What follows belongs to an exercise in optimizing a design on an open flow for small area; a production flow would make more cautious choices. In this exercise RTL edits were held to simulation tests only and were not proved equivalent to the original. Not every run is shown, and edits may drop behaviour that the tests do not exercise. Power and IR drop assume default switching activity.

==> run_1/met1.png <==
Supply wires on this layer in gray.
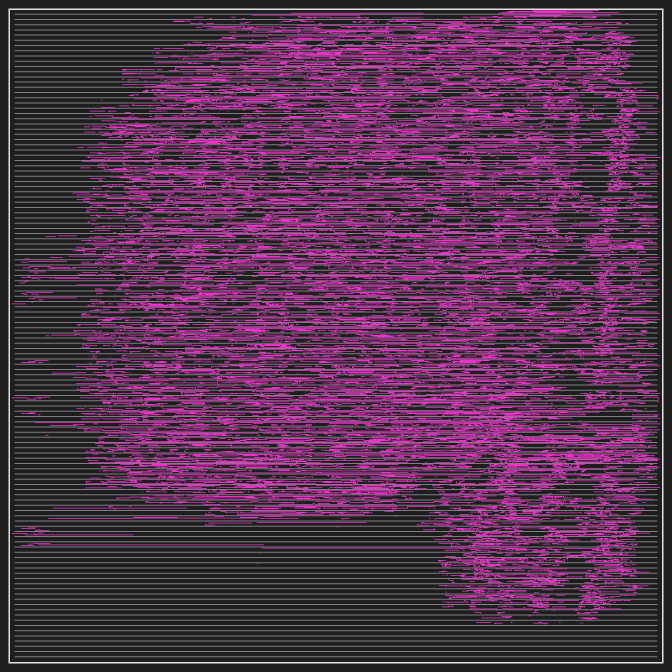
==> run_1/met2.png <==
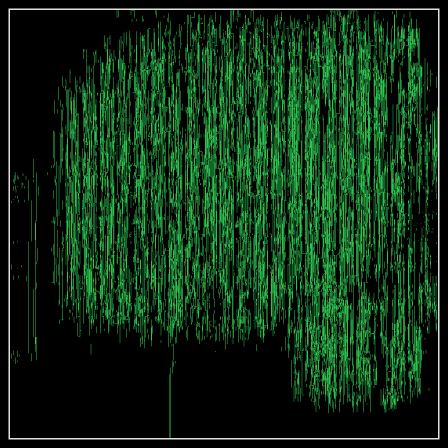
==> run_1/met3.png <==
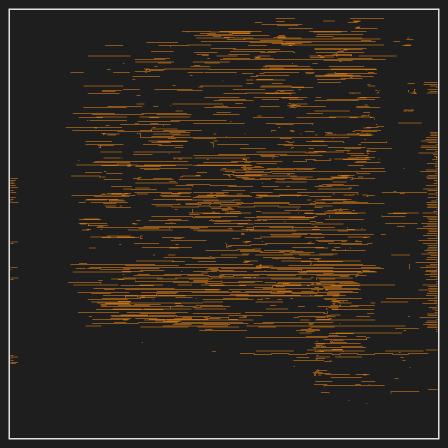
==> run_1/met4.png <==
Supply wires on this layer in gray.
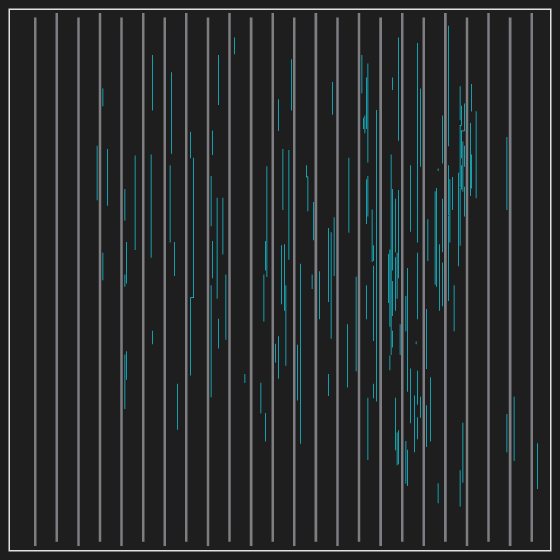
==> design.v <==
`timescale 1ns / 1ps
module dallanmaOngorucu(
input rst_g,
input clk_g,
input [31:0] i_buyruk_adresi,
input [31:0] i_buyruk,
input is_jr,
input is_branch,
input is_jalr,
input is_j,
input is_jal,
input is_comp,
output [31:0] o_atlanan_adres,
output o_buyruk_ongoru,
input guncelle_gecerli_g,
input [31:0] i_eski_buyruk,
input [31:0] i_eski_buyruk_adresi,
input i_buyruk_atladi,
input [31:0] i_atlanan_adres,
input i_ongoru_yanlis
    );
    reg [31:0] r_atlanan_adres;
    reg        r_buyruk_ongoru;
    assign o_atlanan_adres = r_atlanan_adres;
    assign o_buyruk_ongoru = r_buyruk_ongoru;
    reg [31:0] btb_t [0:31];    
    reg [1:0]  btb_c [0:31];    
    reg [7:0] bht;
    reg [2:0] bht_pointer;
    wire [4:0] r_idx = ((is_branch && guncelle_gecerli_g) ? {bht[4:1], i_buyruk_atladi} : bht[4:0])
                       ^ i_buyruk_adresi[6:2];
    wire [31:0] rd_t   = btb_t[r_idx];
    wire        rd_p   = btb_c[r_idx][1];
    wire upd_br  = (i_eski_buyruk[6:0] == 7'b1100011) && guncelle_gecerli_g;
    wire upd_j   = ((i_eski_buyruk[6:0] == 7'b1100111) || (is_comp && (i_eski_buyruk[15:12] == 4'b1001)))
                   && i_ongoru_yanlis;
    wire upd_c   = upd_br && i_ongoru_yanlis;
    wire [7:0] bht_sh = is_branch ? {bht[6:0], rd_p} : bht;
    wire [15:0] bht_ext = {8'd0, bht};
    wire [4:1] bht_rwd = {bht_ext[bht_pointer+4], bht_ext[bht_pointer+3], bht_ext[bht_pointer+2], bht_ext[bht_pointer+1]};
    wire [7:0] bht_next = upd_c ? {bht_sh[7:5], bht_rwd, i_buyruk_atladi} : bht_sh;
    wire [15:0] bht_next_ext = {8'd0, bht_next};
    wire [4:0] w_idx = {i_eski_buyruk_adresi[4], bht_next_ext[bht_pointer +: 4] ^ i_eski_buyruk_adresi[3:0]};
    wire [2:0] bht_pointer_next = upd_br ? ((bht_pointer != 3'd0) ? (is_branch ? bht_pointer : bht_pointer - 3'd1) : 3'd0)
                                         : (is_branch ? bht_pointer + 3'd1 : bht_pointer);
    wire [1:0] old_c = btb_c[w_idx];
    wire [1:0] new_c = i_buyruk_atladi ? ((old_c == 2'b11) ? 2'b11 : old_c + 2'b01)
                                       : ((old_c == 2'b00) ? 2'b00 : old_c - 2'b01);
    wire [31:0] w_t  = rst_g ? 32'd0 : (i_ongoru_yanlis ? i_atlanan_adres : i_eski_buyruk_adresi);
    wire [1:0]  w_c  = rst_g ? 2'b11 : new_c;
    wire        we_t = upd_br | upd_j;
    integer k;
    always @(posedge clk_g) begin
        for (k = 0; k < 32; k = k + 1) begin
            if (rst_g || (we_t && w_idx == k))
                btb_t[k] <= w_t;
            if (rst_g || (upd_c && w_idx == k))
                btb_c[k] <= w_c;
        end
    end
    wire [31:0] imm_jal = {{13{i_buyruk[31]}}, i_buyruk[19:12], i_buyruk[20], i_buyruk[30:21]};
    wire [31:0] imm_j   = {1'b0, {21{i_buyruk[11]}}, i_buyruk[4], i_buyruk[9:8], i_buyruk[10], i_buyruk[6], i_buyruk[7], i_buyruk[3:1], i_buyruk[5]};
    wire [31:0] jsum    = i_buyruk_adresi + (is_j ? imm_j : imm_jal);
    always @(posedge clk_g) begin
        if (rst_g) begin
            bht <= 8'd0;
            bht_pointer <= 3'd0;
            r_atlanan_adres <= 32'd0;
            r_buyruk_ongoru <= 1'b0;
        end else begin
            bht <= bht_next;
            bht_pointer <= bht_pointer_next;
            if (is_branch)
                r_buyruk_ongoru <= rd_p;
            if (is_j || is_jal)
                r_atlanan_adres <= jsum;
            else if (is_branch || is_jr || is_jalr)
                r_atlanan_adres <= rd_t;
        end
    end
endmodule
==> run.sh <==
#!/bin/bash
# synth_recipe.tcl (not shown) runs the flow's synth.tcl, then flattens the netlist and writes it again
# the make line also repeats each setting of config.mk as NAME=value (left out here)
make -C /OpenROAD-flow-scripts/flow DESIGN_CONFIG=/design/flow/config.mk WORK_HOME=/design/flow/orfs CLKGATE_MAP_FILE= SYNTH_SCRIPT=/design/flow/synth_recipe.tcl finish
==> config.mk <==
export PLATFORM = sky130hd
export DESIGN_NAME = dallanmaOngorucu
export DESIGN_NICKNAME = dallanmaOngorucu
export VERILOG_FILES = /design/flow/design.v
export SDC_FILE = /design/flow/constraint.sdc
export NUM_CORES = 4
export LEC_CHECK = 0
export CAP_MARGIN = 20
export CORE_MARGIN = 2
export CORE_UTILIZATION = 40
export SLEW_MARGIN = 20
==> constraint.sdc <==
create_clock -name core_clock -period 10.0 [get_ports {clk_g}]
set_input_delay 2.0000 -clock core_clock [delete_from_list [all_inputs] [get_ports {clk_g}]]
set_output_delay 2.0000 -clock core_clock [all_outputs]
set_load 0.01 [all_outputs]
==> Implementation_results.wiki, run 1 <==
{| class="wikitable"
! Metric !! Value
|-
| Result of the run || no timing/DRC/antenna violations
|-
| Post-synthesis cell type with the largest combined area || sky130_fd_sc_hd__edfxtp_1
|-
| Adder and majority gate portion of the synthesized area || 0.01017
|-
| Maximum achievable frequency || 129.3 MHz
|-
| Reported combinational group power || 0.00129 W
|-
| Worst hold slack || 0.5215 ns
|-
| Post-synthesis area per instance || 16.07 sq um
|-
| Buffering stage count on the worst path with inverters included || 2
|-
| Top post-synthesis cells by count || sky130_fd_sc_hd__edfxtp_1 (1088), sky130_fd_sc_hd__a22oi_1 (175), sky130_fd_sc_hd__a221oi_1 (159), sky130_fd_sc_hd__a22o_1 (157), sky130_fd_sc_hd__nor2_1 (147)
|-
| Final min period || 7.732 ns
|-
| HPWL after detailed placement || 85160 um
|-
| Via count of the first global-routing pass || 28470
|-
| Cell area after synthesis || 45020 sq um
|-
| Setup-failing EPs final || 0
|-
| Hold-fix buffers, CTS || 0
|-
| Clock slew seen by the registers of the worst setup and hold paths || 0.06 ns
|-
| Number of enable flip-flop cells after synthesis || 1088
|-
| Clock group share of total power || 0.360
|-
| Main combinational cell family by area after synthesis || compound AO/OA/AOI/OAI gates
|-
| Clock sink total || 1132
|-
| Biggest area contributors in the synthesized netlist || sky130_fd_sc_hd__edfxtp_1 (73%), sky130_fd_sc_hd__a221oi_1 (3.1%), sky130_fd_sc_hd__a22o_1 (3.1%)
|-
| Gate power share || 0.116
|-
| Cells resized by post-CTS repair || 0
|-
| Slowest stage cell, crit path || sky130_fd_sc_hd__clkdlybuf4s50_1
|-
| Sink of the worst hold path || r_buyruk_ongoru
|-
| Deepest clock path buffer count || 3
|-
| Total sequential power || 0.00585 W
|-
| Highest fanout seen on the critical path || 23
|-
| Number of antenna violations at the first check in global routing || 6
|-
| Power density normalized to cell area || 211.5 nW/um^2
|-
| Category of the most critical setup path || in -> reg
|-
| Buffers inserted during post-CTS setup optimization || 0
|-
| Sequential element share of the synthesized area || 0.7453
|-
| Most frequently used flop master after synthesis || sky130_fd_sc_hd__edfxtp_1
|-
| Residual antenna-violating net count after detailed routing || 0
|-
| R2R setup slack || 3.77 ns
|-
| Routed met1 length || 60610 um
|-
| H-tree levels || 3
|-
| Leak || 18.03 nW
|-
| Internal power of the cells || 0.008303 W
|-
| Pin count of the biggest net entering global routing || 104
|-
| Nature of the critical path endpoint || flop
|-
| Area enclosed by the die boundary || 115200 sq um
|-
| Cell at the root of the clock tree || sky130_fd_sc_hd__clkbuf_16
|-
| Arr. time, crit path || 8.12 ns
|-
| RSZ-0062 raised after global routing || no
|-
| Cells traversed along the worst timing path || clkdlybuf4s50_1, nand2_1, mux2i_4, xnor2_2, nand3_1, o22ai_1, nor2_1, nand3_2, nand4b_1, and3_1, nor2_1, a41o_2, buf_4
|-
| Proportion of layout cells with a drive suffix above 1 || 0.1248
|-
| Pin slew with the least headroom to its limit || 1.263 ns
|-
| Netlist cell types || 81
|-
| Most common cell in the synthesized netlist || sky130_fd_sc_hd__edfxtp_1
|-
| Critical Path Start || is_branch
|-
| Worst path top cell family by delay || simple AND/OR/NAND/NOR gates
|-
| Leading cell type in the layout, fill and taps excluded || sky130_fd_sc_hd__edfxtp_1
|-
| Final-report max-slew violation count || 0
|-
| Floorplan Core Area || 112000 sq um
|-
| Clk latency of the worst-skew pair || 0.72 ns
|-
| Hold Crit Depth || 2
|-
| Relative slew margins || 0.1555
|-
| Start of the worst register-to-register path || bht_pointer[0]
|-
| Cell Rows || 123
|-
| Placer's final routability congestion estimate || 0.9124
|-
| Effective utilization at floorplan || 0.4018
|-
| Wire length per cell || 34.11 um
|-
| First-pass GRT wire length || 218800 um
|-
| Capture instance of the worst register-to-register path || btb_t[23][20]
|-
| Post-Syn Instances || 2801
|-
| Launching element type of the critical path || primary input
|-
| Warnings from Yosys || 3
|-
| Share of cell area taken by muxes after synthesis || 0.02129
|-
| Required time reported for the critical path endpoint || 10.39 ns
|-
| Initial drt markers || 4870
|-
| First-pass iteration count of the detailed router || 8
|-
| Worst min path class || reg -> reg
|-
| Inserted Clock Buffers || 111
|-
| Max Used Layer || met5
|-
| Async set or reset register ratio after synthesis || 0
|-
| Clock group power || 0.00403 W
|-
| Met2 wirelength from detailed routing || 71940 um
|-
| Chip Width || 339.5 um
|-
| Vias/cell || 6.438
|-
| Total negative setup slack || 0 ns
|-
| Delay of the slowest cell on the worst path || 1.03 ns
|-
| Total global routing overflow || 0
|-
| Leading cell types in the layout, fill and taps excluded || sky130_fd_sc_hd__edfxtp_1 (1088), sky130_fd_sc_hd__clkdlybuf4s50_1 (179), sky130_fd_sc_hd__a22oi_1 (175), sky130_fd_sc_hd__a221oi_1 (159), sky130_fd_sc_hd__a22o_1 (157)
|-
| Number of top-level pins || 204
|-
| Biggest consumer || registers
|-
| Count of input and output buffers || 181
|-
| NumNets Final || 3232
|-
| Stages on the worst setup path || 13
|-
| Relative contribution of sequential cells to total power || 0.524
|-
| Area fraction of the dominant cell type after synthesis || 0.7258
|-
| Most repeated library cell on the critical path || sky130_fd_sc_hd__nor2_1
|-
| Startpoint of the most critical hold path || r_buyruk_ongoru
|-
| Part of the cycle the worst path needs || 0.7732
|-
| Psw || 0.002869 W
|-
| Final clock skew || 0.06862 ns
|-
| Met3 wire len || 19960 um
|-
| Simple-gate share of the synthesized area || 0.04850
|-
| GRT Util Overall || 0.2669
|-
| DRC violations left || 0
|-
| Critical path endpoint || btb_t[18][8]
|-
| Cell depth of the worst flop-to-flop path || 9
|-
| Chip Height || 339.5 um
|-
| Max VDD drop || 0.1698 mV
|-
| Area growth syn-to-layout || 17.36%
|-
| Hold violation total from the final report || 0
|-
| Switching power share of the total || 0.2568
|-
| Compound-Gate Fraction of Synth Area || 0.1490
|-
| Top Usage Layer GRT || met2
|-
| Clock tree from TritonCTS || done
|-
| Max Cap Violations || 0
|-
| Synthesized flop and latch total || 1132
|-
| Xor and xnor fraction of the mapped netlist area || 0.008255
|}
Back to the opening pictures, met1.png:
share of all routed wire: 38%
longest straight run: 132 um
main direction: horizontal
global routing met1 resource utilization: 0.3686
total via count after detailed routing: 29730
overall routed net length: 157500 um

Back to the opening pictures, met2.png:
wire length on this layer: 71.9 mm
share of all routed wire: 46%
longest straight run: 139 um
nets with wire on the layer: 2717
met2 track demand over resource: 0.4227

Back to the opening pictures, met3.png:
main direction: horizontal
share of all routed wire: 13%
longest straight run: 193 um
wire length on this layer: 20000 um
nets with wire on the layer: 490
GRT met3 Usage: 0.06166

Back to the opening pictures, met4.png:
nets with wire on the layer: 64
longest straight run: 183 um
main direction: vertical
wire length on this layer: 4990 um
share of all routed wire: 3.2%

run 1: state kept, by name, summed over array words and instances, names as in the netlist:
register         count
bht_pointer          3
bht                  8
r_buyruk_ongoru      1
btb_c               64
r_atlanan_adres     32
btb_t             1024
run 1: cell families after synthesis:
kind of cell,Yosys count
flops,1132
compound gates,868
mux,86
fa+ha+maj,36
buf+inv,197
simple gates,443
xor+xnor,39
run 1: area by class of cell:
class,instances,area (sq um)
clock inverter,67,574.3
timing repair buffer,277,2616
tap,1500,1877
sequential,1132,33550
clock buffer,138,2900
inverter,31,116.4
fill,9624,59210
antenna,1,2.502
multi-input combinational,1472,11190
run 1: metrics by stage:
step | std cells | utilization | setup slack [ns] | instance area (sq um) | power, W
2_1_floorplan | 2801 | - | 3.816 | 45020 | 0.006534
3_3_place_gp | 4407 | 0.4392 | 1.834 | 49210 | 0.007159
3_5_place_dp | 4408 | 0.4396 | 1.695 | 49250 | 0.007199
4_1_cts | 4613 | 0.4706 | 2.413 | 52720 | 0.01114
5_1_grt | 4617 | 0.4715 | 2.129 | 52830 | 0.01146
6_report | 4618 | 0.4716 | 2.268 | 52830 | 0.01117
==> run 2: a larger rewrite; changed files in full <==
removed: run.sh
==> design.v <==
`timescale 1ns / 1ps
module ongoru_oku #(parameter W = 33, parameter N = 32) (
    input  [N*W-1:0] d,
    input  [N-1:0]   sel,
    output reg [W-1:0] q
);
    integer k;
    always @* begin
        q = {W{1'b0}};
        for (k = 0; k < N; k = k + 1)
            q = q | ({W{sel[k]}} & d[k*W +: W]);
    end
endmodule
module ongoru_yaz #(parameter W = 32, parameter N = 32) (
    input  [N*W-1:0] q,
    input  [W-1:0]   wd,
    input  [N-1:0]   en,
    input  [N-1:0]   hold,
    output reg [N*W-1:0] d
);
    integer k;
    always @* begin
        for (k = 0; k < N; k = k + 1)
            d[k*W +: W] = ({W{en[k]}} & wd) | ({W{hold[k]}} & q[k*W +: W]);
    end
endmodule
module dallanmaOngorucu(
input rst_g,
input clk_g,
input [31:0] i_buyruk_adresi,
input [31:0] i_buyruk,
input is_jr,
input is_branch,
input is_jalr,
input is_j,
input is_jal,
input is_comp,
output [31:0] o_atlanan_adres,
output o_buyruk_ongoru,
input guncelle_gecerli_g,
input [31:0] i_eski_buyruk,
input [31:0] i_eski_buyruk_adresi,
input i_buyruk_atladi,
input [31:0] i_atlanan_adres,
input i_ongoru_yanlis
    );
    reg [31:0] r_atlanan_adres;
    reg        r_buyruk_ongoru;
    assign o_atlanan_adres = r_atlanan_adres;
    assign o_buyruk_ongoru = r_buyruk_ongoru;
    reg [1023:0] btb_t;
    reg [63:0]   btb_c;
    reg [7:0] bht;
    reg [2:0] bht_pointer;
    wire [4:0] r_idx = ((is_branch && guncelle_gecerli_g) ? {bht[4:1], i_buyruk_atladi} : bht[4:0])
                       ^ i_buyruk_adresi[6:2];
    wire [31:0] r_sel = 32'd1 << r_idx;
    wire [32*33-1:0] rd_words;
    genvar g;
    generate for (g = 0; g < 32; g = g + 1) begin : rw
        assign rd_words[g*33 +: 33] = {btb_c[g*2+1], btb_t[g*32 +: 32]};
    end endgenerate
    wire [32:0] rd;
    ongoru_oku #(.W(33), .N(32)) u_oku (.d(rd_words), .sel(r_sel), .q(rd));
    wire [31:0] rd_t = rd[31:0];
    wire        rd_p = rd[32];
    wire upd_br  = (i_eski_buyruk[6:0] == 7'b1100011) && guncelle_gecerli_g;
    wire upd_j   = ((i_eski_buyruk[6:0] == 7'b1100111) || (is_comp && (i_eski_buyruk[15:12] == 4'b1001)))
                   && i_ongoru_yanlis;
    wire upd_c   = upd_br && i_ongoru_yanlis;
    wire [7:0] bht_sh = is_branch ? {bht[6:0], rd_p} : bht;
    wire [15:0] bht_ext = {8'd0, bht};
    wire [4:1] bht_rwd = {bht_ext[bht_pointer+4], bht_ext[bht_pointer+3], bht_ext[bht_pointer+2], bht_ext[bht_pointer+1]};
    wire [7:0] bht_next = upd_c ? {bht_sh[7:5], bht_rwd, i_buyruk_atladi} : bht_sh;
    wire [15:0] bht_next_ext = {8'd0, bht_next};
    wire [4:0] w_idx = {i_eski_buyruk_adresi[4], bht_next_ext[bht_pointer +: 4] ^ i_eski_buyruk_adresi[3:0]};
    wire [31:0] w_sel = 32'd1 << w_idx;
    wire [2:0] bht_pointer_next = upd_br ? ((bht_pointer != 3'd0) ? (is_branch ? bht_pointer : bht_pointer - 3'd1) : 3'd0)
                                         : (is_branch ? bht_pointer + 3'd1 : bht_pointer);
    wire [1:0] old_c;
    ongoru_oku #(.W(2), .N(32)) u_oku_c (.d(btb_c), .sel(w_sel), .q(old_c));
    wire [1:0] new_c = i_buyruk_atladi ? ((old_c == 2'b11) ? 2'b11 : old_c + 2'b01)
                                       : ((old_c == 2'b00) ? 2'b00 : old_c - 2'b01);
    wire [31:0] w_t  = rst_g ? 32'd0 : (i_ongoru_yanlis ? i_atlanan_adres : i_eski_buyruk_adresi);
    wire [1:0]  w_c  = rst_g ? 2'b11 : new_c;
    wire [31:0] en_t = {32{rst_g}} | ({32{upd_br | upd_j}} & w_sel);
    wire [31:0] en_c = {32{rst_g}} | ({32{upd_c}} & w_sel);
    wire [1023:0] btb_t_d;
    wire [63:0]   btb_c_d;
    ongoru_yaz #(.W(32), .N(32)) u_yaz_t (.q(btb_t), .wd(w_t), .en(en_t), .hold(~en_t), .d(btb_t_d));
    ongoru_yaz #(.W(2),  .N(32)) u_yaz_c (.q(btb_c), .wd(w_c), .en(en_c), .hold(~en_c), .d(btb_c_d));
    always @(posedge clk_g) begin
        btb_t <= btb_t_d;
        btb_c <= btb_c_d;
    end
    wire [31:0] imm_jal = {{13{i_buyruk[31]}}, i_buyruk[19:12], i_buyruk[20], i_buyruk[30:21]};
    wire [31:0] imm_j   = {1'b0, {21{i_buyruk[11]}}, i_buyruk[4], i_buyruk[9:8], i_buyruk[10], i_buyruk[6], i_buyruk[7], i_buyruk[3:1], i_buyruk[5]};
    wire [31:0] jsum    = i_buyruk_adresi + (is_j ? imm_j : imm_jal);
    always @(posedge clk_g) begin
        if (rst_g) begin
            bht <= 8'd0;
            bht_pointer <= 3'd0;
            r_atlanan_adres <= 32'd0;
            r_buyruk_ongoru <= 1'b0;
        end else begin
            bht <= bht_next;
            bht_pointer <= bht_pointer_next;
            if (is_branch)
                r_buyruk_ongoru <= rd_p;
            if (is_j || is_jal)
                r_atlanan_adres <= jsum;
            else if (is_branch || is_jr || is_jalr)
                r_atlanan_adres <= rd_t;
        end
    end
endmodule
==> flow/run.sh <==
#!/bin/bash
# Own layout flow: the standard synthesis unchanged, then the standard
# ORFS steps with a few extra settings:
#  - remove the buffers abc inserted (repair_design re-buffers what needs it)
#  - port buffers use the smallest buffer cell
#  - CTS with clkbuf_8 leaf clusters of at most 16 sinks and no dummy loads
#  - downsize gates off the critical paths after global routing
set -euo pipefail
bash standard.sh synth > log_synth.txt 2>&1
bash standard.sh \
  REMOVE_ABC_BUFFERS=1 \
  RECOVER_POWER=100 \
  "BUFFER_PORTS_ARGS=-buffer_cell sky130_fd_sc_hd__buf_1" \
  "CTS_ARGS=-sink_clustering_enable -repair_clock_nets -dont_use_dummy_load -buf_list {sky130_fd_sc_hd__clkbuf_8} -sink_clustering_size 16 -sink_clustering_max_diameter 60" \
  finish > log_finish.txt 2>&1
==> standard.sh <==
#!/bin/bash
# synth_recipe.tcl (not shown) runs the flow's synth.tcl, then flattens the netlist and writes it again
# the make line also repeats each setting of config.mk as NAME=value (left out here)
make -C /OpenROAD-flow-scripts/flow DESIGN_CONFIG=/design/flow/config.mk WORK_HOME=/design/flow/orfs CLKGATE_MAP_FILE= SYNTH_SCRIPT=/design/flow/synth_recipe.tcl "${@:-finish}"
==> config.mk <==
export PLATFORM = sky130hd
export DESIGN_NAME = dallanmaOngorucu
export DESIGN_NICKNAME = dallanmaOngorucu
export VERILOG_FILES = /design/flow/design.v
export SDC_FILE = /design/flow/constraint.sdc
export NUM_CORES = 4
export LEC_CHECK = 0
export CAP_MARGIN = 20
export CORE_MARGIN = 2
export CORE_UTILIZATION = 60
export SLEW_MARGIN = 20
export SYNTH_HIERARCHICAL = 1
==> run 2 against run 1 <==
Net effect: now fails the layout checks on capacitance limit, slew limit; setup slack worse by 1.5 ns; final cell count up 13%; area after synthesis up 4.8%; maximum frequency down 16%; critical path type unchanged; largest cell class unchanged.
==> Implementation_results.wiki, run 2 <==
{| class="wikitable"
! Metric !! Value
|-
| Post-synthesis area per instance || 11.02 sq um (-31%)
|-
| Deepest clock path buffer count || 3 (unchanged)
|-
| Vias/cell || 7.550 (+17%)
|-
| Post-Syn Instances || 4280 (+53%)
|-
| RSZ-0062 raised after global routing || no
|-
| Clk latency of the worst-skew pair || 0.76 ns (+0.04 ns)
|-
| Dpl cells || 5115 (+16%)
|-
| Placer's final routability congestion estimate || 0.9110 (-0.15%)
|-
| Number of enable flip-flop cells after synthesis || 0 (-100%)
|-
| Max Cap Violations || 29 (+29)
|-
| Wire length per cell || 31.73 um (-7.0%)
|-
| Residual antenna-violating net count after detailed routing || 0 (unchanged)
|-
| Clock sink total || 1132 (unchanged)
|-
| GRT Util Overall || 0.3914 (+0.1245)
|-
| Post-synthesis cell type with the largest combined area || sky130_fd_sc_hd__dfxtp_1
|-
| Number of flip-flops and latches || 1132 (unchanged)
|-
| Register with the highest flop count || btb_t
|-
| Cells resized by post-CTS repair || 0 (unchanged)
|-
| Result of the run || complete, but fails checks
|-
| Launching element type of the critical path || primary input
|-
| Cell Rows || 102 (-17%)
|-
| Tap Count || 1040 (-31%)
|-
| Max VDD drop || 0.1268 mV (-25%)
|-
| Final clock skew || 0.08355 ns (+0.01493 ns)
|-
| Relative slew margins || -1.385 (-1.540)
|-
| First-pass GRT wire length || 244000 um (+12%)
|-
| First-pass iteration count of the detailed router || 6 (-2)
|-
| Flip-flop count of the largest register, all copies and words added || 1024 (unchanged)
|-
| H-tree levels || 3 (unchanged)
|-
| Pin count of the biggest net entering global routing || 80 (-23%)
|-
| NumNets Final || 4375 (+35%)
|-
| Maximum achievable frequency || 108.8 MHz (-16%)
|-
| Leak || 18.63 nW (+3.3%)
|-
| Clk tree area frac || 0.02556 (-0.04021)
|-
| Part of the cycle the worst path needs || 0.9192 (+0.1460)
|-
| Clock tree from TritonCTS || done
|-
| Cell area after synthesis || 47190 sq um (+4.8%)
|-
| Cell at the root of the clock tree || sky130_fd_sc_hd__clkbuf_8
|-
| Number of fill cells in the layout || 6359 (-34%)
|-
| Count of input and output buffers || 181 (unchanged)
|-
| Non-Clock Buffer Area Fraction || 0.03472 (-0.01480)
|-
| Antenna Diode Count || 4 (+3)
|-
| Cells traversed along the worst timing path || buf_1, nand2_1, mux2i_1, xor2_1, nand2_1, nor2_4, buf_4, a22oi_1, nand4_1, or4_1, mux2i_1, o21ai_0, o22ai_1, o31ai_1, xor2_1, nor3_1, clkbuf_1, a21o_1, clkbuf_1, a22o_1
|-
| Leading cell types in the layout, fill and taps excluded || sky130_fd_sc_hd__dfxtp_1 (1132), sky130_fd_sc_hd__a22o_1 (1085), sky130_fd_sc_hd__a22oi_1 (560), sky130_fd_sc_hd__buf_1 (178), sky130_fd_sc_hd__nand4_1 (148)
|-
| Most common cell in the synthesized netlist || sky130_fd_sc_hd__dfxtp_1
|-
| Number of top-level pins || 204 (unchanged)
|-
| Required time reported for the critical path endpoint || 10.69 ns (+0.30 ns)
|-
| Clock slew seen by the registers of the worst setup and hold paths || 0.09 ns (+0.03 ns)
|-
| Hold-fix buffers, CTS || 0 (unchanged)
|-
| Pin slew with the least headroom to its limit || 3.577 ns (+2.314 ns)
|-
| Leading cell type in the layout, fill and taps excluded || sky130_fd_sc_hd__dfxtp_1
|-
| Sequential element share of the synthesized area || 0.4803 (-0.2651)
|-
| Number of logic inverters in the finished layout || 27 (-13%)
|-
| Inserted Clock Buffers || 89 (-20%)
|-
| Warnings from Yosys || 11 (+8)
|-
| Hold violation total from the final report || 0 (unchanged)
|-
| Floorplan Core Area || 77590 sq um (-31%)
|-
| Setup slack of the critical path after layout || 0.8085 ns (-1.460 ns)
|-
| Slowest stage cell, crit path || sky130_fd_sc_hd__clkbuf_1
|-
| Nature of the critical path endpoint || flop
|-
| Area taken by flip-flops and latches || 22660 sq um (-32%)
|-
| Chip Width || 284.4 um (-16%)
|-
| Total area of multi-input combinational cells || 20960 sq um (+87%)
|-
| Area enclosed by the die boundary || 80900 sq um (-30%)
|-
| Arr. time, crit path || 9.88 ns (+1.76 ns)
|-
| Area growth syn-to-layout || 1.564%
|-
| Buffering stage count on the worst path with inverters included || 4 (+2)
|-
| Total negative setup slack || 0 ns (unchanged)
|-
| Worst min path class || reg -> reg
|-
| Biggest area contributors in the synthesized netlist || sky130_fd_sc_hd__dfxtp_1 (48%), sky130_fd_sc_hd__a22o_1 (20%), sky130_fd_sc_hd__a22oi_1 (8.9%)
|-
| Proportion of cell area occupied by multi-input gates || 0.4374 (+0.2255)
|-
| Synthesized flop and latch total || 1132 (unchanged)
|-
| Chip Height || 284.4 um (-16%)
|-
| Most frequently used flop master after synthesis || sky130_fd_sc_hd__dfxtp_1
|-
| Number of antenna violations at the first check in global routing || 9 (+3)
|-
| DRC violations left || 0 (unchanged)
|-
| Worst setup timing slack at the placement stage || 1.116 ns (-0.5788 ns)
|-
| Number of signal-net buffers in the layout || 315 (+14%)
|-
| Async set or reset register ratio after synthesis || 0 (unchanged)
|-
| Area fraction of the dominant cell type after synthesis || 0.4803 (-0.2455)
|-
| Buffers inserted during post-CTS setup optimization || 0 (unchanged)
|-
| Power density normalized to cell area || 192.1 nW/um^2 (-9.2%)
|-
| Count of multi-input combinational gates || 2603 (+77%)
|-
| Final non-filler cell total || 5210 (+13%)
|-
| Top post-synthesis cells by count || sky130_fd_sc_hd__dfxtp_1 (1132), sky130_fd_sc_hd__a22o_1 (1085), sky130_fd_sc_hd__a22oi_1 (560), sky130_fd_sc_hd__buf_6 (258), sky130_fd_sc_hd__nand4_1 (148)
|-
| Netlist cell types || 73 (-9.9%)
|-
| Clock buffer cells || 89 (-36%)
|-
| Highest fanout seen on the critical path || 33 (+43%)
|-
| Via count of the first global-routing pass || 38530 (+35%)
|-
| Proportion of layout cells with a drive suffix above 1 || 0.08569 (-0.03911)
|-
| Registers with the most flip-flops || btb_t x1024, btb_c x64, r_atlanan_adres x32
|-
| Initial drt markers || 4720 (-3.1%)
|-
| Effective utilization at floorplan || 0.6081 (+0.2063)
|-
| Worst hold slack || 0.4783 ns (-0.04320 ns)
|-
| Leading cell kind || sequential cells
|-
| HPWL after detailed placement || 98880 um (+16%)
|-
| Category of the most critical setup path || in -> reg
|-
| Worst path top cell family by delay || buffers and inverters
|-
| Setup-failing EPs final || 0 (unchanged)
|-
| Violated layout checks || capacitance limit, slew limit
|-
| Sequential portion of the cell area || 0.4729 (-0.1622)
|-
| Final min period || 9.192 ns (+1.460 ns)
|-
| Final-report max-slew violation count || 943 (+943)
|-
| Total global routing overflow || 0 (unchanged)
|-
| Delay of the slowest cell on the worst path || 1.56 ns (+0.53 ns)
|-
| Total power after layout || 0.009207 W (-18%)
|}
[run 2: final timing paths]
kind                      to               start  slack (ns)  depth (start not counted)
hold / removal     btb_c[40]           btb_c[40]        0.48                          1
setup / recovery  btb_t[410]  guncelle_gecerli_g        0.81                         20
setup reg to reg  btb_t[410]              bht[0]        2.11                         18
hold reg to reg    btb_c[40]           btb_c[40]        0.48                          1
[run 2: per-stage QoR]
stage               utilization  cell area [sq um]
detailed placement       0.6031              46800
floorplan                     -              43060
global route             0.6175              47920
finish                   0.6176              47920
global placement         0.6022              46730
CTS                      0.6189              48020
[run 2: cells by family after synthesis]
family / count (synthesis) / synth area share
xor+xnor: 35 / 0.006497
buf+inv: 545 / 0.08952
compound gates: 1959 / 0.3364
mux: 91 / 0.02042
fa+ha+maj: 37 / 0.009917
simple gates: 481 / 0.05698
flops: 1132 / 0.4803
[run 2: routing by layer]
metal | part of all wire | GRT usage
met5 | 0.000079 | 0
met4 | 0.043 | 0.1593
met3 | 0.13 | 0.1012
met2 | 0.43 | 0.6004
met1 | 0.40 | 0.5256
[run 2: power breakdown]
part	switching, W	internal [W]
combinational	0.00104	0.000619
sequential	0.000324	0.00499
clock	0.00144	0.000796
total	0.00280	0.00641
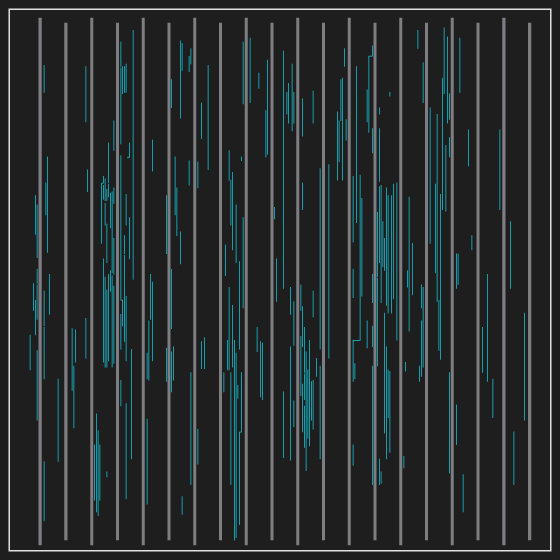
(run_2/met4.png)
Supply wires on this layer in gray.
nets with wire on the layer: 118
longest straight run: 131 um
share of all routed wire: 4.3%
overall routed net length: 165300 um
total via count after detailed routing: 39340

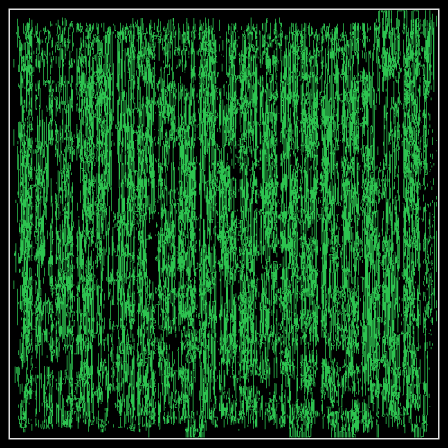
(run_2/met2.png)
nets with wire on the layer: 3825
wire length on this layer: 71.8 mm
main direction: vertical
longest straight run: 93.0 um
share of all routed wire: 43%
met2 track demand over resource: 0.6004

==> run 3, diff against run 2 <==
--- a/design.v
+++ b/design.v
@@ -1,14 +1,42 @@
 `timescale 1ns / 1ps
-module ongoru_oku #(parameter W = 33, parameter N = 32) (
-    input  [N*W-1:0] d,
-    input  [N-1:0]   sel,
-    output reg [W-1:0] q
+module ongoru_aoi222 (
+    input a1, input a2, input b1, input b2, input c1, input c2,
+    output y
 );
-    integer k;
-    always @* begin
-        q = {W{1'b0}};
-        for (k = 0; k < N; k = k + 1)
-            q = q | ({W{sel[k]}} & d[k*W +: W]);
-    end
+    assign y = ~((a1 & a2) | (b1 & b2) | (c1 & c2));
+endmodule
+module ongoru_aoi22 (
+    input a1, input a2, input b1, input b2,
+    output y
+);
+    assign y = ~((a1 & a2) | (b1 & b2));
+endmodule
+module ongoru_oku_bit (
+    input  [31:0] d,
+    input  [31:0] sel,
+    output q
+);
+    wire [10:0] t;
+    genvar g;
+    generate for (g = 0; g < 10; g = g + 1) begin : a
+        ongoru_aoi222 u (.a1(d[3*g]), .a2(sel[3*g]), .b1(d[3*g+1]), .b2(sel[3*g+1]),
+                         .c1(d[3*g+2]), .c2(sel[3*g+2]), .y(t[g]));
+    end endgenerate
+    ongoru_aoi22 u_son (.a1(d[30]), .a2(sel[30]), .b1(d[31]), .b2(sel[31]), .y(t[10]));
+    assign q = ~&t;
+endmodule
+module ongoru_oku #(parameter W = 33) (
+    input  [32*W-1:0] d,
+    input  [31:0]     sel,
+    output [W-1:0]    q
+);
+    genvar b, k;
+    generate for (b = 0; b < W; b = b + 1) begin : bit_
+        wire [31:0] col;
+        for (k = 0; k < 32; k = k + 1) begin : c
+            assign col[k] = d[k*W + b];
+        end
+        ongoru_oku_bit u (.d(col), .sel(sel), .q(q[b]));
+    end endgenerate
 endmodule
 module ongoru_yaz #(parameter W = 32, parameter N = 32) (
@@ -62,5 +90,5 @@
     end endgenerate
     wire [32:0] rd;
-    ongoru_oku #(.W(33), .N(32)) u_oku (.d(rd_words), .sel(r_sel), .q(rd));
+    ongoru_oku #(.W(33)) u_oku (.d(rd_words), .sel(r_sel), .q(rd));
     wire [31:0] rd_t = rd[31:0];
     wire        rd_p = rd[32];
@@ -79,14 +107,16 @@
                                          : (is_branch ? bht_pointer + 3'd1 : bht_pointer);
     wire [1:0] old_c;
-    ongoru_oku #(.W(2), .N(32)) u_oku_c (.d(btb_c), .sel(w_sel), .q(old_c));
+    ongoru_oku #(.W(2)) u_oku_c (.d(btb_c), .sel(w_sel), .q(old_c));
     wire [1:0] new_c = i_buyruk_atladi ? ((old_c == 2'b11) ? 2'b11 : old_c + 2'b01)
                                        : ((old_c == 2'b00) ? 2'b00 : old_c - 2'b01);
-    wire [31:0] w_t  = rst_g ? 32'd0 : (i_ongoru_yanlis ? i_atlanan_adres : i_eski_buyruk_adresi);
-    wire [1:0]  w_c  = rst_g ? 2'b11 : new_c;
-    wire [31:0] en_t = {32{rst_g}} | ({32{upd_br | upd_j}} & w_sel);
-    wire [31:0] en_c = {32{rst_g}} | ({32{upd_c}} & w_sel);
+    wire [31:0] w_t    = i_ongoru_yanlis ? i_atlanan_adres : i_eski_buyruk_adresi;
+    wire [1:0]  w_c    = rst_g ? 2'b11 : new_c;
+    wire [31:0] wr_t   = {32{upd_br | upd_j}} & w_sel;
+    wire [31:0] en_t   = {32{~rst_g}} & wr_t;
+    wire [31:0] hold_t = {32{~rst_g}} & ~wr_t;
+    wire [31:0] en_c   = {32{rst_g}} | ({32{upd_c}} & w_sel);
     wire [1023:0] btb_t_d;
     wire [63:0]   btb_c_d;
-    ongoru_yaz #(.W(32), .N(32)) u_yaz_t (.q(btb_t), .wd(w_t), .en(en_t), .hold(~en_t), .d(btb_t_d));
+    ongoru_yaz #(.W(32), .N(32)) u_yaz_t (.q(btb_t), .wd(w_t), .en(en_t), .hold(hold_t), .d(btb_t_d));
     ongoru_yaz #(.W(2),  .N(32)) u_yaz_c (.q(btb_c), .wd(w_c), .en(en_c), .hold(~en_c), .d(btb_c_d));
     always @(posedge clk_g) begin
--- a/flow/run.sh
+++ b/flow/run.sh
@@ -5,10 +5,8 @@
 #  - port buffers use the smallest buffer cell
 #  - CTS with clkbuf_8 leaf clusters of at most 16 sinks and no dummy loads
-#  - downsize gates off the critical paths after global routing
 set -euo pipefail
 bash standard.sh synth > log_synth.txt 2>&1
 bash standard.sh \
   REMOVE_ABC_BUFFERS=1 \
-  RECOVER_POWER=100 \
   "BUFFER_PORTS_ARGS=-buffer_cell sky130_fd_sc_hd__buf_1" \
   "CTS_ARGS=-sink_clustering_enable -repair_clock_nets -dont_use_dummy_load -buf_list {sky130_fd_sc_hd__clkbuf_8} -sink_clustering_size 16 -sink_clustering_max_diameter 60" \
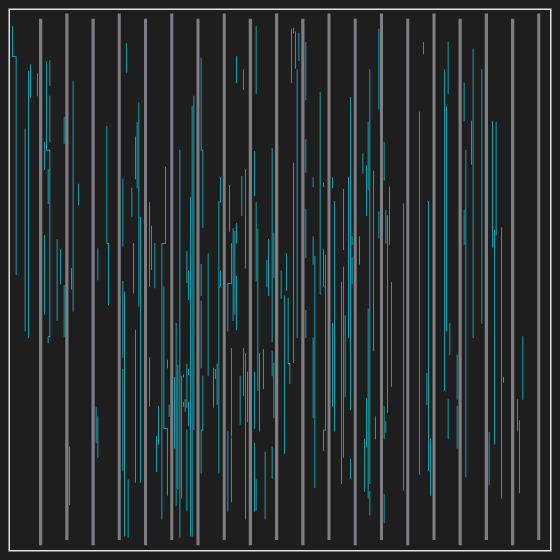
(run_3/met4.png)
Supply wires on this layer in gray.
main direction: vertical
nets with wire on the layer: 124
wire length on this layer: 9500 um
longest straight run: 222 um
share of all routed wire: 5.9%
total via count after detailed routing: 37840
overall routed net length: 162100 um

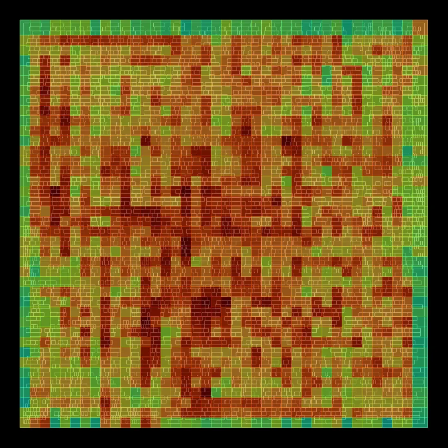
(run_3/final_congestion.png)
Top Usage Layer GRT: met2
wire length per cell: 33.08 um
met2 track demand over resource: 0.5911

==> run 3 against run 2 <==
Net effect: the run now finishes clean; maximum frequency is 7.1% higher; via count is 3.8% lower; area after synthesis is 3.5% lower; power is 14% lower; flip-flop and latch count stayed put; sequential power is 11% lower; clock power hardly changed; largest cell class unchanged; die area is 3.5% lower; design area is 1.3% lower; clock-buffer cell count is 1 higher; combinational power is 41% lower.
==> Implementation_results.wiki, run 3 <==
{| class="wikitable"
! Metric !! Value
|-
| Registers with the most flip-flops || btb_t x1024, btb_c x64, r_atlanan_adres x32
|-
| Biggest consumer || registers
|-
| Register with the highest flop count || btb_t
|-
| Result of the run || no timing/DRC/antenna violations
|-
| Post-synthesis cell type with the largest combined area || sky130_fd_sc_hd__dfxtp_1
|-
| Total sequential power || 0.00471 W (-11%)
|-
| Final min period || 8.580 ns (-0.6120 ns)
|-
| Leading cell types in the layout, fill and taps excluded || sky130_fd_sc_hd__dfxtp_1 (1132), sky130_fd_sc_hd__a22o_1 (1085), sky130_fd_sc_hd__a222oi_1 (350), sky130_fd_sc_hd__buf_1 (178)
|-
| Stages on the worst setup path || 23 (+15%)
|-
| Clk latency of the worst-skew pair || 0.77 ns (about the same)
|-
| Leak || 17.51 nW (-6.0%)
|-
| Count of input and output buffers || 181 (unchanged)
|-
| Warnings from Yosys || 9 (-2)
|-
| Floorplan Core Area || 75570 sq um (-2.6%)
|-
| Pin count of the biggest net entering global routing || 80 (unchanged)
|-
| Vias/cell || 7.724 (+2.3%)
|-
| Final-report max-slew violation count || 0 (-100%)
|-
| Leading cell type in the layout, fill and taps excluded || sky130_fd_sc_hd__dfxtp_1
|-
| Final clock skew || 0.09560 ns (+0.01204 ns)
|-
| Sink of the worst hold path || btb_t[227]
|-
| Relative contribution of sequential cells to total power || 0.594 (+0.016)
|-
| Xor and xnor fraction of the mapped netlist area || 0.007062 (+0.0005652)
|-
| Buffering stage count on the worst path with inverters included || 1 (-3)
|-
| Async set or reset register ratio after synthesis || 0 (unchanged)
|-
| Critical Path Start || i_buyruk_adresi[5]
|-
| Maximum achievable frequency || 116.6 MHz (+7.1%)
|-
| Reported combinational group power || 0.000972 W (-41%)
|-
| Chip Height || 279.5 um (-1.7%)
|-
| Max VDD drop || 0.1434 mV (+13%)
|-
| Setup slack of the critical path after layout || 1.420 ns (+0.6120 ns)
|-
| GRT met3 Usage || 0.1257 (+0.02448)
|-
| Cells resized by post-CTS repair || 0 (unchanged)
|-
| Worst setup timing slack at the placement stage || 1.011 ns (-0.1053 ns)
|-
| R2R setup slack || 2.64 ns (+0.53 ns)
|-
| Delay of the slowest cell on the worst path || 0.80 ns (-0.76 ns)
|-
| Setup-failing EPs final || 0 (unchanged)
|-
| Critical path endpoint || btb_c[2]
|-
| Total power after layout || 0.007922 W (-14%)
|-
| Placer's final routability congestion estimate || 0.9187 (+0.85%)
|-
| DRC violations left || 0 (unchanged)
|-
| Area enclosed by the die boundary || 78110 sq um (-3.5%)
|-
| Chip Width || 279.5 um (-1.7%)
|-
| Clock group power || 0.00224 W (about the same)
|-
| Worst path top cell family by delay || simple AND/OR/NAND/NOR gates
|-
| Biggest area contributors in the synthesized netlist || sky130_fd_sc_hd__dfxtp_1 (50%), sky130_fd_sc_hd__a22o_1 (21%), sky130_fd_sc_hd__a222oi_1 (7.7%)
|-
| Power density normalized to cell area || 167.4 nW/um^2 (-13%)
|-
| Gate power share || 0.123 (-0.057)
|-
| Switching power share of the total || 0.2818 (-0.02219)
|-
| Clock sink total || 1132 (unchanged)
|-
| Hold violation total from the final report || 0 (unchanged)
|-
| Number of antenna violations at the first check in global routing || 7 (-2)
|-
| Share of cell area taken by muxes after synthesis || 0.02550 (+0.005081)
|-
| Area growth syn-to-layout || 3.924%
|-
| Clock tree from TritonCTS || done
|-
| Clock slew seen by the registers of the worst setup and hold paths || 0.06 ns (-0.03 ns)
|-
| Inserted Clock Buffers || 90 (+1.1%)
|-
| Most frequently used flop master after synthesis || sky130_fd_sc_hd__dfxtp_1
|-
| Compound-Gate Fraction of Synth Area || 0.3333 (-0.003140)
|-
| Cell Rows || 101 (-0.98%)
|-
| Proportion of layout cells with a drive suffix above 1 || 0.1073 (+0.02159)
|-
| Pin slew with the least headroom to its limit || 1.229 ns (-2.348 ns)
|-
| HPWL after detailed placement || 94680 um (-4.3%)
|-
| Dpl cells || 4792 (-6.3%)
|-
| Final non-filler cell total || 4899 (-6.0%)
|-
| Nature of the critical path endpoint || flop
|-
| NumNets Final || 4124 (-5.7%)
|-
| First-pass GRT wire length || 236900 um (-2.9%)
|-
| Slowest stage cell, crit path || sky130_fd_sc_hd__nor2_4
|-
| Part of the cycle the worst path needs || 0.8580 (-0.06120)
|-
| Number of enable flip-flop cells after synthesis || 0 (unchanged)
|-
| Worst hold slack || 0.4773 ns (-0.0009240 ns)
|-
| Clock group share of total power || 0.283 (+0.040)
|-
| Global routing met1 resource utilization || 0.5130 (-0.01260)
|-
| Internal power of the cells || 0.005689 W (-11%)
|-
| Hold Crit Depth || 1 (unchanged)
|-
| GRT Util Overall || 0.3974 (+0.006015)
|-
| Number of top-level pins || 204 (unchanged)
|-
| Startpoint of the most critical hold path || btb_t[227]
|-
| Post-synthesis area per instance || 11.67 sq um (+5.8%)
|}
==> run 3: cell types whose count changed after synthesis, moves of 33 or more <==
cell / previous run / this run
sky130_fd_sc_hd__a222oi_1: 0 / 350
sky130_fd_sc_hd__a22oi_1: 560 / 1
sky130_fd_sc_hd__a22oi_2: 2 / 36
sky130_fd_sc_hd__a31o_2: 34 / 0
sky130_fd_sc_hd__buf_2: 140 / 105
sky130_fd_sc_hd__buf_6: 258 / 208
sky130_fd_sc_hd__clkbuf_1: 97 / 38
sky130_fd_sc_hd__mux2_2: 12 / 45
sky130_fd_sc_hd__nand3_1: 12 / 52
sky130_fd_sc_hd__nand4_1: 148 / 73
sky130_fd_sc_hd__or3_1: 11 / 47
sky130_fd_sc_hd__or4_1: 37 / 1
==> run 3: per-layer routing <==
layer	vias to the layer above	routed length, um
met5	-	0
met4	0	9498
met3	427	20810
met2	2646	68390
met1	18840	63370
li1	15930	-
==> run 3: area by class of cell <==
class,count,area (sq um)
Fill cell,6000,28250
Sequential cell,1132,22660
Multi-Input combinational cell,2379,20290
Timing Repair Buffer,287,1789
Clock buffer,90,1239
Tap cell,978,1224
Inverter,27,101.3
Antenna cell,6,15.01
--- run 4 (changed files replaced; the others as in run 3) ---
==> design.v <==
`timescale 1ns / 1ps
module ongoru_nor2 (input a, input b, output y);
    assign y = ~(a | b);
endmodule
module ongoru_coz (
    input  [4:0]  idx,
    input         en,
    output [31:0] y
);
    wire [3:0] pa_n = ~(4'd1 << idx[1:0]);
    wire [7:0] pb_n = ~({8{en}} & (8'd1 << idx[4:2]));
    genvar k;
    generate for (k = 0; k < 32; k = k + 1) begin : r
        ongoru_nor2 u (.a(pa_n[k%4]), .b(pb_n[k/4]), .y(y[k]));
    end endgenerate
endmodule
module ongoru_coz_h (
    input  [4:0]  idx,
    input         en,
    input         all,
    output [31:0] y
);
    wire [3:0] pa_n = ~((4'd1 << idx[1:0]) | {4{all}});
    wire [7:0] pb_n = ~(({8{en}} & (8'd1 << idx[4:2])) | {8{all}});
    genvar k;
    generate for (k = 0; k < 32; k = k + 1) begin : r
        ongoru_nor2 u (.a(pa_n[k%4]), .b(pb_n[k/4]), .y(y[k]));
    end endgenerate
endmodule
module ongoru_aoi222 (
    input a1, input a2, input b1, input b2, input c1, input c2,
    output y
);
    assign y = ~((a1 & a2) | (b1 & b2) | (c1 & c2));
endmodule
module ongoru_aoi22 (
    input a1, input a2, input b1, input b2,
    output y
);
    assign y = ~((a1 & a2) | (b1 & b2));
endmodule
module ongoru_oku_bit (
    input  [31:0] d,
    input  [31:0] sel,
    output q
);
    wire [10:0] t;
    genvar g;
    generate for (g = 0; g < 10; g = g + 1) begin : a
        ongoru_aoi222 u (.a1(d[3*g]), .a2(sel[3*g]), .b1(d[3*g+1]), .b2(sel[3*g+1]),
                         .c1(d[3*g+2]), .c2(sel[3*g+2]), .y(t[g]));
    end endgenerate
    ongoru_aoi22 u_son (.a1(d[30]), .a2(sel[30]), .b1(d[31]), .b2(sel[31]), .y(t[10]));
    assign q = ~&t;
endmodule
module ongoru_hedef_bit (
    input  [31:0] d,
    input  [31:0] sel,
    input  j, input sj,
    input  h, input sh,
    output q
);
    wire [11:0] t;
    genvar g;
    generate for (g = 0; g < 10; g = g + 1) begin : a
        ongoru_aoi222 u (.a1(d[3*g]), .a2(sel[3*g]), .b1(d[3*g+1]), .b2(sel[3*g+1]),
                         .c1(d[3*g+2]), .c2(sel[3*g+2]), .y(t[g]));
    end endgenerate
    ongoru_aoi222 u_son (.a1(d[30]), .a2(sel[30]), .b1(d[31]), .b2(sel[31]), .c1(j), .c2(sj), .y(t[10]));
    assign t[11] = ~(h & sh);
    assign q = ~&t;
endmodule
module ongoru_hedef (
    input  [1023:0] d,
    input  [31:0]   sel,
    input  [31:0]   j, input sj,
    input  [31:0]   h, input sh,
    output [31:0]   q
);
    genvar b, k;
    generate for (b = 0; b < 32; b = b + 1) begin : bit_
        wire [31:0] col;
        for (k = 0; k < 32; k = k + 1) begin : c
            assign col[k] = d[k*32 + b];
        end
        ongoru_hedef_bit u (.d(col), .sel(sel), .j(j[b]), .sj(sj), .h(h[b]), .sh(sh), .q(q[b]));
    end endgenerate
endmodule
module ongoru_fa (input a, input b, input ci, output s, output co);
    assign s  = a ^ b ^ ci;
    assign co = (a & b) | (ci & (a ^ b));
endmodule
module ongoru_topla (input [31:0] a, input [31:0] b, output [31:0] s);
    wire [10:0] c;
    assign c[0] = 1'b0;
    genvar i;
    generate for (i = 0; i < 10; i = i + 1) begin : lo
        ongoru_fa u (.a(a[i]), .b(b[i]), .ci(c[i]), .s(s[i]), .co(c[i+1]));
    end endgenerate
    wire [9:0] c0, c1;
    wire [8:0] s0, s1;
    assign c0[0] = 1'b0;
    assign c1[0] = 1'b1;
    generate for (i = 0; i < 9; i = i + 1) begin : mid
        ongoru_fa u0 (.a(a[10+i]), .b(b[10+i]), .ci(c0[i]), .s(s0[i]), .co(c0[i+1]));
        ongoru_fa u1 (.a(a[10+i]), .b(b[10+i]), .ci(c1[i]), .s(s1[i]), .co(c1[i+1]));
    end endgenerate
    assign s[18:10] = c[10] ? s1 : s0;
    wire c19 = c[10] ? c1[9] : c0[9];
    wire x = b[19];
    wire [12:0] p1, p0;
    assign p1[0] = 1'b1;
    assign p0[0] = 1'b1;
    generate for (i = 0; i < 12; i = i + 1) begin : hi
        assign p1[i+1] = p1[i] & a[19+i];
        assign p0[i+1] = p0[i] & ~a[19+i];
        assign s[19+i] = a[19+i] ^ ((c19 & ~x & p1[i]) | (~c19 & x & p0[i]));
    end endgenerate
    wire c31 = x ? (c19 | ~p0[12]) : (c19 & p1[12]);
    assign s[31] = a[31] ^ b[31] ^ c31;
endmodule
module ongoru_oku #(parameter W = 33) (
    input  [32*W-1:0] d,
    input  [31:0]     sel,
    output [W-1:0]    q
);
    genvar b, k;
    generate for (b = 0; b < W; b = b + 1) begin : bit_
        wire [31:0] col;
        for (k = 0; k < 32; k = k + 1) begin : c
            assign col[k] = d[k*W + b];
        end
        ongoru_oku_bit u (.d(col), .sel(sel), .q(q[b]));
    end endgenerate
endmodule
module ongoru_yaz #(parameter W = 32, parameter N = 32) (
    input  [N*W-1:0] q,
    input  [W-1:0]   wd,
    input  [N-1:0]   en,
    input  [N-1:0]   hold,
    output reg [N*W-1:0] d
);
    integer k;
    always @* begin
        for (k = 0; k < N; k = k + 1)
            d[k*W +: W] = ({W{en[k]}} & wd) | ({W{hold[k]}} & q[k*W +: W]);
    end
endmodule
module dallanmaOngorucu(
input rst_g,
input clk_g,
input [31:0] i_buyruk_adresi,
input [31:0] i_buyruk,
input is_jr,
input is_branch,
input is_jalr,
input is_j,
input is_jal,
input is_comp,
output [31:0] o_atlanan_adres,
output o_buyruk_ongoru,
input guncelle_gecerli_g,
input [31:0] i_eski_buyruk,
input [31:0] i_eski_buyruk_adresi,
input i_buyruk_atladi,
input [31:0] i_atlanan_adres,
input i_ongoru_yanlis
    );
    reg [31:0] r_atlanan_adres;
    reg        r_buyruk_ongoru;
    assign o_atlanan_adres = r_atlanan_adres;
    assign o_buyruk_ongoru = r_buyruk_ongoru;
    reg [1023:0] btb_t;
    reg [63:0]   btb_c;
    reg [7:0] bht;
    reg [2:0] bht_pointer;
    wire [4:0] r_idx = ((is_branch && guncelle_gecerli_g) ? {bht[4:1], i_buyruk_atladi} : bht[4:0])
                       ^ i_buyruk_adresi[6:2];
    wire [31:0] p_sel;
    ongoru_coz u_coz_p (.idx(r_idx), .en(is_branch), .y(p_sel));
    wire rd_p;
    ongoru_oku #(.W(1)) u_oku_p (.d({btb_c[63], btb_c[61], btb_c[59], btb_c[57], btb_c[55], btb_c[53], btb_c[51], btb_c[49],
                                      btb_c[47], btb_c[45], btb_c[43], btb_c[41], btb_c[39], btb_c[37], btb_c[35], btb_c[33],
                                      btb_c[31], btb_c[29], btb_c[27], btb_c[25], btb_c[23], btb_c[21], btb_c[19], btb_c[17],
                                      btb_c[15], btb_c[13], btb_c[11], btb_c[9],  btb_c[7],  btb_c[5],  btb_c[3],  btb_c[1]}),
                                 .sel(p_sel), .q(rd_p));
    wire upd_br  = (i_eski_buyruk[6:0] == 7'b1100011) && guncelle_gecerli_g;
    wire upd_j   = ((i_eski_buyruk[6:0] == 7'b1100111) || (is_comp && (i_eski_buyruk[15:12] == 4'b1001)))
                   && i_ongoru_yanlis;
    wire upd_c   = upd_br && i_ongoru_yanlis;
    wire [7:0] bht_sh = is_branch ? {bht[6:0], rd_p} : bht;
    wire [15:0] bht_ext = {8'd0, bht};
    wire [4:1] bht_rwd = {bht_ext[bht_pointer+4], bht_ext[bht_pointer+3], bht_ext[bht_pointer+2], bht_ext[bht_pointer+1]};
    wire [7:0] bht_next = upd_c ? {bht_sh[7:5], bht_rwd, i_buyruk_atladi} : bht_sh;
    wire [15:0] bht_next_ext = {8'd0, bht_next};
    wire [4:0] w_idx = {i_eski_buyruk_adresi[4], bht_next_ext[bht_pointer +: 4] ^ i_eski_buyruk_adresi[3:0]};
    wire [2:0] bht_pointer_next = upd_br ? ((bht_pointer != 3'd0) ? (is_branch ? bht_pointer : bht_pointer - 3'd1) : 3'd0)
                                         : (is_branch ? bht_pointer + 3'd1 : bht_pointer);
    wire [31:0] en_c;
    ongoru_coz_h u_coz_c (.idx(w_idx), .en(upd_c), .all(rst_g), .y(en_c));
    wire [1:0] old_c;
    ongoru_oku #(.W(2)) u_oku_c (.d(btb_c), .sel(en_c), .q(old_c));
    wire [1:0] new_c = i_buyruk_atladi ? ((old_c == 2'b11) ? 2'b11 : old_c + 2'b01)
                                       : ((old_c == 2'b00) ? 2'b00 : old_c - 2'b01);
    wire [31:0] w_t    = i_ongoru_yanlis ? i_atlanan_adres : i_eski_buyruk_adresi;
    wire [1:0]  w_c    = rst_g ? 2'b11 : new_c;
    wire [31:0] en_t;
    ongoru_coz u_coz_t (.idx(w_idx), .en((upd_br | upd_j) & ~rst_g), .y(en_t));
    wire [31:0] hold_t = ~(en_t | {32{rst_g}});
    wire [1023:0] btb_t_d;
    wire [63:0]   btb_c_d;
    ongoru_yaz #(.W(32), .N(32)) u_yaz_t (.q(btb_t), .wd(w_t), .en(en_t), .hold(hold_t), .d(btb_t_d));
    ongoru_yaz #(.W(2),  .N(32)) u_yaz_c (.q(btb_c), .wd(w_c), .en(en_c), .hold(~en_c), .d(btb_c_d));
    always @(posedge clk_g) begin
        btb_t <= btb_t_d;
        btb_c <= btb_c_d;
    end
    wire [31:0] imm_jal = {{13{i_buyruk[31]}}, i_buyruk[19:12], i_buyruk[20], i_buyruk[30:21]};
    wire [31:0] imm_j   = {1'b0, {21{i_buyruk[11]}}, i_buyruk[4], i_buyruk[9:8], i_buyruk[10], i_buyruk[6], i_buyruk[7], i_buyruk[3:1], i_buyruk[5]};
    wire [31:0] jsum;
    ongoru_topla u_topla (.a(i_buyruk_adresi), .b(is_j ? imm_j : imm_jal), .s(jsum));
    wire s_jump = (is_j || is_jal) && !rst_g;
    wire s_tab  = (is_branch || is_jr || is_jalr) && !(is_j || is_jal) && !rst_g;
    wire s_hold = !(is_branch || is_jr || is_jalr || is_j || is_jal) && !rst_g;
    wire [31:0] t_sel;
    ongoru_coz u_coz_h (.idx(r_idx), .en(s_tab), .y(t_sel));
    wire [31:0] r_atlanan_adres_d;
    ongoru_hedef u_hedef (.d(btb_t), .sel(t_sel), .j(jsum), .sj(s_jump), .h(r_atlanan_adres), .sh(s_hold),
                          .q(r_atlanan_adres_d));
    always @(posedge clk_g) begin
        r_atlanan_adres <= r_atlanan_adres_d;
        if (rst_g) begin
            bht <= 8'd0;
            bht_pointer <= 3'd0;
            r_buyruk_ongoru <= 1'b0;
        end else begin
            bht <= bht_next;
            bht_pointer <= bht_pointer_next;
            if (is_branch)
                r_buyruk_ongoru <= rd_p;
        end
    end
endmodule
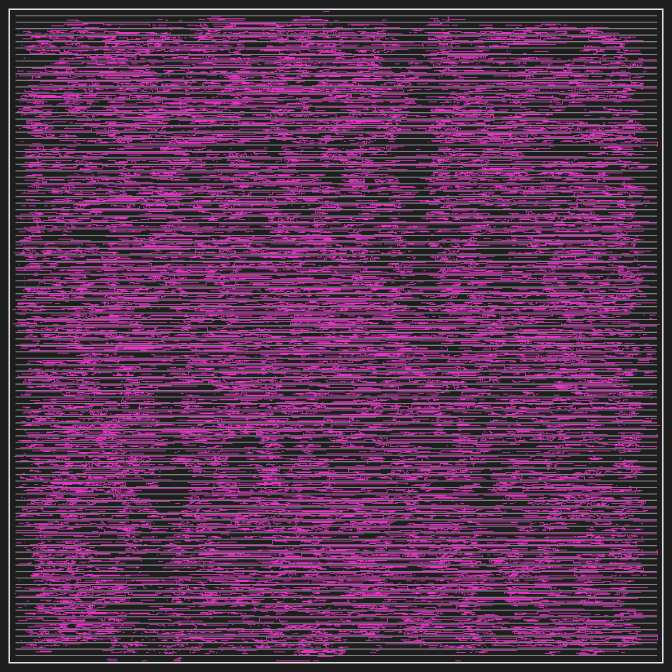
(run_4/met1.png)
Supply wires on this layer in gray.
longest straight run: 104 um
main direction: horizontal
wire length on this layer: 59.7 mm
nets with wire on the layer: 3731
share of all routed wire: 39%
total via count after detailed routing: 36200
global routing met1 resource utilization: 0.5232

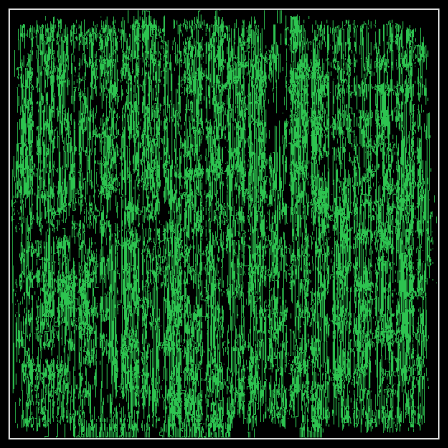
(run_4/met2.png)
longest straight run: 125 um
wire length on this layer: 67.7 mm
share of all routed wire: 44%
main direction: vertical
met2 track demand over resource: 0.6048
overall routed net length: 154700 um

==> run 4 against run 3 <==
Net effect: maximum frequency down 5.7%; non-clock buffer count up 2; synthesized cell count down 7.0%; clock skew up 0.015 ns; largest power group unchanged; global-route usage down 0.069 points; critical path depth down 2; hold slack better by 0.0018 ns; still clean on timing, DRC and antenna.
==> Implementation_results.wiki, run 4 <==
{| class="wikitable"
! Metric !! Value
|-
| Number of signal-net buffers in the layout || 289 (+0.70%)
|-
| Leading cell types in the layout, fill and taps excluded || sky130_fd_sc_hd__dfxtp_1 (1132), sky130_fd_sc_hd__a22o_1 (1086), sky130_fd_sc_hd__a222oi_1 (382), sky130_fd_sc_hd__buf_1 (179), sky130_fd_sc_hd__buf_4 (107)
|-
| Setup-failing EPs final || 0 (unchanged)
|-
| Slowest stage cell, crit path || sky130_fd_sc_hd__fa_1
|-
| Placer's final routability congestion estimate || 0.8876 (-3.4%)
|-
| Leak || 16.71 nW (-4.6%)
|-
| Proportion of cell area occupied by multi-input gates || 0.4088 (-0.02007)
|-
| Share of cell area taken by muxes after synthesis || 0.01945 (-0.006050)
|-
| Chip Height || 274.4 um (-1.8%)
|-
| Arr. time, crit path || 9.71 ns
|-
| Sink of the worst hold path || btb_c[16]
|-
| Highest fanout seen on the critical path || 10
|-
| Area taken by flip-flops and latches || 22660 sq um (unchanged)
|-
| Buffering stage count on the worst path with inverters included || 1 (unchanged)
|-
| Maximum achievable frequency || 109.9 MHz (-5.7%)
|-
| Nature of the critical path endpoint || flop
|-
| Power density normalized to cell area || 167.8 nW/um^2 (+0.25%)
|-
| Initial drt markers || 6230
|-
| Via count of the first global-routing pass || 35140
|-
| HPWL after detailed placement || 92460 um (-2.3%)
|-
| Max Cap Violations || 0
|-
| Area fraction of the dominant cell type after synthesis || 0.5165
|-
| Vias/cell || 7.793 (+0.89%)
|-
| Number of logic inverters in the finished layout || 52 (+93%)
|-
| Pin count of the biggest net entering global routing || 36 (-55%)
|-
| Post-synthesis area per instance || 12.09 sq um (+3.7%)
|-
| Final clock skew || 0.1106 ns (+0.01497 ns)
|-
| Total negative setup slack || 0 ns
|-
| Registers with the most flip-flops || btb_t x1024, btb_c x64, r_atlanan_adres x32
|-
| Worst min path class || reg -> reg
|-
| Cell Rows || 99 (-2.0%)
|-
| Register with the highest flop count || btb_t
|-
| Clk tree area frac || 0.02556 (-0.0006109)
|-
| Leading cell type in the layout, fill and taps excluded || sky130_fd_sc_hd__dfxtp_1
|-
| Number of antenna violations at the first check in global routing || 9 (+2)
|-
| Launching element type of the critical path || primary input
|-
| Biggest area contributors in the synthesized netlist || sky130_fd_sc_hd__dfxtp_1 (52%), sky130_fd_sc_hd__a22o_1 (22%), sky130_fd_sc_hd__a222oi_1 (8.7%)
|-
| Total power after layout || 0.007589 W (-4.2%)
|-
| Main combinational cell family by area after synthesis || compound AO/OA/AOI/OAI gates
|-
| Chip Width || 274.4 um (-1.8%)
|-
| DRC violations left || 0 (unchanged)
|-
| Final non-filler cell total || 4645 (-5.2%)
|-
| Cell area after synthesis || 43870 sq um
|-
| Post-synthesis cell type with the largest combined area || sky130_fd_sc_hd__dfxtp_1
|-
| Compound-Gate Fraction of Synth Area || 0.3265 (-0.006771)
|-
| Category of the most critical setup path || in -> reg
|-
| Hold-fix buffers, CTS || 0
|-
| Clock slew seen by the registers of the worst setup and hold paths || 0.10 ns (+0.04 ns)
|-
| Final min period || 9.098 ns (+0.5180 ns)
|-
| Async set or reset register ratio after synthesis || 0 (unchanged)
|-
| Clock sink total || 1132 (unchanged)
|-
| Hold violation total from the final report || 0 (unchanged)
|-
| Most frequently used flop master after synthesis || sky130_fd_sc_hd__dfxtp_1
|-
| Sequential element share of the synthesized area || 0.5165
|-
| Final core utilization || 0.6220
|-
| Total global routing overflow || 0
|-
| Worst setup timing slack at the placement stage || 0.3077 ns (-0.7032 ns)
|-
| First-pass iteration count of the detailed router || 12
|-
| Capture instance of the worst register-to-register path || btb_c[56]
|-
| Dpl cells || 4554 (-5.0%)
|-
| Delay of the slowest cell on the worst path || 0.59 ns (-0.21 ns)
|-
| First-pass GRT wire length || 226900 um (-4.2%)
|-
| Antenna Diode Count || 6 (unchanged)
|-
| Xor and xnor fraction of the mapped netlist area || 0.004791 (-0.002271)
|-
| Cell depth of the worst flop-to-flop path || 21
|-
| Part of the cycle the worst path needs || 0.9098 (+0.05180)
|-
| Number of enable flip-flop cells after synthesis || 0 (unchanged)
|-
| Number of top-level pins || 204 (unchanged)
|-
| Sequential portion of the cell area || 0.5011 (+0.02223)
|-
| Hold Crit Depth || 1 (unchanged)
|-
| Startpoint of the most critical hold path || btb_c[16]
|-
| Max VDD drop || 0.1450 mV (+1.1%)
|-
| Final-report max-slew violation count || 0 (unchanged)
|-
| R2R setup slack || 2.91 ns (+0.27 ns)
|-
| Number of flip-flops and latches || 1132 (unchanged)
|-
| Clk latency of the worst-skew pair || 0.74 ns (-0.03 ns)
|-
| Area enclosed by the die boundary || 75300 sq um (-3.6%)
|-
| Worst path top cell family by delay || adder cells
|-
| Leading cell kind || sequential cells
|-
| Deepest clock path buffer count || 3
|-
| Non-Clock Buffer Area Fraction || 0.03328 (-0.004525)
|-
| Clock buffer cells || 84 (-6.7%)
|-
| Inserted Clock Buffers || 84 (-6.7%)
|-
| Clock tree from TritonCTS || done
|-
| Number of fill cells in the layout || 5715 (-4.8%)
|-
| Warnings from Yosys || 9 (unchanged)
|-
| Proportion of layout cells with a drive suffix above 1 || 0.1000 (-0.007280)
|-
| Netlist cell types || 76
|-
| Worst hold slack || 0.4791 ns (+0.001773 ns)
|-
| Cells resized by post-CTS repair || 0 (unchanged)
|-
| Setup slack of the critical path after layout || 0.9025 ns (-0.5180 ns)
|-
| Floorplan Core Area || 72710 sq um (-3.8%)
|-
| GRT Util Overall || 0.3967 (-0.0006860)
|-
| Area growth syn-to-layout || 3.074%
|-
| Pin slew with the least headroom to its limit || 1.164 ns (-0.06489 ns)
|-
| Tap Count || 959 (-1.9%)
|-
| Residual antenna-violating net count after detailed routing || 0
|-
| Cells traversed along the worst timing path || buf_1, mux2_2, fa_1, fa_1, fa_1, fa_1, fa_1, fa_1, fa_1, fa_1, fa_1, fa_1, mux2i_1, ha_1, or4b_4, or3_2, o21ai_0, xor2_1, a222oi_1, nand3_1, a2111o_1
|-
| Flip-flop count of the largest register, all copies and words added || 1024
|-
| Count of multi-input combinational gates || 2123 (-11%)
|-
| Count of input and output buffers || 181 (unchanged)
|-
| Total area of multi-input combinational cells || 18490 sq um (-8.9%)
|-
| Adder and majority gate portion of the synthesized area || 0.01449
|-
| Most repeated library cell on the critical path || sky130_fd_sc_hd__fa_1
|-
| NumNets Final || 3887 (-5.7%)
|-
| Result of the run || no timing/DRC/antenna violations
|-
| Wire length per cell || 33.29 um (+0.64%)
|}
-- run 4: worst max-delay path by stage --
stage	startpoint	endpoint	slack, ns	depth (start not counted)
finish	is_j	r_atlanan_adres[24]	0.90	21
global route	is_j	r_atlanan_adres[24]	0.72	21
CTS	is_j	r_atlanan_adres[29]	1.06	21
detailed placement	is_j	r_atlanan_adres[29]	0.31	21
global placement	is_j	r_atlanan_adres[29]	0.40	21
floorplan	is_j	r_atlanan_adres[28]	1.40	20
-- run 4: report_power, final --
group / switching [W] / internal (W)
Combinational: 0.000533 / 0.000212
Sequential: 0.0000709 / 0.00458
Clock: 0.00143 / 0.000755
-- run 4: routing by layer --
| layer | vias to the layer above | share of wire | global-route usage |
|---|---|---|---|
| met5 | - | 0.00017 | 0 |
| met3 | 458 | 0.12 | 0.09887 |
| li1 | 15000 | - | - |
| met1 | 18150 | 0.39 | 0.5232 |
| met4 | 4 | 0.057 | 0.2022 |
| met2 | 2585 | 0.44 | 0.6048 |
==> run 5, diff against run 4 <==
--- a/config.mk
+++ b/config.mk
@@ -8,5 +8,5 @@
 export CAP_MARGIN = 20
 export CORE_MARGIN = 2
-export CORE_UTILIZATION = 60
+export CORE_UTILIZATION = 70
 export SLEW_MARGIN = 20
 export SYNTH_HIERARCHICAL = 1
==> run 5 against run 4 <==
Net effect: die area down 14%; power down 0.96%; design area down 0.43%; utilization up 11 points; clock skew down 0.018 ns; global-route usage up 5.5 points; sequential power about the same; largest power group unchanged; highest routed layer unchanged.
==> Implementation_results.wiki, run 5 <==
{| class="wikitable"
! Metric !! Value
|-
| Total power after layout || 0.007517 W (-0.96%)
|-
| Area fraction of the dominant cell type after synthesis || 0.5165 (unchanged)
|-
| Share of cell area taken by muxes after synthesis || 0.01945 (unchanged)
|-
| Registers with the most flip-flops || btb_t x1024, btb_c x64, r_atlanan_adres x32
|-
| Final non-filler cell total || 4525 (-2.6%)
|-
| Cell Rows || 91 (-8.1%)
|-
| Final clock skew || 0.09306 ns (-0.01750 ns)
|-
| Sink of the worst hold path || btb_t[199]
|-
| Clock tree from TritonCTS || done
|-
| Clk latency of the worst-skew pair || 0.75 ns (about the same)
|-
| Post-synthesis cell type with the largest combined area || sky130_fd_sc_hd__dfxtp_1
|-
| DRC violations left || 0 (unchanged)
|-
| Via count of the first global-routing pass || 35810 (+1.9%)
|-
| Total negative setup slack || 0 ns (unchanged)
|-
| Max VDD drop || 0.1450 mV (about the same)
|-
| Launching element type of the critical path || primary input
|-
| Final-report max-slew violation count || 0 (unchanged)
|-
| Sequential element share of the synthesized area || 0.5165 (unchanged)
|-
| Cells resized by post-CTS repair || 0 (unchanged)
|-
| Cells traversed along the worst timing path || buf_1, mux2_2, fa_1, fa_1, fa_1, fa_1, fa_1, fa_1, fa_1, fa_1, fa_1, fa_1, mux2i_1, ha_1, or4b_4, or2_4, a2bb2oi_1, xnor2_1, a222oi_1, nand3_1, a2111o_1
|-
| Compound-Gate Fraction of Synth Area || 0.3265 (unchanged)
|-
| Post-synthesis area per instance || 12.09 sq um (unchanged)
|-
| Worst path top cell family by delay || adder cells
|-
| Area enclosed by the die boundary || 64700 sq um (-14%)
|-
| Slowest stage cell, crit path || sky130_fd_sc_hd__fa_1
|-
| Part of the cycle the worst path needs || 0.9092 (about the same)
|-
| Delay of the slowest cell on the worst path || 0.58 ns (about the same)
|-
| Worst hold slack || 0.4753 ns (-0.003788 ns)
|-
| Pin slew with the least headroom to its limit || 1.109 ns (-0.05490 ns)
|-
| Most frequently used flop master after synthesis || sky130_fd_sc_hd__dfxtp_1
|-
| Cell depth of the worst flop-to-flop path || 24 (+14%)
|-
| Dpl cells || 4435 (-2.6%)
|-
| Inserted Clock Buffers || 81 (-3.6%)
|-
| Final core utilization || 0.7283 (+0.1063)
|-
| Pin count of the biggest net entering global routing || 34 (-5.6%)
|-
| Wire length per cell || 33.26 um (-0.11%)
|-
| Hold Crit Depth || 1 (unchanged)
|-
| Nature of the critical path endpoint || flop
|-
| Worst min path class || reg -> reg
|-
| Register with the highest flop count || btb_t
|-
| Clock slew seen by the registers of the worst setup and hold paths || 0.10 ns (about the same)
|-
| Number of enable flip-flop cells after synthesis || 0 (unchanged)
|-
| Power density normalized to cell area || 166.9 nW/um^2 (-0.53%)
|-
| Leak || 16.70 nW (about the same)
|-
| Number of top-level pins || 204 (unchanged)
|-
| Biggest area contributors in the synthesized netlist || sky130_fd_sc_hd__dfxtp_1 (52%), sky130_fd_sc_hd__a22o_1 (22%), sky130_fd_sc_hd__a222oi_1 (8.7%)
|-
| Chip Height || 254.4 um (-7.3%)
|-
| Deepest clock path buffer count || 3 (unchanged)
|-
| Cell area after synthesis || 43870 sq um (unchanged)
|-
| Number of fill cells in the layout || 4410 (-23%)
|-
| Stages on the worst setup path || 21 (unchanged)
|-
| Flip-flop count of the largest register, all copies and words added || 1024 (unchanged)
|-
| Result of the run || no timing/DRC/antenna violations
|-
| Chip Width || 254.4 um (-7.3%)
|-
| Max Cap Violations || 0 (unchanged)
|-
| Most repeated library cell on the critical path || sky130_fd_sc_hd__fa_1
|-
| Placer's final routability congestion estimate || 0.9564 (+7.8%)
|-
| Area growth syn-to-layout || 2.629%
|-
| Arr. time, crit path || 9.71 ns (about the same)
|-
| Netlist cell types || 76 (unchanged)
|-
| Warnings from Yosys || 9 (unchanged)
|-
| Residual antenna-violating net count after detailed routing || 0 (unchanged)
|-
| First-pass GRT wire length || 222100 um (-2.1%)
|-
| Vias/cell || 8.078 (+3.6%)
|-
| Category of the most critical setup path || in -> reg
|-
| Critical Path Start || is_j
|-
| Number of antenna violations at the first check in global routing || 10 (+1)
|-
| Total global routing overflow || 0 (unchanged)
|-
| GRT Util Overall || 0.4520 (+0.05528)
|-
| Hold-fix buffers, CTS || 0 (unchanged)
|-
| Highest fanout seen on the critical path || 10 (unchanged)
|-
| Count of input and output buffers || 181 (unchanged)
|-
| Leading cell type in the layout, fill and taps excluded || sky130_fd_sc_hd__dfxtp_1
|-
| Main combinational cell family by area after synthesis || compound AO/OA/AOI/OAI gates
|-
| Xor and xnor fraction of the mapped netlist area || 0.004791 (unchanged)
|-
| Clock sink total || 1132 (unchanged)
|-
| Worst setup timing slack at the placement stage || 0.3385 ns (+0.03074 ns)
|-
| Setup slack of the critical path after layout || 0.9078 ns (+0.005347 ns)
|-
| Startpoint of the most critical hold path || btb_t[199]
|-
| Initial drt markers || 6894 (+11%)
|-
| Setup-failing EPs final || 0 (unchanged)
|-
| Leading cell types in the layout, fill and taps excluded || sky130_fd_sc_hd__dfxtp_1 (1132), sky130_fd_sc_hd__a22o_1 (1086), sky130_fd_sc_hd__a222oi_1 (382), sky130_fd_sc_hd__buf_1 (179), sky130_fd_sc_hd__buf_4 (110)
|-
| Maximum achievable frequency || 110.0 MHz (about the same)
|-
| NumNets Final || 3886 (-0.026%)
|-
| Final min period || 9.092 ns (-0.005347 ns)
|-
| Post-Syn Instances || 3628
|-
| Proportion of layout cells with a drive suffix above 1 || 0.09976 (-0.0002446)
|-
| Floorplan Core Area || 61830 sq um (-15%)
|-
| Critical path endpoint || r_atlanan_adres[29]
|-
| Adder and majority gate portion of the synthesized area || 0.01449 (unchanged)
|}
run 5: cell types whose count changed in the layout (fill, tap and decap cells not counted), sizes merged:
| cell | delta |
|---|---|
| diode | +3 |
| buf | +2 |
| clkbuf | -3 |
run 5: logic make-up (layout without fill, tap and decap cells):
family | Yosys count | in the layout
flops | 1132 | 1132
buf+inv | 374 | 424
other cells | 2 | 12
simple gates | 399 | 399
xor+xnor | 24 | 24
fa+ha+maj | 34 | 34
mux | 78 | 78
compound gates | 1585 | 1585
run 5: power by group:
part	switching (W)	leakage (nW)	internal (W)
Clock	0.00140	0.582	0.000729
Combinational	0.000532	6.97	0.000211
Sequential	0.0000648	9.15	0.00458
run 5: cell type report:
class	count	area [sq um]	share of cell area
inverter	52	200.2	0.004446
antenna	9	22.52	0.0005002
clock buffer	81	1115	0.02476
multi-input combinational	2123	18470	0.4103
timing repair buffer	291	1508	0.03348
sequential	1132	22660	0.5033
tap	837	1047	0.02326
run 5: metal layers:
metal,vias to the layer above,wire (um),track usage,share of wire
met5,-,31,0,0.00021
met4,4,10930,0.3002,0.073
met3,658,21180,0.1252,0.14
met2,3137,64610,0.6757,0.43
met1,17750,53740,0.5738,0.36
li1,15000,-,-,-
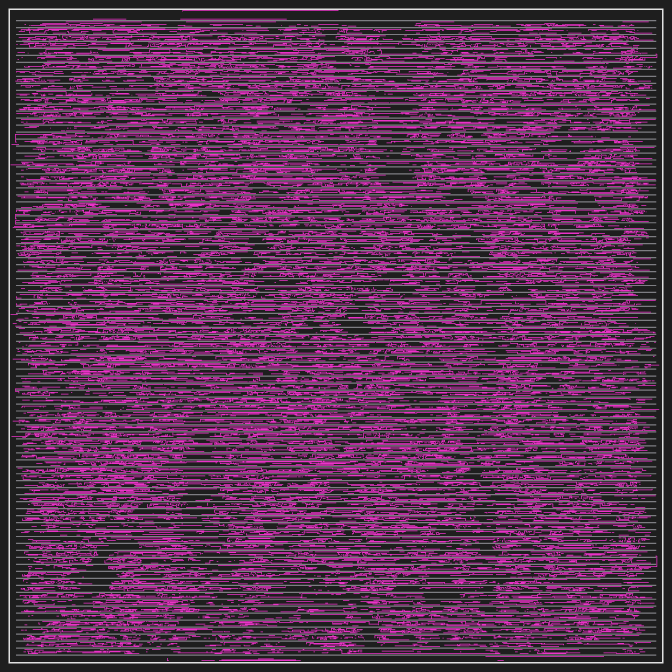
(run_5/met1.png)
Supply wires on this layer in gray.
share of all routed wire: 36%
nets with wire on the layer: 3725
main direction: horizontal
wire length on this layer: 53.7 mm
overall routed net length: 150500 um
total via count after detailed routing: 36550

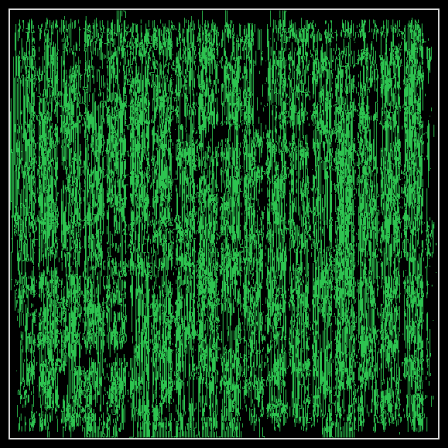
(run_5/met2.png)
wire length on this layer: 64.6 mm
share of all routed wire: 43%
longest straight run: 95.5 um
main direction: vertical
nets with wire on the layer: 3518
met2 track demand over resource: 0.6757

==> run_5/final_congestion.png <==
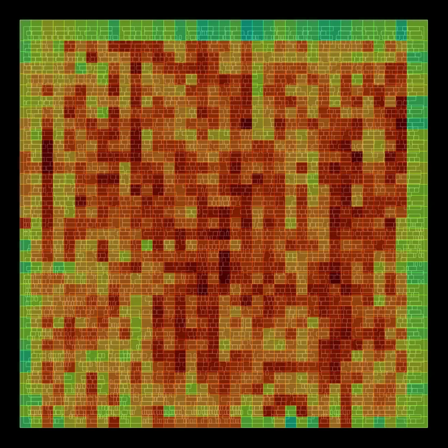

==> run 6, diff against run 5 <==
--- a/config.mk
+++ b/config.mk
@@ -6,7 +6,7 @@
 export NUM_CORES = 4
 export LEC_CHECK = 0
-export CAP_MARGIN = 20
+export CAP_MARGIN = 5
 export CORE_MARGIN = 2
-export CORE_UTILIZATION = 70
-export SLEW_MARGIN = 20
+export CORE_UTILIZATION = 60
+export SLEW_MARGIN = 5
 export SYNTH_HIERARCHICAL = 1
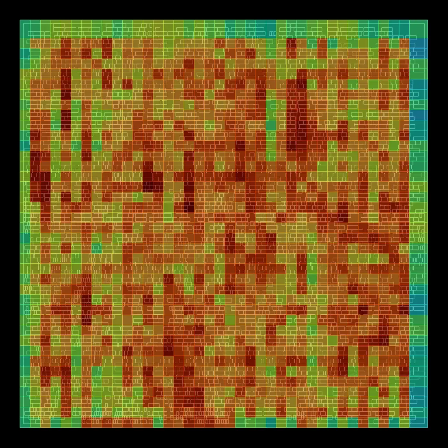
(run_6/final_congestion.png)
GRT met3 Usage: 0.09887
met2 track demand over resource: 0.6048
GRT Util Overall: 0.3967
final core utilization: 0.6217
wire length per cell: 33.24 um

==> run 6 against run 5 <==
Net effect: die area up 16%; via count fell by 1.2%; flip-flop and latch count unchanged; clock-buffer cell count rose by 3; still clean; routed wire length up 2.6%; area after synthesis did not move; first-iteration DRC count shrank 9.5%; critical path depth did not move; maximum frequency rose by 0.12%; synthesized cell count stayed put.
==> Implementation_results.wiki, run 6 <==
{| class="wikitable"
! Metric !! Value
|-
| Result of the run || no timing/DRC/antenna violations
|-
| Number of enable flip-flop cells after synthesis || 0 (unchanged)
|-
| Leak || 16.70 nW (about the same)
|-
| Pin count of the biggest net entering global routing || 36 (+5.9%)
|-
| Met3 wire len || 18160 um (-14%)
|-
| Pin slew with the least headroom to its limit || 1.263 ns (+0.1538 ns)
|-
| Routed met1 length || 59980 um (+12%)
|-
| Clk latency of the worst-skew pair || 0.74 ns (about the same)
|-
| Nature of the critical path endpoint || flop
|-
| Buffering stage count on the worst path with inverters included || 1
|-
| Leading cell types in the layout, fill and taps excluded || sky130_fd_sc_hd__dfxtp_1 (1132), sky130_fd_sc_hd__a22o_1 (1086), sky130_fd_sc_hd__a222oi_1 (382), sky130_fd_sc_hd__buf_1 (179), sky130_fd_sc_hd__buf_4 (107)
|-
| Delay of the slowest cell on the worst path || 0.59 ns (about the same)
|-
| Total negative setup slack || 0 ns (unchanged)
|-
| Clock slew seen by the registers of the worst setup and hold paths || 0.10 ns (about the same)
|-
| Highest fanout seen on the critical path || 10 (unchanged)
|-
| Max Used Layer || met5
|-
| H-tree levels || 3
|-
| Xor and xnor fraction of the mapped netlist area || 0.004791 (unchanged)
|-
| Post-synthesis area per instance || 12.09 sq um (unchanged)
|-
| Startpoint of the most critical hold path || r_buyruk_ongoru
|-
| Cell area after synthesis || 43870 sq um (unchanged)
|-
| Power density normalized to cell area || 167.8 nW/um^2 (+0.55%)
|-
| Vias/cell || 7.773 (-3.8%)
|-
| Part of the cycle the worst path needs || 0.9082 (-0.001060)
|-
| Biggest area contributors in the synthesized netlist || sky130_fd_sc_hd__dfxtp_1 (52%), sky130_fd_sc_hd__a22o_1 (22%), sky130_fd_sc_hd__a222oi_1 (8.7%)
|-
| Top Usage Layer GRT || met2
|-
| Launching element type of the critical path || primary input
|-
| Worst hold slack || 0.4776 ns (+0.002273 ns)
|-
| Clock sink total || 1132 (unchanged)
|-
| Final-report max-slew violation count || 0 (unchanged)
|-
| Main combinational cell family by area after synthesis || compound AO/OA/AOI/OAI gates
|-
| Inserted Clock Buffers || 84 (+3.7%)
|-
| Chip Height || 274.4 um (+7.9%)
|-
| Cells resized by post-CTS repair || 0 (unchanged)
|-
| Maximum achievable frequency || 110.1 MHz (+0.12%)
|-
| Most repeated library cell on the critical path || sky130_fd_sc_hd__fa_1
|-
| Number of antenna violations at the first check in global routing || 9 (-1)
|-
| Number of fill cells in the layout || 5717 (+30%)
|-
| Max VDD drop || 0.1442 mV (-0.53%)
|-
| Leading cell type in the layout, fill and taps excluded || sky130_fd_sc_hd__dfxtp_1
|-
| Most frequently used flop master after synthesis || sky130_fd_sc_hd__dfxtp_1
|-
| NumNets Final || 3886 (unchanged)
|-
| Hold-fix buffers, CTS || 0 (unchanged)
|-
| Share of cell area taken by muxes after synthesis || 0.01945 (unchanged)
|-
| Area taken by flip-flops and latches || 22660 sq um (unchanged)
|-
| Proportion of layout cells with a drive suffix above 1 || 0.09948 (-0.0002718)
|-
| First-pass iteration count of the detailed router || 12
|-
| Worst path top cell family by delay || adder cells
|-
| Worst min path class || reg -> reg
|-
| Compound-Gate Fraction of Synth Area || 0.3265 (unchanged)
|-
| Area fraction of the dominant cell type after synthesis || 0.5165 (unchanged)
|-
| Area growth syn-to-layout || 3.029%
|-
| Deepest clock path buffer count || 3 (unchanged)
|-
| Total area of multi-input combinational cells || 18490 sq um (about the same)
|-
| Via count of the first global-routing pass || 35140 (-1.9%)
|-
| HPWL after detailed placement || 92460 um
|-
| Residual antenna-violating net count after detailed routing || 0 (unchanged)
|-
| Worst setup timing slack at the placement stage || 0.3077 ns (-0.03074 ns)
|-
| DRC violations left || 0 (unchanged)
|-
| Total global routing overflow || 0 (unchanged)
|-
| Post-Syn Instances || 3628 (unchanged)
|-
| Flip-flop count of the largest register, all copies and words added || 1024 (unchanged)
|-
| Setup slack of the critical path after layout || 0.9184 ns (+0.01060 ns)
|-
| Category of the most critical setup path || in -> reg
|-
| Chip Width || 274.4 um (+7.9%)
|-
| Placer's final routability congestion estimate || 0.8876 (-7.2%)
|-
| Adder and majority gate portion of the synthesized area || 0.01449 (unchanged)
|-
| Cell Rows || 99 (+8.8%)
|-
| Netlist cell types || 76 (unchanged)
|-
| Register with the highest flop count || btb_t
|-
| Cell depth of the worst flop-to-flop path || 20 (-17%)
|-
| Post-synthesis cell type with the largest combined area || sky130_fd_sc_hd__dfxtp_1
|-
| Top post-synthesis cells by count || sky130_fd_sc_hd__dfxtp_1 (1132), sky130_fd_sc_hd__a22o_1 (1086), sky130_fd_sc_hd__a222oi_1 (382), sky130_fd_sc_hd__buf_6 (208), sky130_fd_sc_hd__nor2_1 (181)
|-
| Slowest stage cell, crit path || sky130_fd_sc_hd__fa_1
|-
| Stages on the worst setup path || 21 (unchanged)
|-
| Arr. time, crit path || 9.69 ns (-0.02 ns)
|-
| Clock tree from TritonCTS || done
|-
| Final min period || 9.082 ns (-0.01060 ns)
|-
| Registers with the most flip-flops || btb_t x1024, btb_c x64, r_atlanan_adres x32
|-
| Cells traversed along the worst timing path || buf_1, mux2_2, fa_1, fa_1, fa_1, fa_1, fa_1, fa_1, fa_1, fa_1, fa_1, fa_1, mux2i_1, ha_1, or4b_4, or3_2, o21ai_0, xor2_1, a222oi_1, nand3_1, a2111o_1
|-
| Warnings from Yosys || 9 (unchanged)
|-
| Hold Crit Depth || 2 (+1)
|-
| Sequential element share of the synthesized area || 0.5165 (unchanged)
|-
| Floorplan Core Area || 72710 sq um (+18%)
|-
| Global routing met1 resource utilization || 0.5232 (-0.05068)
|-
| Met2 wirelength from detailed routing || 67420 um (+4.3%)
|-
| Initial drt markers || 6237 (-9.5%)
|-
| Setup-failing EPs final || 0 (unchanged)
|-
| Count of input and output buffers || 181 (unchanged)
|-
| Sink of the worst hold path || r_buyruk_ongoru
|-
| Number of top-level pins || 204 (unchanged)
|-
| Final clock skew || 0.1013 ns (+0.008237 ns)
|-
| Area enclosed by the die boundary || 75300 sq um (+16%)
|-
| Critical path endpoint || r_atlanan_adres[24]
|-
| First-pass GRT wire length || 226900 um (+2.1%)
|-
| Max Cap Violations || 0 (unchanged)
|}
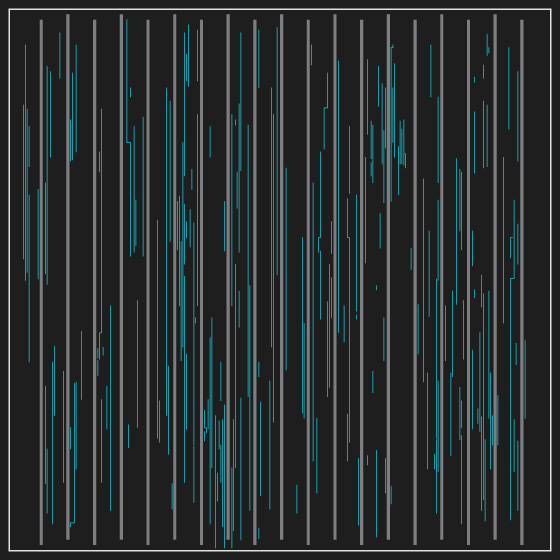
(run_6/met4.png)
Supply wires on this layer in gray.
main direction: vertical
share of all routed wire: 5.7%
nets with wire on the layer: 141
wire length on this layer: 8810 um
longest straight run: 167 um
total via count after detailed routing: 36100
overall routed net length: 154400 um

run 6: final cells by class:
class                           count  share of cell area
Sequential cell                  1132              0.5013
Multi-Input combinational cell   2123              0.4089
Timing Repair Buffer              288             0.03286
Tap cell                          959             0.02654
Clock buffer                       84             0.02558
Inverter                           52            0.004429
Antenna cell                        6           0.0003322
run 6: metrics by stage:
stage               power [W]  utilization  cells
floorplan            0.005118            -   3307
global placement     0.005449       0.6056   4554
detailed placement   0.005475       0.6056   4554
CTS                  0.007555       0.6215   4638
global route         0.007773       0.6217   4643
finish               0.007587       0.6217   4644
run 6: logic make-up after synthesis:
group | Yosys count
compound gates | 1585
xor+xnor | 24
fa+ha+maj | 34
buf+inv | 374
flops | 1132
mux | 78
other cells | 2
simple gates | 399
run 6: power breakdown:
group / leakage [nW] / internal [W] / switching [W]
sequential: 9.15 / 0.00458 / 0.0000710
combinational: 6.95 / 0.000212 / 0.000534
clock: 0.604 / 0.000755 / 0.00143
==> run_6/met1.png <==
Supply wires on this layer in gray.
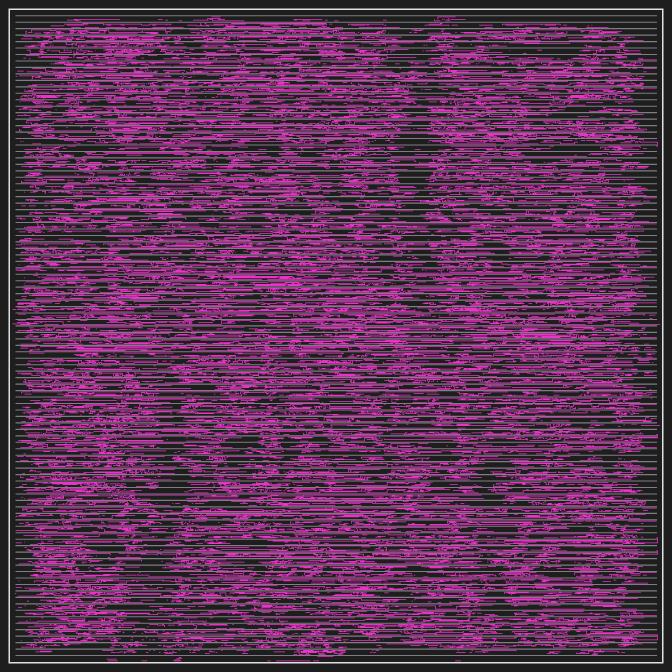

==> run 7, diff against run 6 <==
--- a/config.mk
+++ b/config.mk
@@ -8,5 +8,5 @@
 export CAP_MARGIN = 5
 export CORE_MARGIN = 2
-export CORE_UTILIZATION = 60
+export CORE_UTILIZATION = 75
 export SLEW_MARGIN = 5
 export SYNTH_HIERARCHICAL = 1
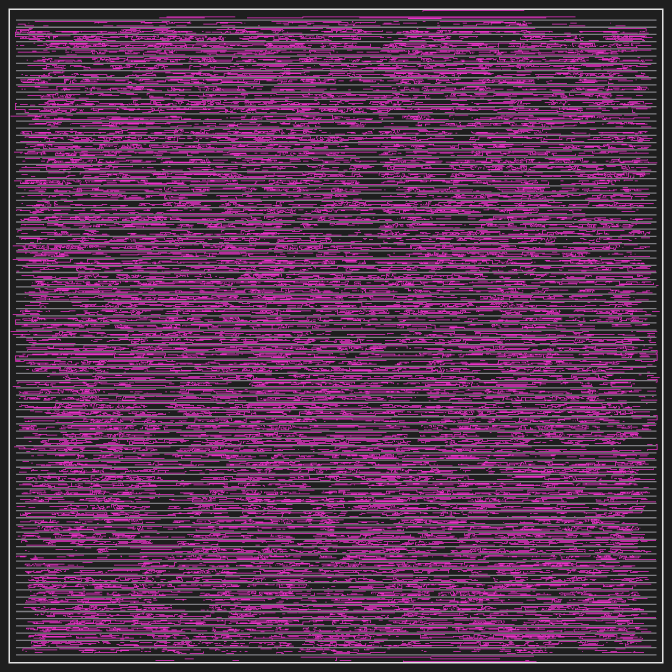
(run_7/met1.png)
Supply wires on this layer in gray.
longest straight run: 106 um
wire length on this layer: 51.4 mm
total via count after detailed routing: 36700
overall routed net length: 147700 um
global routing met1 resource utilization: 0.5933

==> run 7 against run 6 <==
Net effect: critical path depth did not move; final cell count fell by 4.2%; non-clock buffer count rose by 2; clock skew fell by 0.026 ns; flip-flop and latch count did not move; critical path type unchanged; highest routed layer unchanged.
==> Implementation_results.wiki, run 7 <==
{| class="wikitable"
! Metric !! Value
|-
| Switching power share of the total || 0.2651 (-0.003178)
|-
| Clock group share of total power || 0.283 (-0.005)
|-
| Count of multi-input combinational gates || 2123 (unchanged)
|-
| Vias/cell || 8.252 (+6.2%)
|-
| Antenna Diode Count || 4 (-2)
|-
| Post-synthesis cell type with the largest combined area || sky130_fd_sc_hd__dfxtp_1
|-
| Cell area after synthesis || 43870 sq um (unchanged)
|-
| Final core utilization || 0.7762 (+0.1545)
|-
| Clock group power || 0.00212 W (-3%)
|-
| Category of the most critical setup path || in -> reg
|-
| Reported combinational group power || 0.000736 W (-1%)
|-
| Number of top-level pins || 204 (unchanged)
|-
| Count of input and output buffers || 181 (unchanged)
|-
| Clock buffer cells || 81 (-3.6%)
|-
| Inserted Clock Buffers || 81 (-3.6%)
|-
| Most repeated library cell on the critical path || sky130_fd_sc_hd__fa_1
|-
| Async set or reset register ratio after synthesis || 0
|-
| Most frequently used flop master after synthesis || sky130_fd_sc_hd__dfxtp_1
|-
| Synthesized flop and latch total || 1132
|-
| Biggest area contributors in the synthesized netlist || sky130_fd_sc_hd__dfxtp_1 (52%), sky130_fd_sc_hd__a22o_1 (22%), sky130_fd_sc_hd__a222oi_1 (8.7%)
|-
| Chip Height || 245.9 um (-10%)
|-
| Area growth syn-to-layout || 2.264%
|-
| Hold violation total from the final report || 0
|-
| Wire length per cell || 33.22 um (about the same)
|-
| Total sequential power || 0.00466 W (about the same)
|-
| Registers with the most flip-flops || btb_t x1024, btb_c x64, r_atlanan_adres x32
|-
| Total negative setup slack || 0 ns (unchanged)
|-
| Via count of the first global-routing pass || 36500 (+3.9%)
|-
| Number of enable flip-flop cells after synthesis || 0 (unchanged)
|-
| Highest fanout seen on the critical path || 10 (unchanged)
|-
| Effective utilization at floorplan || 0.7590
|-
| Area taken by flip-flops and latches || 22660 sq um (unchanged)
|-
| Worst hold slack || 0.4688 ns (-0.008853 ns)
|-
| Number of fill cells in the layout || 3825 (-33%)
|-
| Proportion of layout cells with a drive suffix above 1 || 0.09897 (-0.0005167)
|-
| Leading cell types in the layout, fill and taps excluded || sky130_fd_sc_hd__dfxtp_1 (1132), sky130_fd_sc_hd__a22o_1 (1086), sky130_fd_sc_hd__a222oi_1 (382), sky130_fd_sc_hd__buf_1 (179), sky130_fd_sc_hd__buf_4 (109)
|-
| Floorplan Core Area || 57810 sq um (-20%)
|-
| Buffers inserted during post-CTS setup optimization || 0
|-
| Worst min path class || reg -> reg
|-
| Initial drt markers || 6731 (+7.9%)
|-
| Total area of multi-input combinational cells || 18420 sq um (-0.33%)
|-
| Slowest stage cell, crit path || sky130_fd_sc_hd__fa_1
|-
| Pin count of the biggest net entering global routing || 40 (+11%)
|-
| Chip Width || 245.9 um (-10%)
|-
| R2R setup slack || 2.81 ns
|-
| Most common cell in the synthesized netlist || sky130_fd_sc_hd__dfxtp_1
|-
| Clk latency of the worst-skew pair || 0.74 ns (about the same)
|-
| Leading cell type in the layout, fill and taps excluded || sky130_fd_sc_hd__dfxtp_1
|-
| Max Cap Violations || 0 (unchanged)
|-
| Number of antenna violations at the first check in global routing || 3 (-6)
|-
| Dpl cells || 4362 (-4.2%)
|-
| Max VDD drop || 0.1553 mV (+7.7%)
|-
| Gate power share || 0.098 (about the same)
|-
| Sequential portion of the cell area || 0.5051 (+0.003748)
|-
| RSZ-0062 raised after global routing || no
|-
| Warnings from Yosys || 9 (unchanged)
|-
| Internal power of the cells || 0.005523 W (-0.51%)
|-
| HPWL after detailed placement || 87390 um (-5.5%)
|-
| Clock slew seen by the registers of the worst setup and hold paths || 0.09 ns (about the same)
|-
| Setup-failing EPs final || 0 (unchanged)
|-
| Number of logic inverters in the finished layout || 52 (unchanged)
|-
| Cells resized by post-CTS repair || 0 (unchanged)
|-
| Required time reported for the critical path endpoint || 10.59 ns
|-
| Post-Syn Instances || 3628 (unchanged)
|-
| Final min period || 8.944 ns (-0.1374 ns)
|-
| Final clock skew || 0.07499 ns (-0.02631 ns)
|-
| Nature of the critical path endpoint || flop
|-
| DRC violations left || 0 (unchanged)
|-
| H-tree levels || 3 (unchanged)
|-
| Sequential element share of the synthesized area || 0.5165 (unchanged)
|-
| Placer's final routability congestion estimate || 0.9331 (+5.1%)
|-
| Psw || 0.001993 W (-2.1%)
|-
| Worst path top cell family by delay || adder cells
|-
| First-pass GRT wire length || 220100 um (-3.0%)
|-
| First-pass iteration count of the detailed router || 14 (+2)
|-
| Relative slew margins || 0.1878
|-
| Non-Clock Buffer Area Fraction || 0.03344 (+0.0005804)
|-
| Clock sink total || 1132 (unchanged)
|-
| Post-synthesis area per instance || 12.09 sq um (unchanged)
|-
| Number of signal-net buffers in the layout || 290 (+0.69%)
|-
| Clk tree area frac || 0.02485 (-0.0007291)
|-
| Pin slew with the least headroom to its limit || 1.218 ns (-0.04485 ns)
|-
| Number of flip-flops and latches || 1132 (unchanged)
|-
| Buffering stage count on the worst path with inverters included || 1 (unchanged)
|-
| Area enclosed by the die boundary || 60450 sq um (-20%)
|-
| Cell at the root of the clock tree || sky130_fd_sc_hd__clkbuf_8
|-
| Clock tree from TritonCTS || done
|-
| Biggest consumer || registers
|-
| Part of the cycle the worst path needs || 0.8944 (-0.01374)
|-
| Leak || 16.69 nW (about the same)
|-
| Tap Count || 765 (-20%)
|-
| NumNets Final || 3885 (-0.026%)
|-
| Top post-synthesis cells by count || sky130_fd_sc_hd__dfxtp_1 (1132), sky130_fd_sc_hd__a22o_1 (1086), sky130_fd_sc_hd__a222oi_1 (382), sky130_fd_sc_hd__buf_6 (208), sky130_fd_sc_hd__nor2_1 (181)
|-
| Arr. time, crit path || 9.53 ns (-0.16 ns)
|-
| Final non-filler cell total || 4447 (-4.2%)
|-
| Power density normalized to cell area || 167.5 nW/um^2 (-0.20%)
|-
| Residual antenna-violating net count after detailed routing || 0 (unchanged)
|-
| Deepest clock path buffer count || 3 (unchanged)
|-
| Total global routing overflow || 0 (unchanged)
|-
| Maximum achievable frequency || 111.8 MHz (+1.5%)
|-
| Cells traversed along the worst timing path || buf_1, mux2_2, fa_1, fa_1, fa_1, fa_1, fa_1, fa_1, fa_1, fa_1, fa_1, fa_1, mux2i_1, ha_1, or4b_4, or2_4, mux2i_1, xor2_1, a222oi_1, nand3_1, a2111o_1
|-
| Cell Rows || 88 (-11%)
|-
| Result of the run || no timing/DRC/antenna violations
|-
| GRT Util Overall || 0.4759 (+0.07920)
|-
| Flip-flop count of the largest register, all copies and words added || 1024 (unchanged)
|-
| Proportion of cell area occupied by multi-input gates || 0.4106 (+0.001691)
|-
| Total power after layout || 0.007516 W (-0.94%)
|-
| Netlist cell types || 76 (unchanged)
|-
| Leading cell kind || sequential cells
|-
| Register with the highest flop count || btb_t
|-
| Hold-fix buffers, CTS || 0 (unchanged)
|-
| Area fraction of the dominant cell type after synthesis || 0.5165 (unchanged)
|-
| Launching element type of the critical path || primary input
|-
| Final-report max-slew violation count || 0 (unchanged)
|-
| Delay of the slowest cell on the worst path || 0.59 ns (about the same)
|-
| Relative contribution of sequential cells to total power || 0.619 (+0.005)
|}
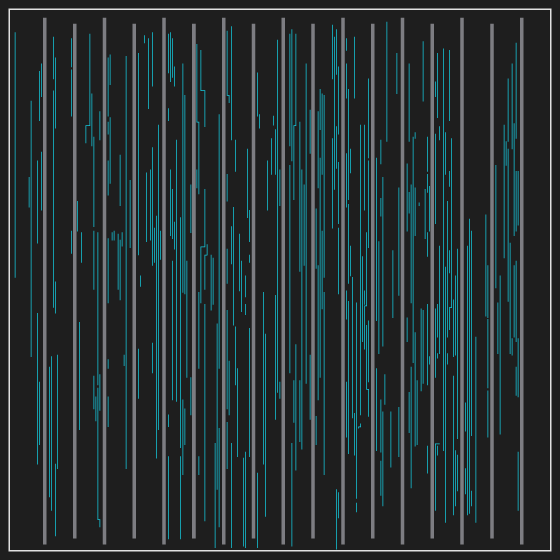
(run_7/met4.png)
Supply wires on this layer in gray.
longest straight run: 188 um
wire length on this layer: 11000 um
share of all routed wire: 7.4%
main direction: vertical

run 7: cell families after synthesis:
logic type | after synthesis | share of synthesized area
xor+xnor | 24 | 0.004791
buf+inv | 374 | 0.07064
simple gates | 399 | 0.04745
compound gates | 1585 | 0.3265
fa+ha+maj | 34 | 0.01449
flops | 1132 | 0.5165
mux | 78 | 0.01945
other cells | 2 | 0.0001712
run 7: metal layers:
layer | part of all wire | GRT usage | up-vias
met4 | 0.075 | 0.3234 | 4
met2 | 0.42 | 0.7027 | 3174
met3 | 0.15 | 0.1548 | 668
met1 | 0.35 | 0.5933 | 17850
met5 | 0.00020 | 0 | -
li1 | - | - | 15010
run 7: worst paths after layout:
check	startpoint	to	cells past startpoint
hold reg to reg	r_buyruk_ongoru	r_buyruk_ongoru	2
setup reg to reg	bht[0]	btb_c[34]	24
setup / recovery	is_j	r_atlanan_adres[26]	21
hold / removal	r_buyruk_ongoru	r_buyruk_ongoru	2
run 7: metrics by stage:
| stage | area, sq um | setup WS [ns] |
|---|---|---|
| finish | 44870 | 1.056 |
| detailed placement | 43740 | 0.4404 |
| global route | 44860 | 0.8721 |
| CTS | 44860 | 1.179 |
| floorplan | 40980 | 1.405 |
| global placement | 43740 | 0.6596 |
==> run_7/met2.png <==
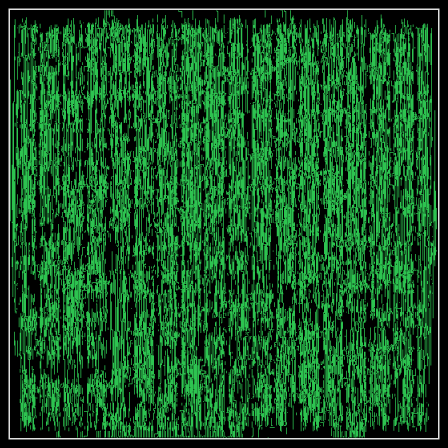

==> run 8, diff against run 7 <==
==> flow/run.sh (replaced) <==
#!/bin/bash
# Own layout flow: the standard synthesis unchanged, then the standard
# ORFS steps with a few extra settings:
#  - remove the buffers abc inserted (repair_design re-buffers what needs it)
#  - port buffers use the smallest buffer cell
#  - CTS with clkbuf_16 leaf clusters of at most 30 sinks and no dummy loads
set -euo pipefail
bash standard.sh synth > log_synth.txt 2>&1
bash standard.sh \
  REMOVE_ABC_BUFFERS=1 \
  "BUFFER_PORTS_ARGS=-buffer_cell sky130_fd_sc_hd__buf_1" \
  "CTS_ARGS=-sink_clustering_enable -repair_clock_nets -dont_use_dummy_load -buf_list {sky130_fd_sc_hd__clkbuf_16} -sink_clustering_size 30 -sink_clustering_max_diameter 60" \
  finish > log_finish.txt 2>&1
--- a/config.mk
+++ b/config.mk
@@ -6,7 +6,7 @@
 export NUM_CORES = 4
 export LEC_CHECK = 0
-export CAP_MARGIN = 5
+export CAP_MARGIN = 20
 export CORE_MARGIN = 2
-export CORE_UTILIZATION = 75
-export SLEW_MARGIN = 5
+export CORE_UTILIZATION = 70
+export SLEW_MARGIN = 20
 export SYNTH_HIERARCHICAL = 1
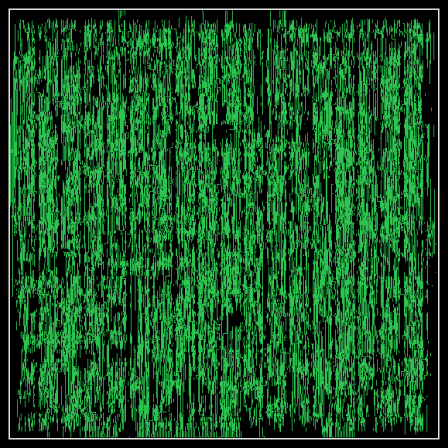
(run_8/met2.png)
share of all routed wire: 43%
wire length on this layer: 64.0 mm
longest straight run: 109 um
nets with wire on the layer: 3507
main direction: vertical
total via count after detailed routing: 36570
met2 track demand over resource: 0.6715
overall routed net length: 150200 um

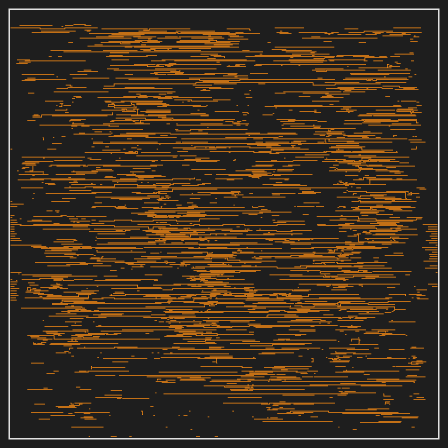
(run_8/met3.png)
share of all routed wire: 14%
main direction: horizontal
longest straight run: 158 um
nets with wire on the layer: 667
wire length on this layer: 21.1 mm
GRT met3 Usage: 0.1269

==> run 8 against run 7 <==
Net effect: still clean; non-clock buffer count up 1; via count down 0.35%; synthesized cell count unchanged; hold slack better by 0.0074 ns; first-iteration DRC count up 2.3%; global-route usage down 2.6 points; sequential share of layout area down 0.46 points; critical endpoint is now r_atlanan_adres[29]; largest cell class unchanged.
==> Implementation_results.wiki, run 8 <==
{| class="wikitable"
! Metric !! Value
|-
| Result of the run || no timing/DRC/antenna violations
|-
| Clock group share of total power || 0.306 (+0.023)
|-
| Switching power share of the total || 0.2569 (-0.008192)
|-
| Flip-flop count of the largest register, all copies and words added || 1024 (unchanged)
|-
| Cell area after synthesis || 43870 sq um (unchanged)
|-
| R2R setup slack || 2.55 ns (-0.26 ns)
|-
| Register with the highest flop count || btb_t
|-
| Clock slew seen by the registers of the worst setup and hold paths || 0.10 ns (about the same)
|-
| Count of input and output buffers || 181 (unchanged)
|-
| Launching element type of the critical path || primary input
|-
| Sequential portion of the cell area || 0.5005 (-0.004620)
|-
| Dpl cells || 4435 (+1.7%)
|-
| Hold-fix buffers, CTS || 0 (unchanged)
|-
| Antenna Diode Count || 6 (+2)
|-
| Relative contribution of sequential cells to total power || 0.598 (-0.021)
|-
| Chip Height || 254.4 um (+3.5%)
|-
| Leading cell kind || sequential cells
|-
| Max Cap Violations || 0 (unchanged)
|-
| Sink of the worst hold path || btb_c[14]
|-
| Cell depth of the worst flop-to-flop path || 24 (unchanged)
|-
| Gate power share || 0.096 (-0.002)
|-
| Final clock skew || 0.1091 ns (+0.03415 ns)
|-
| Setup slack of the critical path after layout || 0.7871 ns (-0.2687 ns)
|-
| Number of antenna violations at the first check in global routing || 7 (+4)
|-
| Initial drt markers || 6886 (+2.3%)
|-
| Biggest consumer || registers
|-
| Buffers inserted during post-CTS setup optimization || 0 (unchanged)
|-
| Hold Crit Depth || 1 (-1)
|-
| Start of the worst register-to-register path || bht[0]
|-
| RSZ-0062 raised after global routing || no
|-
| Worst min path class || reg -> reg
|-
| Sequential element share of the synthesized area || 0.5165 (unchanged)
|-
| Critical Path Start || is_j
|-
| Worst hold slack || 0.4761 ns (+0.007397 ns)
|-
| Part of the cycle the worst path needs || 0.9213 (+0.02687)
|-
| Met2 wirelength from detailed routing || 63950 um (+2.1%)
|-
| Main combinational cell family by area after synthesis || compound AO/OA/AOI/OAI gates
|-
| Maximum achievable frequency || 108.5 MHz (-2.9%)
|-
| Tap Count || 837 (+9.4%)
|-
| Cell at the root of the clock tree || sky130_fd_sc_hd__clkbuf_16
|-
| Required time reported for the critical path endpoint || 10.56 ns (-0.03 ns)
|-
| Clock sink total || 1132 (unchanged)
|-
| Number of fill cells in the layout || 4358 (+14%)
|-
| Area taken by flip-flops and latches || 22660 sq um (unchanged)
|-
| Final non-filler cell total || 4496 (+1.1%)
|-
| Inserted Clock Buffers || 55 (-32%)
|-
| Number of top-level pins || 204 (unchanged)
|-
| Setup-failing EPs final || 0 (unchanged)
|-
| Chip Width || 254.4 um (+3.5%)
|-
| Top post-synthesis cells by count || sky130_fd_sc_hd__dfxtp_1 (1132), sky130_fd_sc_hd__a22o_1 (1086), sky130_fd_sc_hd__a222oi_1 (382), sky130_fd_sc_hd__buf_6 (208), sky130_fd_sc_hd__nor2_1 (181)
|-
| Synthesized flop and latch total || 1132 (unchanged)
|-
| Max VDD drop || 0.1691 mV (+8.9%)
|-
| Most common cell in the synthesized netlist || sky130_fd_sc_hd__dfxtp_1
|-
| Share of cell area taken by muxes after synthesis || 0.01945 (unchanged)
|-
| Category of the most critical setup path || in -> reg
|-
| Met3 wire len || 21140 um (-6.4%)
|-
| Capture instance of the worst register-to-register path || btb_c[10]
|-
| First-pass iteration count of the detailed router || 12 (-2)
|-
| Number of enable flip-flop cells after synthesis || 0 (unchanged)
|-
| Critical path endpoint || r_atlanan_adres[29]
|-
| Via count of the first global-routing pass || 35700 (-2.2%)
|-
| Residual antenna-violating net count after detailed routing || 0 (unchanged)
|-
| Cell Rows || 91 (+3.4%)
|-
| Floorplan Core Area || 61830 sq um (+7.0%)
|-
| Clock buffer cells || 55 (-32%)
|-
| Final min period || 9.213 ns (+0.2687 ns)
|-
| Non-Clock Buffer Area Fraction || 0.03330 (-0.0001400)
|-
| Cells resized by post-CTS repair || 0 (unchanged)
|-
| Post-synthesis area per instance || 12.09 sq um (unchanged)
|-
| Area growth syn-to-layout || 3.208%
|-
| Total power after layout || 0.007771 W (+3.4%)
|-
| Area fraction of the dominant cell type after synthesis || 0.5165 (unchanged)
|-
| Clk tree area frac || 0.03039 (+0.005548)
|-
| HPWL after detailed placement || 90120 um (+3.1%)
|-
| Final-report max-slew violation count || 0 (unchanged)
|-
| Proportion of cell area occupied by multi-input gates || 0.4080 (-0.002650)
|-
| Most frequently used flop master after synthesis || sky130_fd_sc_hd__dfxtp_1
|-
| First-pass GRT wire length || 221500 um (+0.62%)
|-
| Psw || 0.001997 W (+0.20%)
|-
| Hold violation total from the final report || 0 (unchanged)
|-
| Highest fanout seen on the critical path || 10 (unchanged)
|-
| Leak || 16.79 nW (+0.62%)
|-
| Worst setup timing slack at the placement stage || 0.3385 ns (-0.1020 ns)
|-
| Effective utilization at floorplan || 0.7097 (-0.04935)
|-
| Async set or reset register ratio after synthesis || 0 (unchanged)
|-
| Arr. time, crit path || 9.77 ns (+0.24 ns)
|-
| Compound-Gate Fraction of Synth Area || 0.3265 (unchanged)
|-
| Internal power of the cells || 0.005774 W (+4.5%)
|-
| Top Usage Layer GRT || met2
|-
| Reported combinational group power || 0.000743 W (+1%)
|-
| Simple-gate share of the synthesized area || 0.04745 (unchanged)
|-
| Post-Syn Instances || 3628 (unchanged)
|-
| Area enclosed by the die boundary || 64700 sq um (+7.0%)
|-
| Xor and xnor fraction of the mapped netlist area || 0.004791 (unchanged)
|-
| Leading cell type in the layout, fill and taps excluded || sky130_fd_sc_hd__dfxtp_1
|-
| Biggest area contributors in the synthesized netlist || sky130_fd_sc_hd__dfxtp_1 (52%), sky130_fd_sc_hd__a22o_1 (22%), sky130_fd_sc_hd__a222oi_1 (8.7%)
|-
| Routed met1 length || 54100 um (+5.2%)
|-
| Number of flip-flops and latches || 1132 (unchanged)
|-
| Final core utilization || 0.7324 (-0.04377)
|-
| Power density normalized to cell area || 171.6 nW/um^2 (+2.5%)
|-
| Number of logic inverters in the finished layout || 52 (unchanged)
|-
| Vias/cell || 8.134 (-1.4%)
|-
| Netlist cell types || 76 (unchanged)
|-
| Nature of the critical path endpoint || flop
|-
| Placer's final routability congestion estimate || 0.9564 (+2.5%)
|-
| Total sequential power || 0.00465 W (about the same)
|-
| Count of multi-input combinational gates || 2123 (unchanged)
|-
| DRC violations left || 0 (unchanged)
|-
| Pin count of the biggest net entering global routing || 34 (-15%)
|-
| Max Used Layer || met5
|-
| Total negative setup slack || 0 ns (unchanged)
|-
| Startpoint of the most critical hold path || btb_c[14]
|-
| Clock group power || 0.00238 W (+12%)
|-
| Global routing met1 resource utilization || 0.5692 (-0.02412)
|-
| GRT Util Overall || 0.4498 (-0.02608)
|-
| Deepest clock path buffer count || 3 (unchanged)
|-
| Summed area of non-filler cells in the final layout || 45280 sq um (+0.92%)
|-
| Total global routing overflow || 0 (unchanged)
|-
| Leading cell types in the layout, fill and taps excluded || sky130_fd_sc_hd__dfxtp_1 (1132), sky130_fd_sc_hd__a22o_1 (1086), sky130_fd_sc_hd__a222oi_1 (382), sky130_fd_sc_hd__buf_1 (179), sky130_fd_sc_hd__buf_4 (110)
|-
| H-tree levels || 2 (-1)
|}
## run 8: cell counts after synthesis
No cell type changed its count.
## run 8: worst max-delay path, cell delays in order
cell	delay (ns)
sky130_fd_sc_hd__buf_1	0.10
sky130_fd_sc_hd__mux2_2	0.36
sky130_fd_sc_hd__fa_1	0.41
sky130_fd_sc_hd__fa_1	0.42
sky130_fd_sc_hd__fa_1	0.41
sky130_fd_sc_hd__fa_1	0.39
sky130_fd_sc_hd__fa_1	0.39
sky130_fd_sc_hd__fa_1	0.40
sky130_fd_sc_hd__fa_1	0.41
sky130_fd_sc_hd__fa_1	0.42
sky130_fd_sc_hd__fa_1	0.44
sky130_fd_sc_hd__fa_1	0.59
sky130_fd_sc_hd__mux2i_1	0.62
sky130_fd_sc_hd__ha_1	0.31
sky130_fd_sc_hd__or4b_4	0.50
sky130_fd_sc_hd__or2_4	0.29
sky130_fd_sc_hd__a2bb2oi_1	0.16
sky130_fd_sc_hd__xnor2_1	0.15
sky130_fd_sc_hd__a222oi_1	0.39
sky130_fd_sc_hd__nand3_1	0.26
sky130_fd_sc_hd__a2111o_1	0.33

==> screenshots <==
Signal wires on met1.
Supply wires on this layer in gray.
(a)
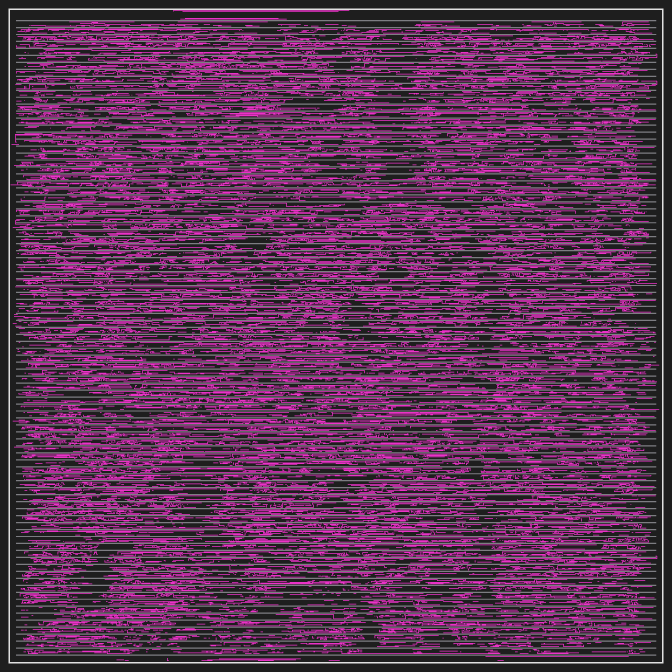
(b)
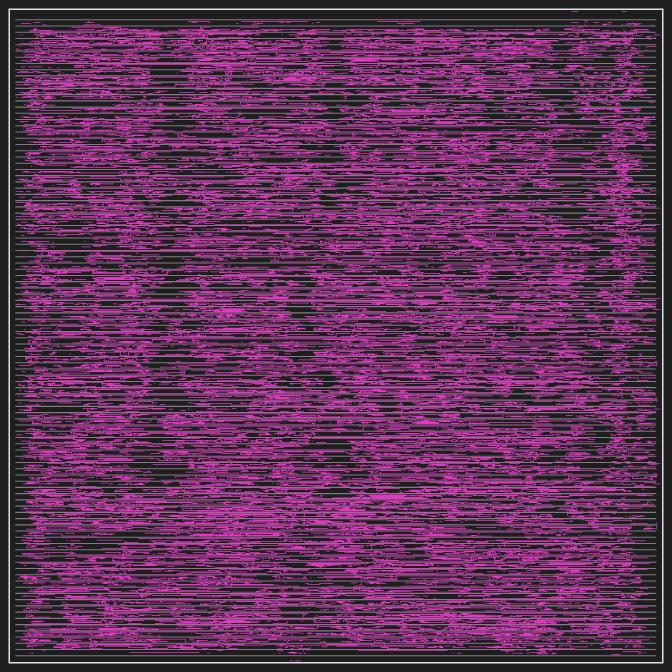
(c)
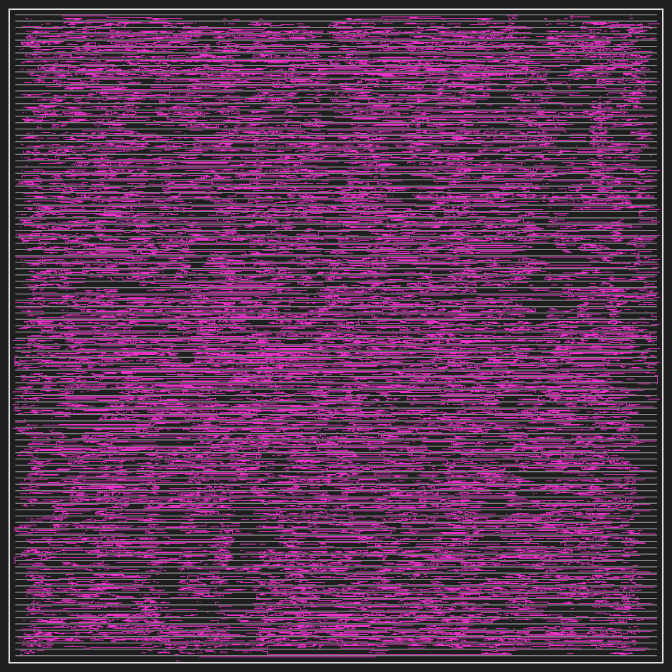
| picture | from |
|---|---|
| (b) | run 2 |
| (a) | run 8 |
| (c) | run 3 |

Key to (a):
main direction: horizontal
share of all routed wire: 36%
wire length on this layer: 54.1 mm
longest straight run: 105 um


## Gallery

Routing congestion map.
image #1
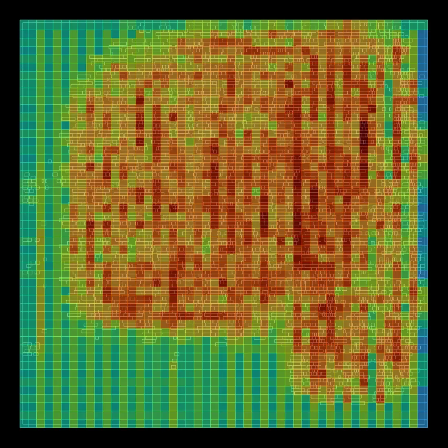
image #2
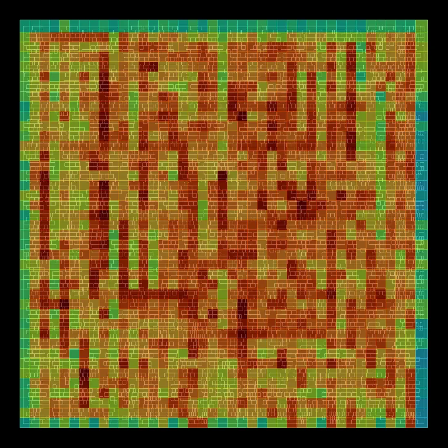
image #3
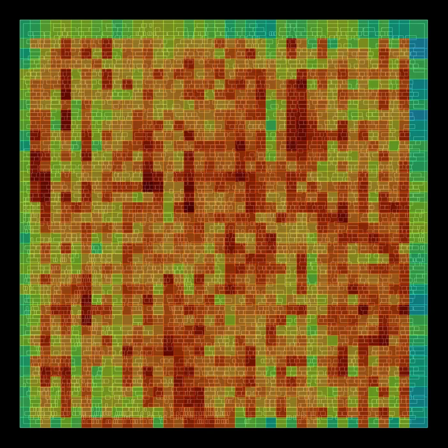
image #4
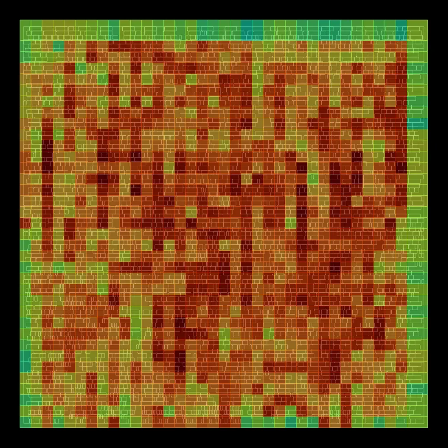
image #5
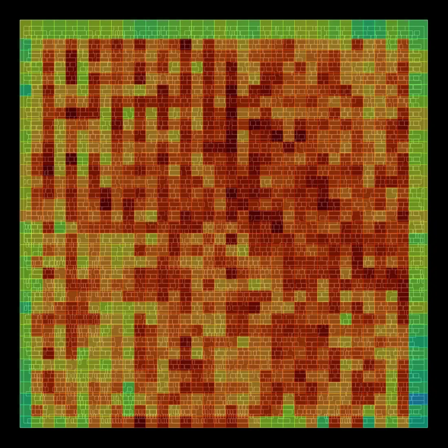
For run 8, see image #4.
For run 4, see image #3.
For run 7, see image #5.
For run 2, see image #2.
For run 1, see image #1.

[what the ideal ports hide]
The results above use ideal ports. As a check the final layouts listed here were re-extracted and re-timed, cells and wires unchanged.
Step 1: set_driving_cell puts a clkbuf_16 on clk_g and a buf_2 on each other input, an assumption about the parent block.
Step 2 adds t to the input delays and takes it off the output delays; t is the mean of the earliest and latest rising clock arrival at the registers after step 1. Input paths then give back, and output paths get back, about the clock's delay inside the block.
Three values: ideal, step 1, step 2; two values: the first two.
run | t (ns) | slack for setup (ns) | latest minus earliest clock arrival (ns) | cell pins on the clock port's net
run 1 | 0.762 | 2.268 / 2.322 / 1.559 | 0.068 / 0.069 | 1
run 2 | 0.789 | 0.808 / 0.860 / 0.071 | 0.083 / 0.083 | 1
run 3 | 0.794 | 1.420 / 1.450 / 0.656 | 0.096 / 0.096 | 1
run 4 | 0.758 | 0.902 / 0.941 / 0.182 | 0.110 / 0.111 | 1
run 5 | 0.775 | 0.908 / 0.950 / 0.175 | 0.093 / 0.093 | 1
run 6 | 0.758 | 0.918 / 0.957 / 0.199 | 0.104 / 0.104 | 1
run 7 | 0.770 | 1.056 / 1.083 / 0.312 | 0.075 / 0.075 | 1
run 8 | 0.704 | 0.787 / 0.829 / 0.125 | 0.109 / 0.110 | 1
For run 3, which loses most, drivers alone change the setup slack by +0.030 ns; drivers and shift together by -0.764 ns.
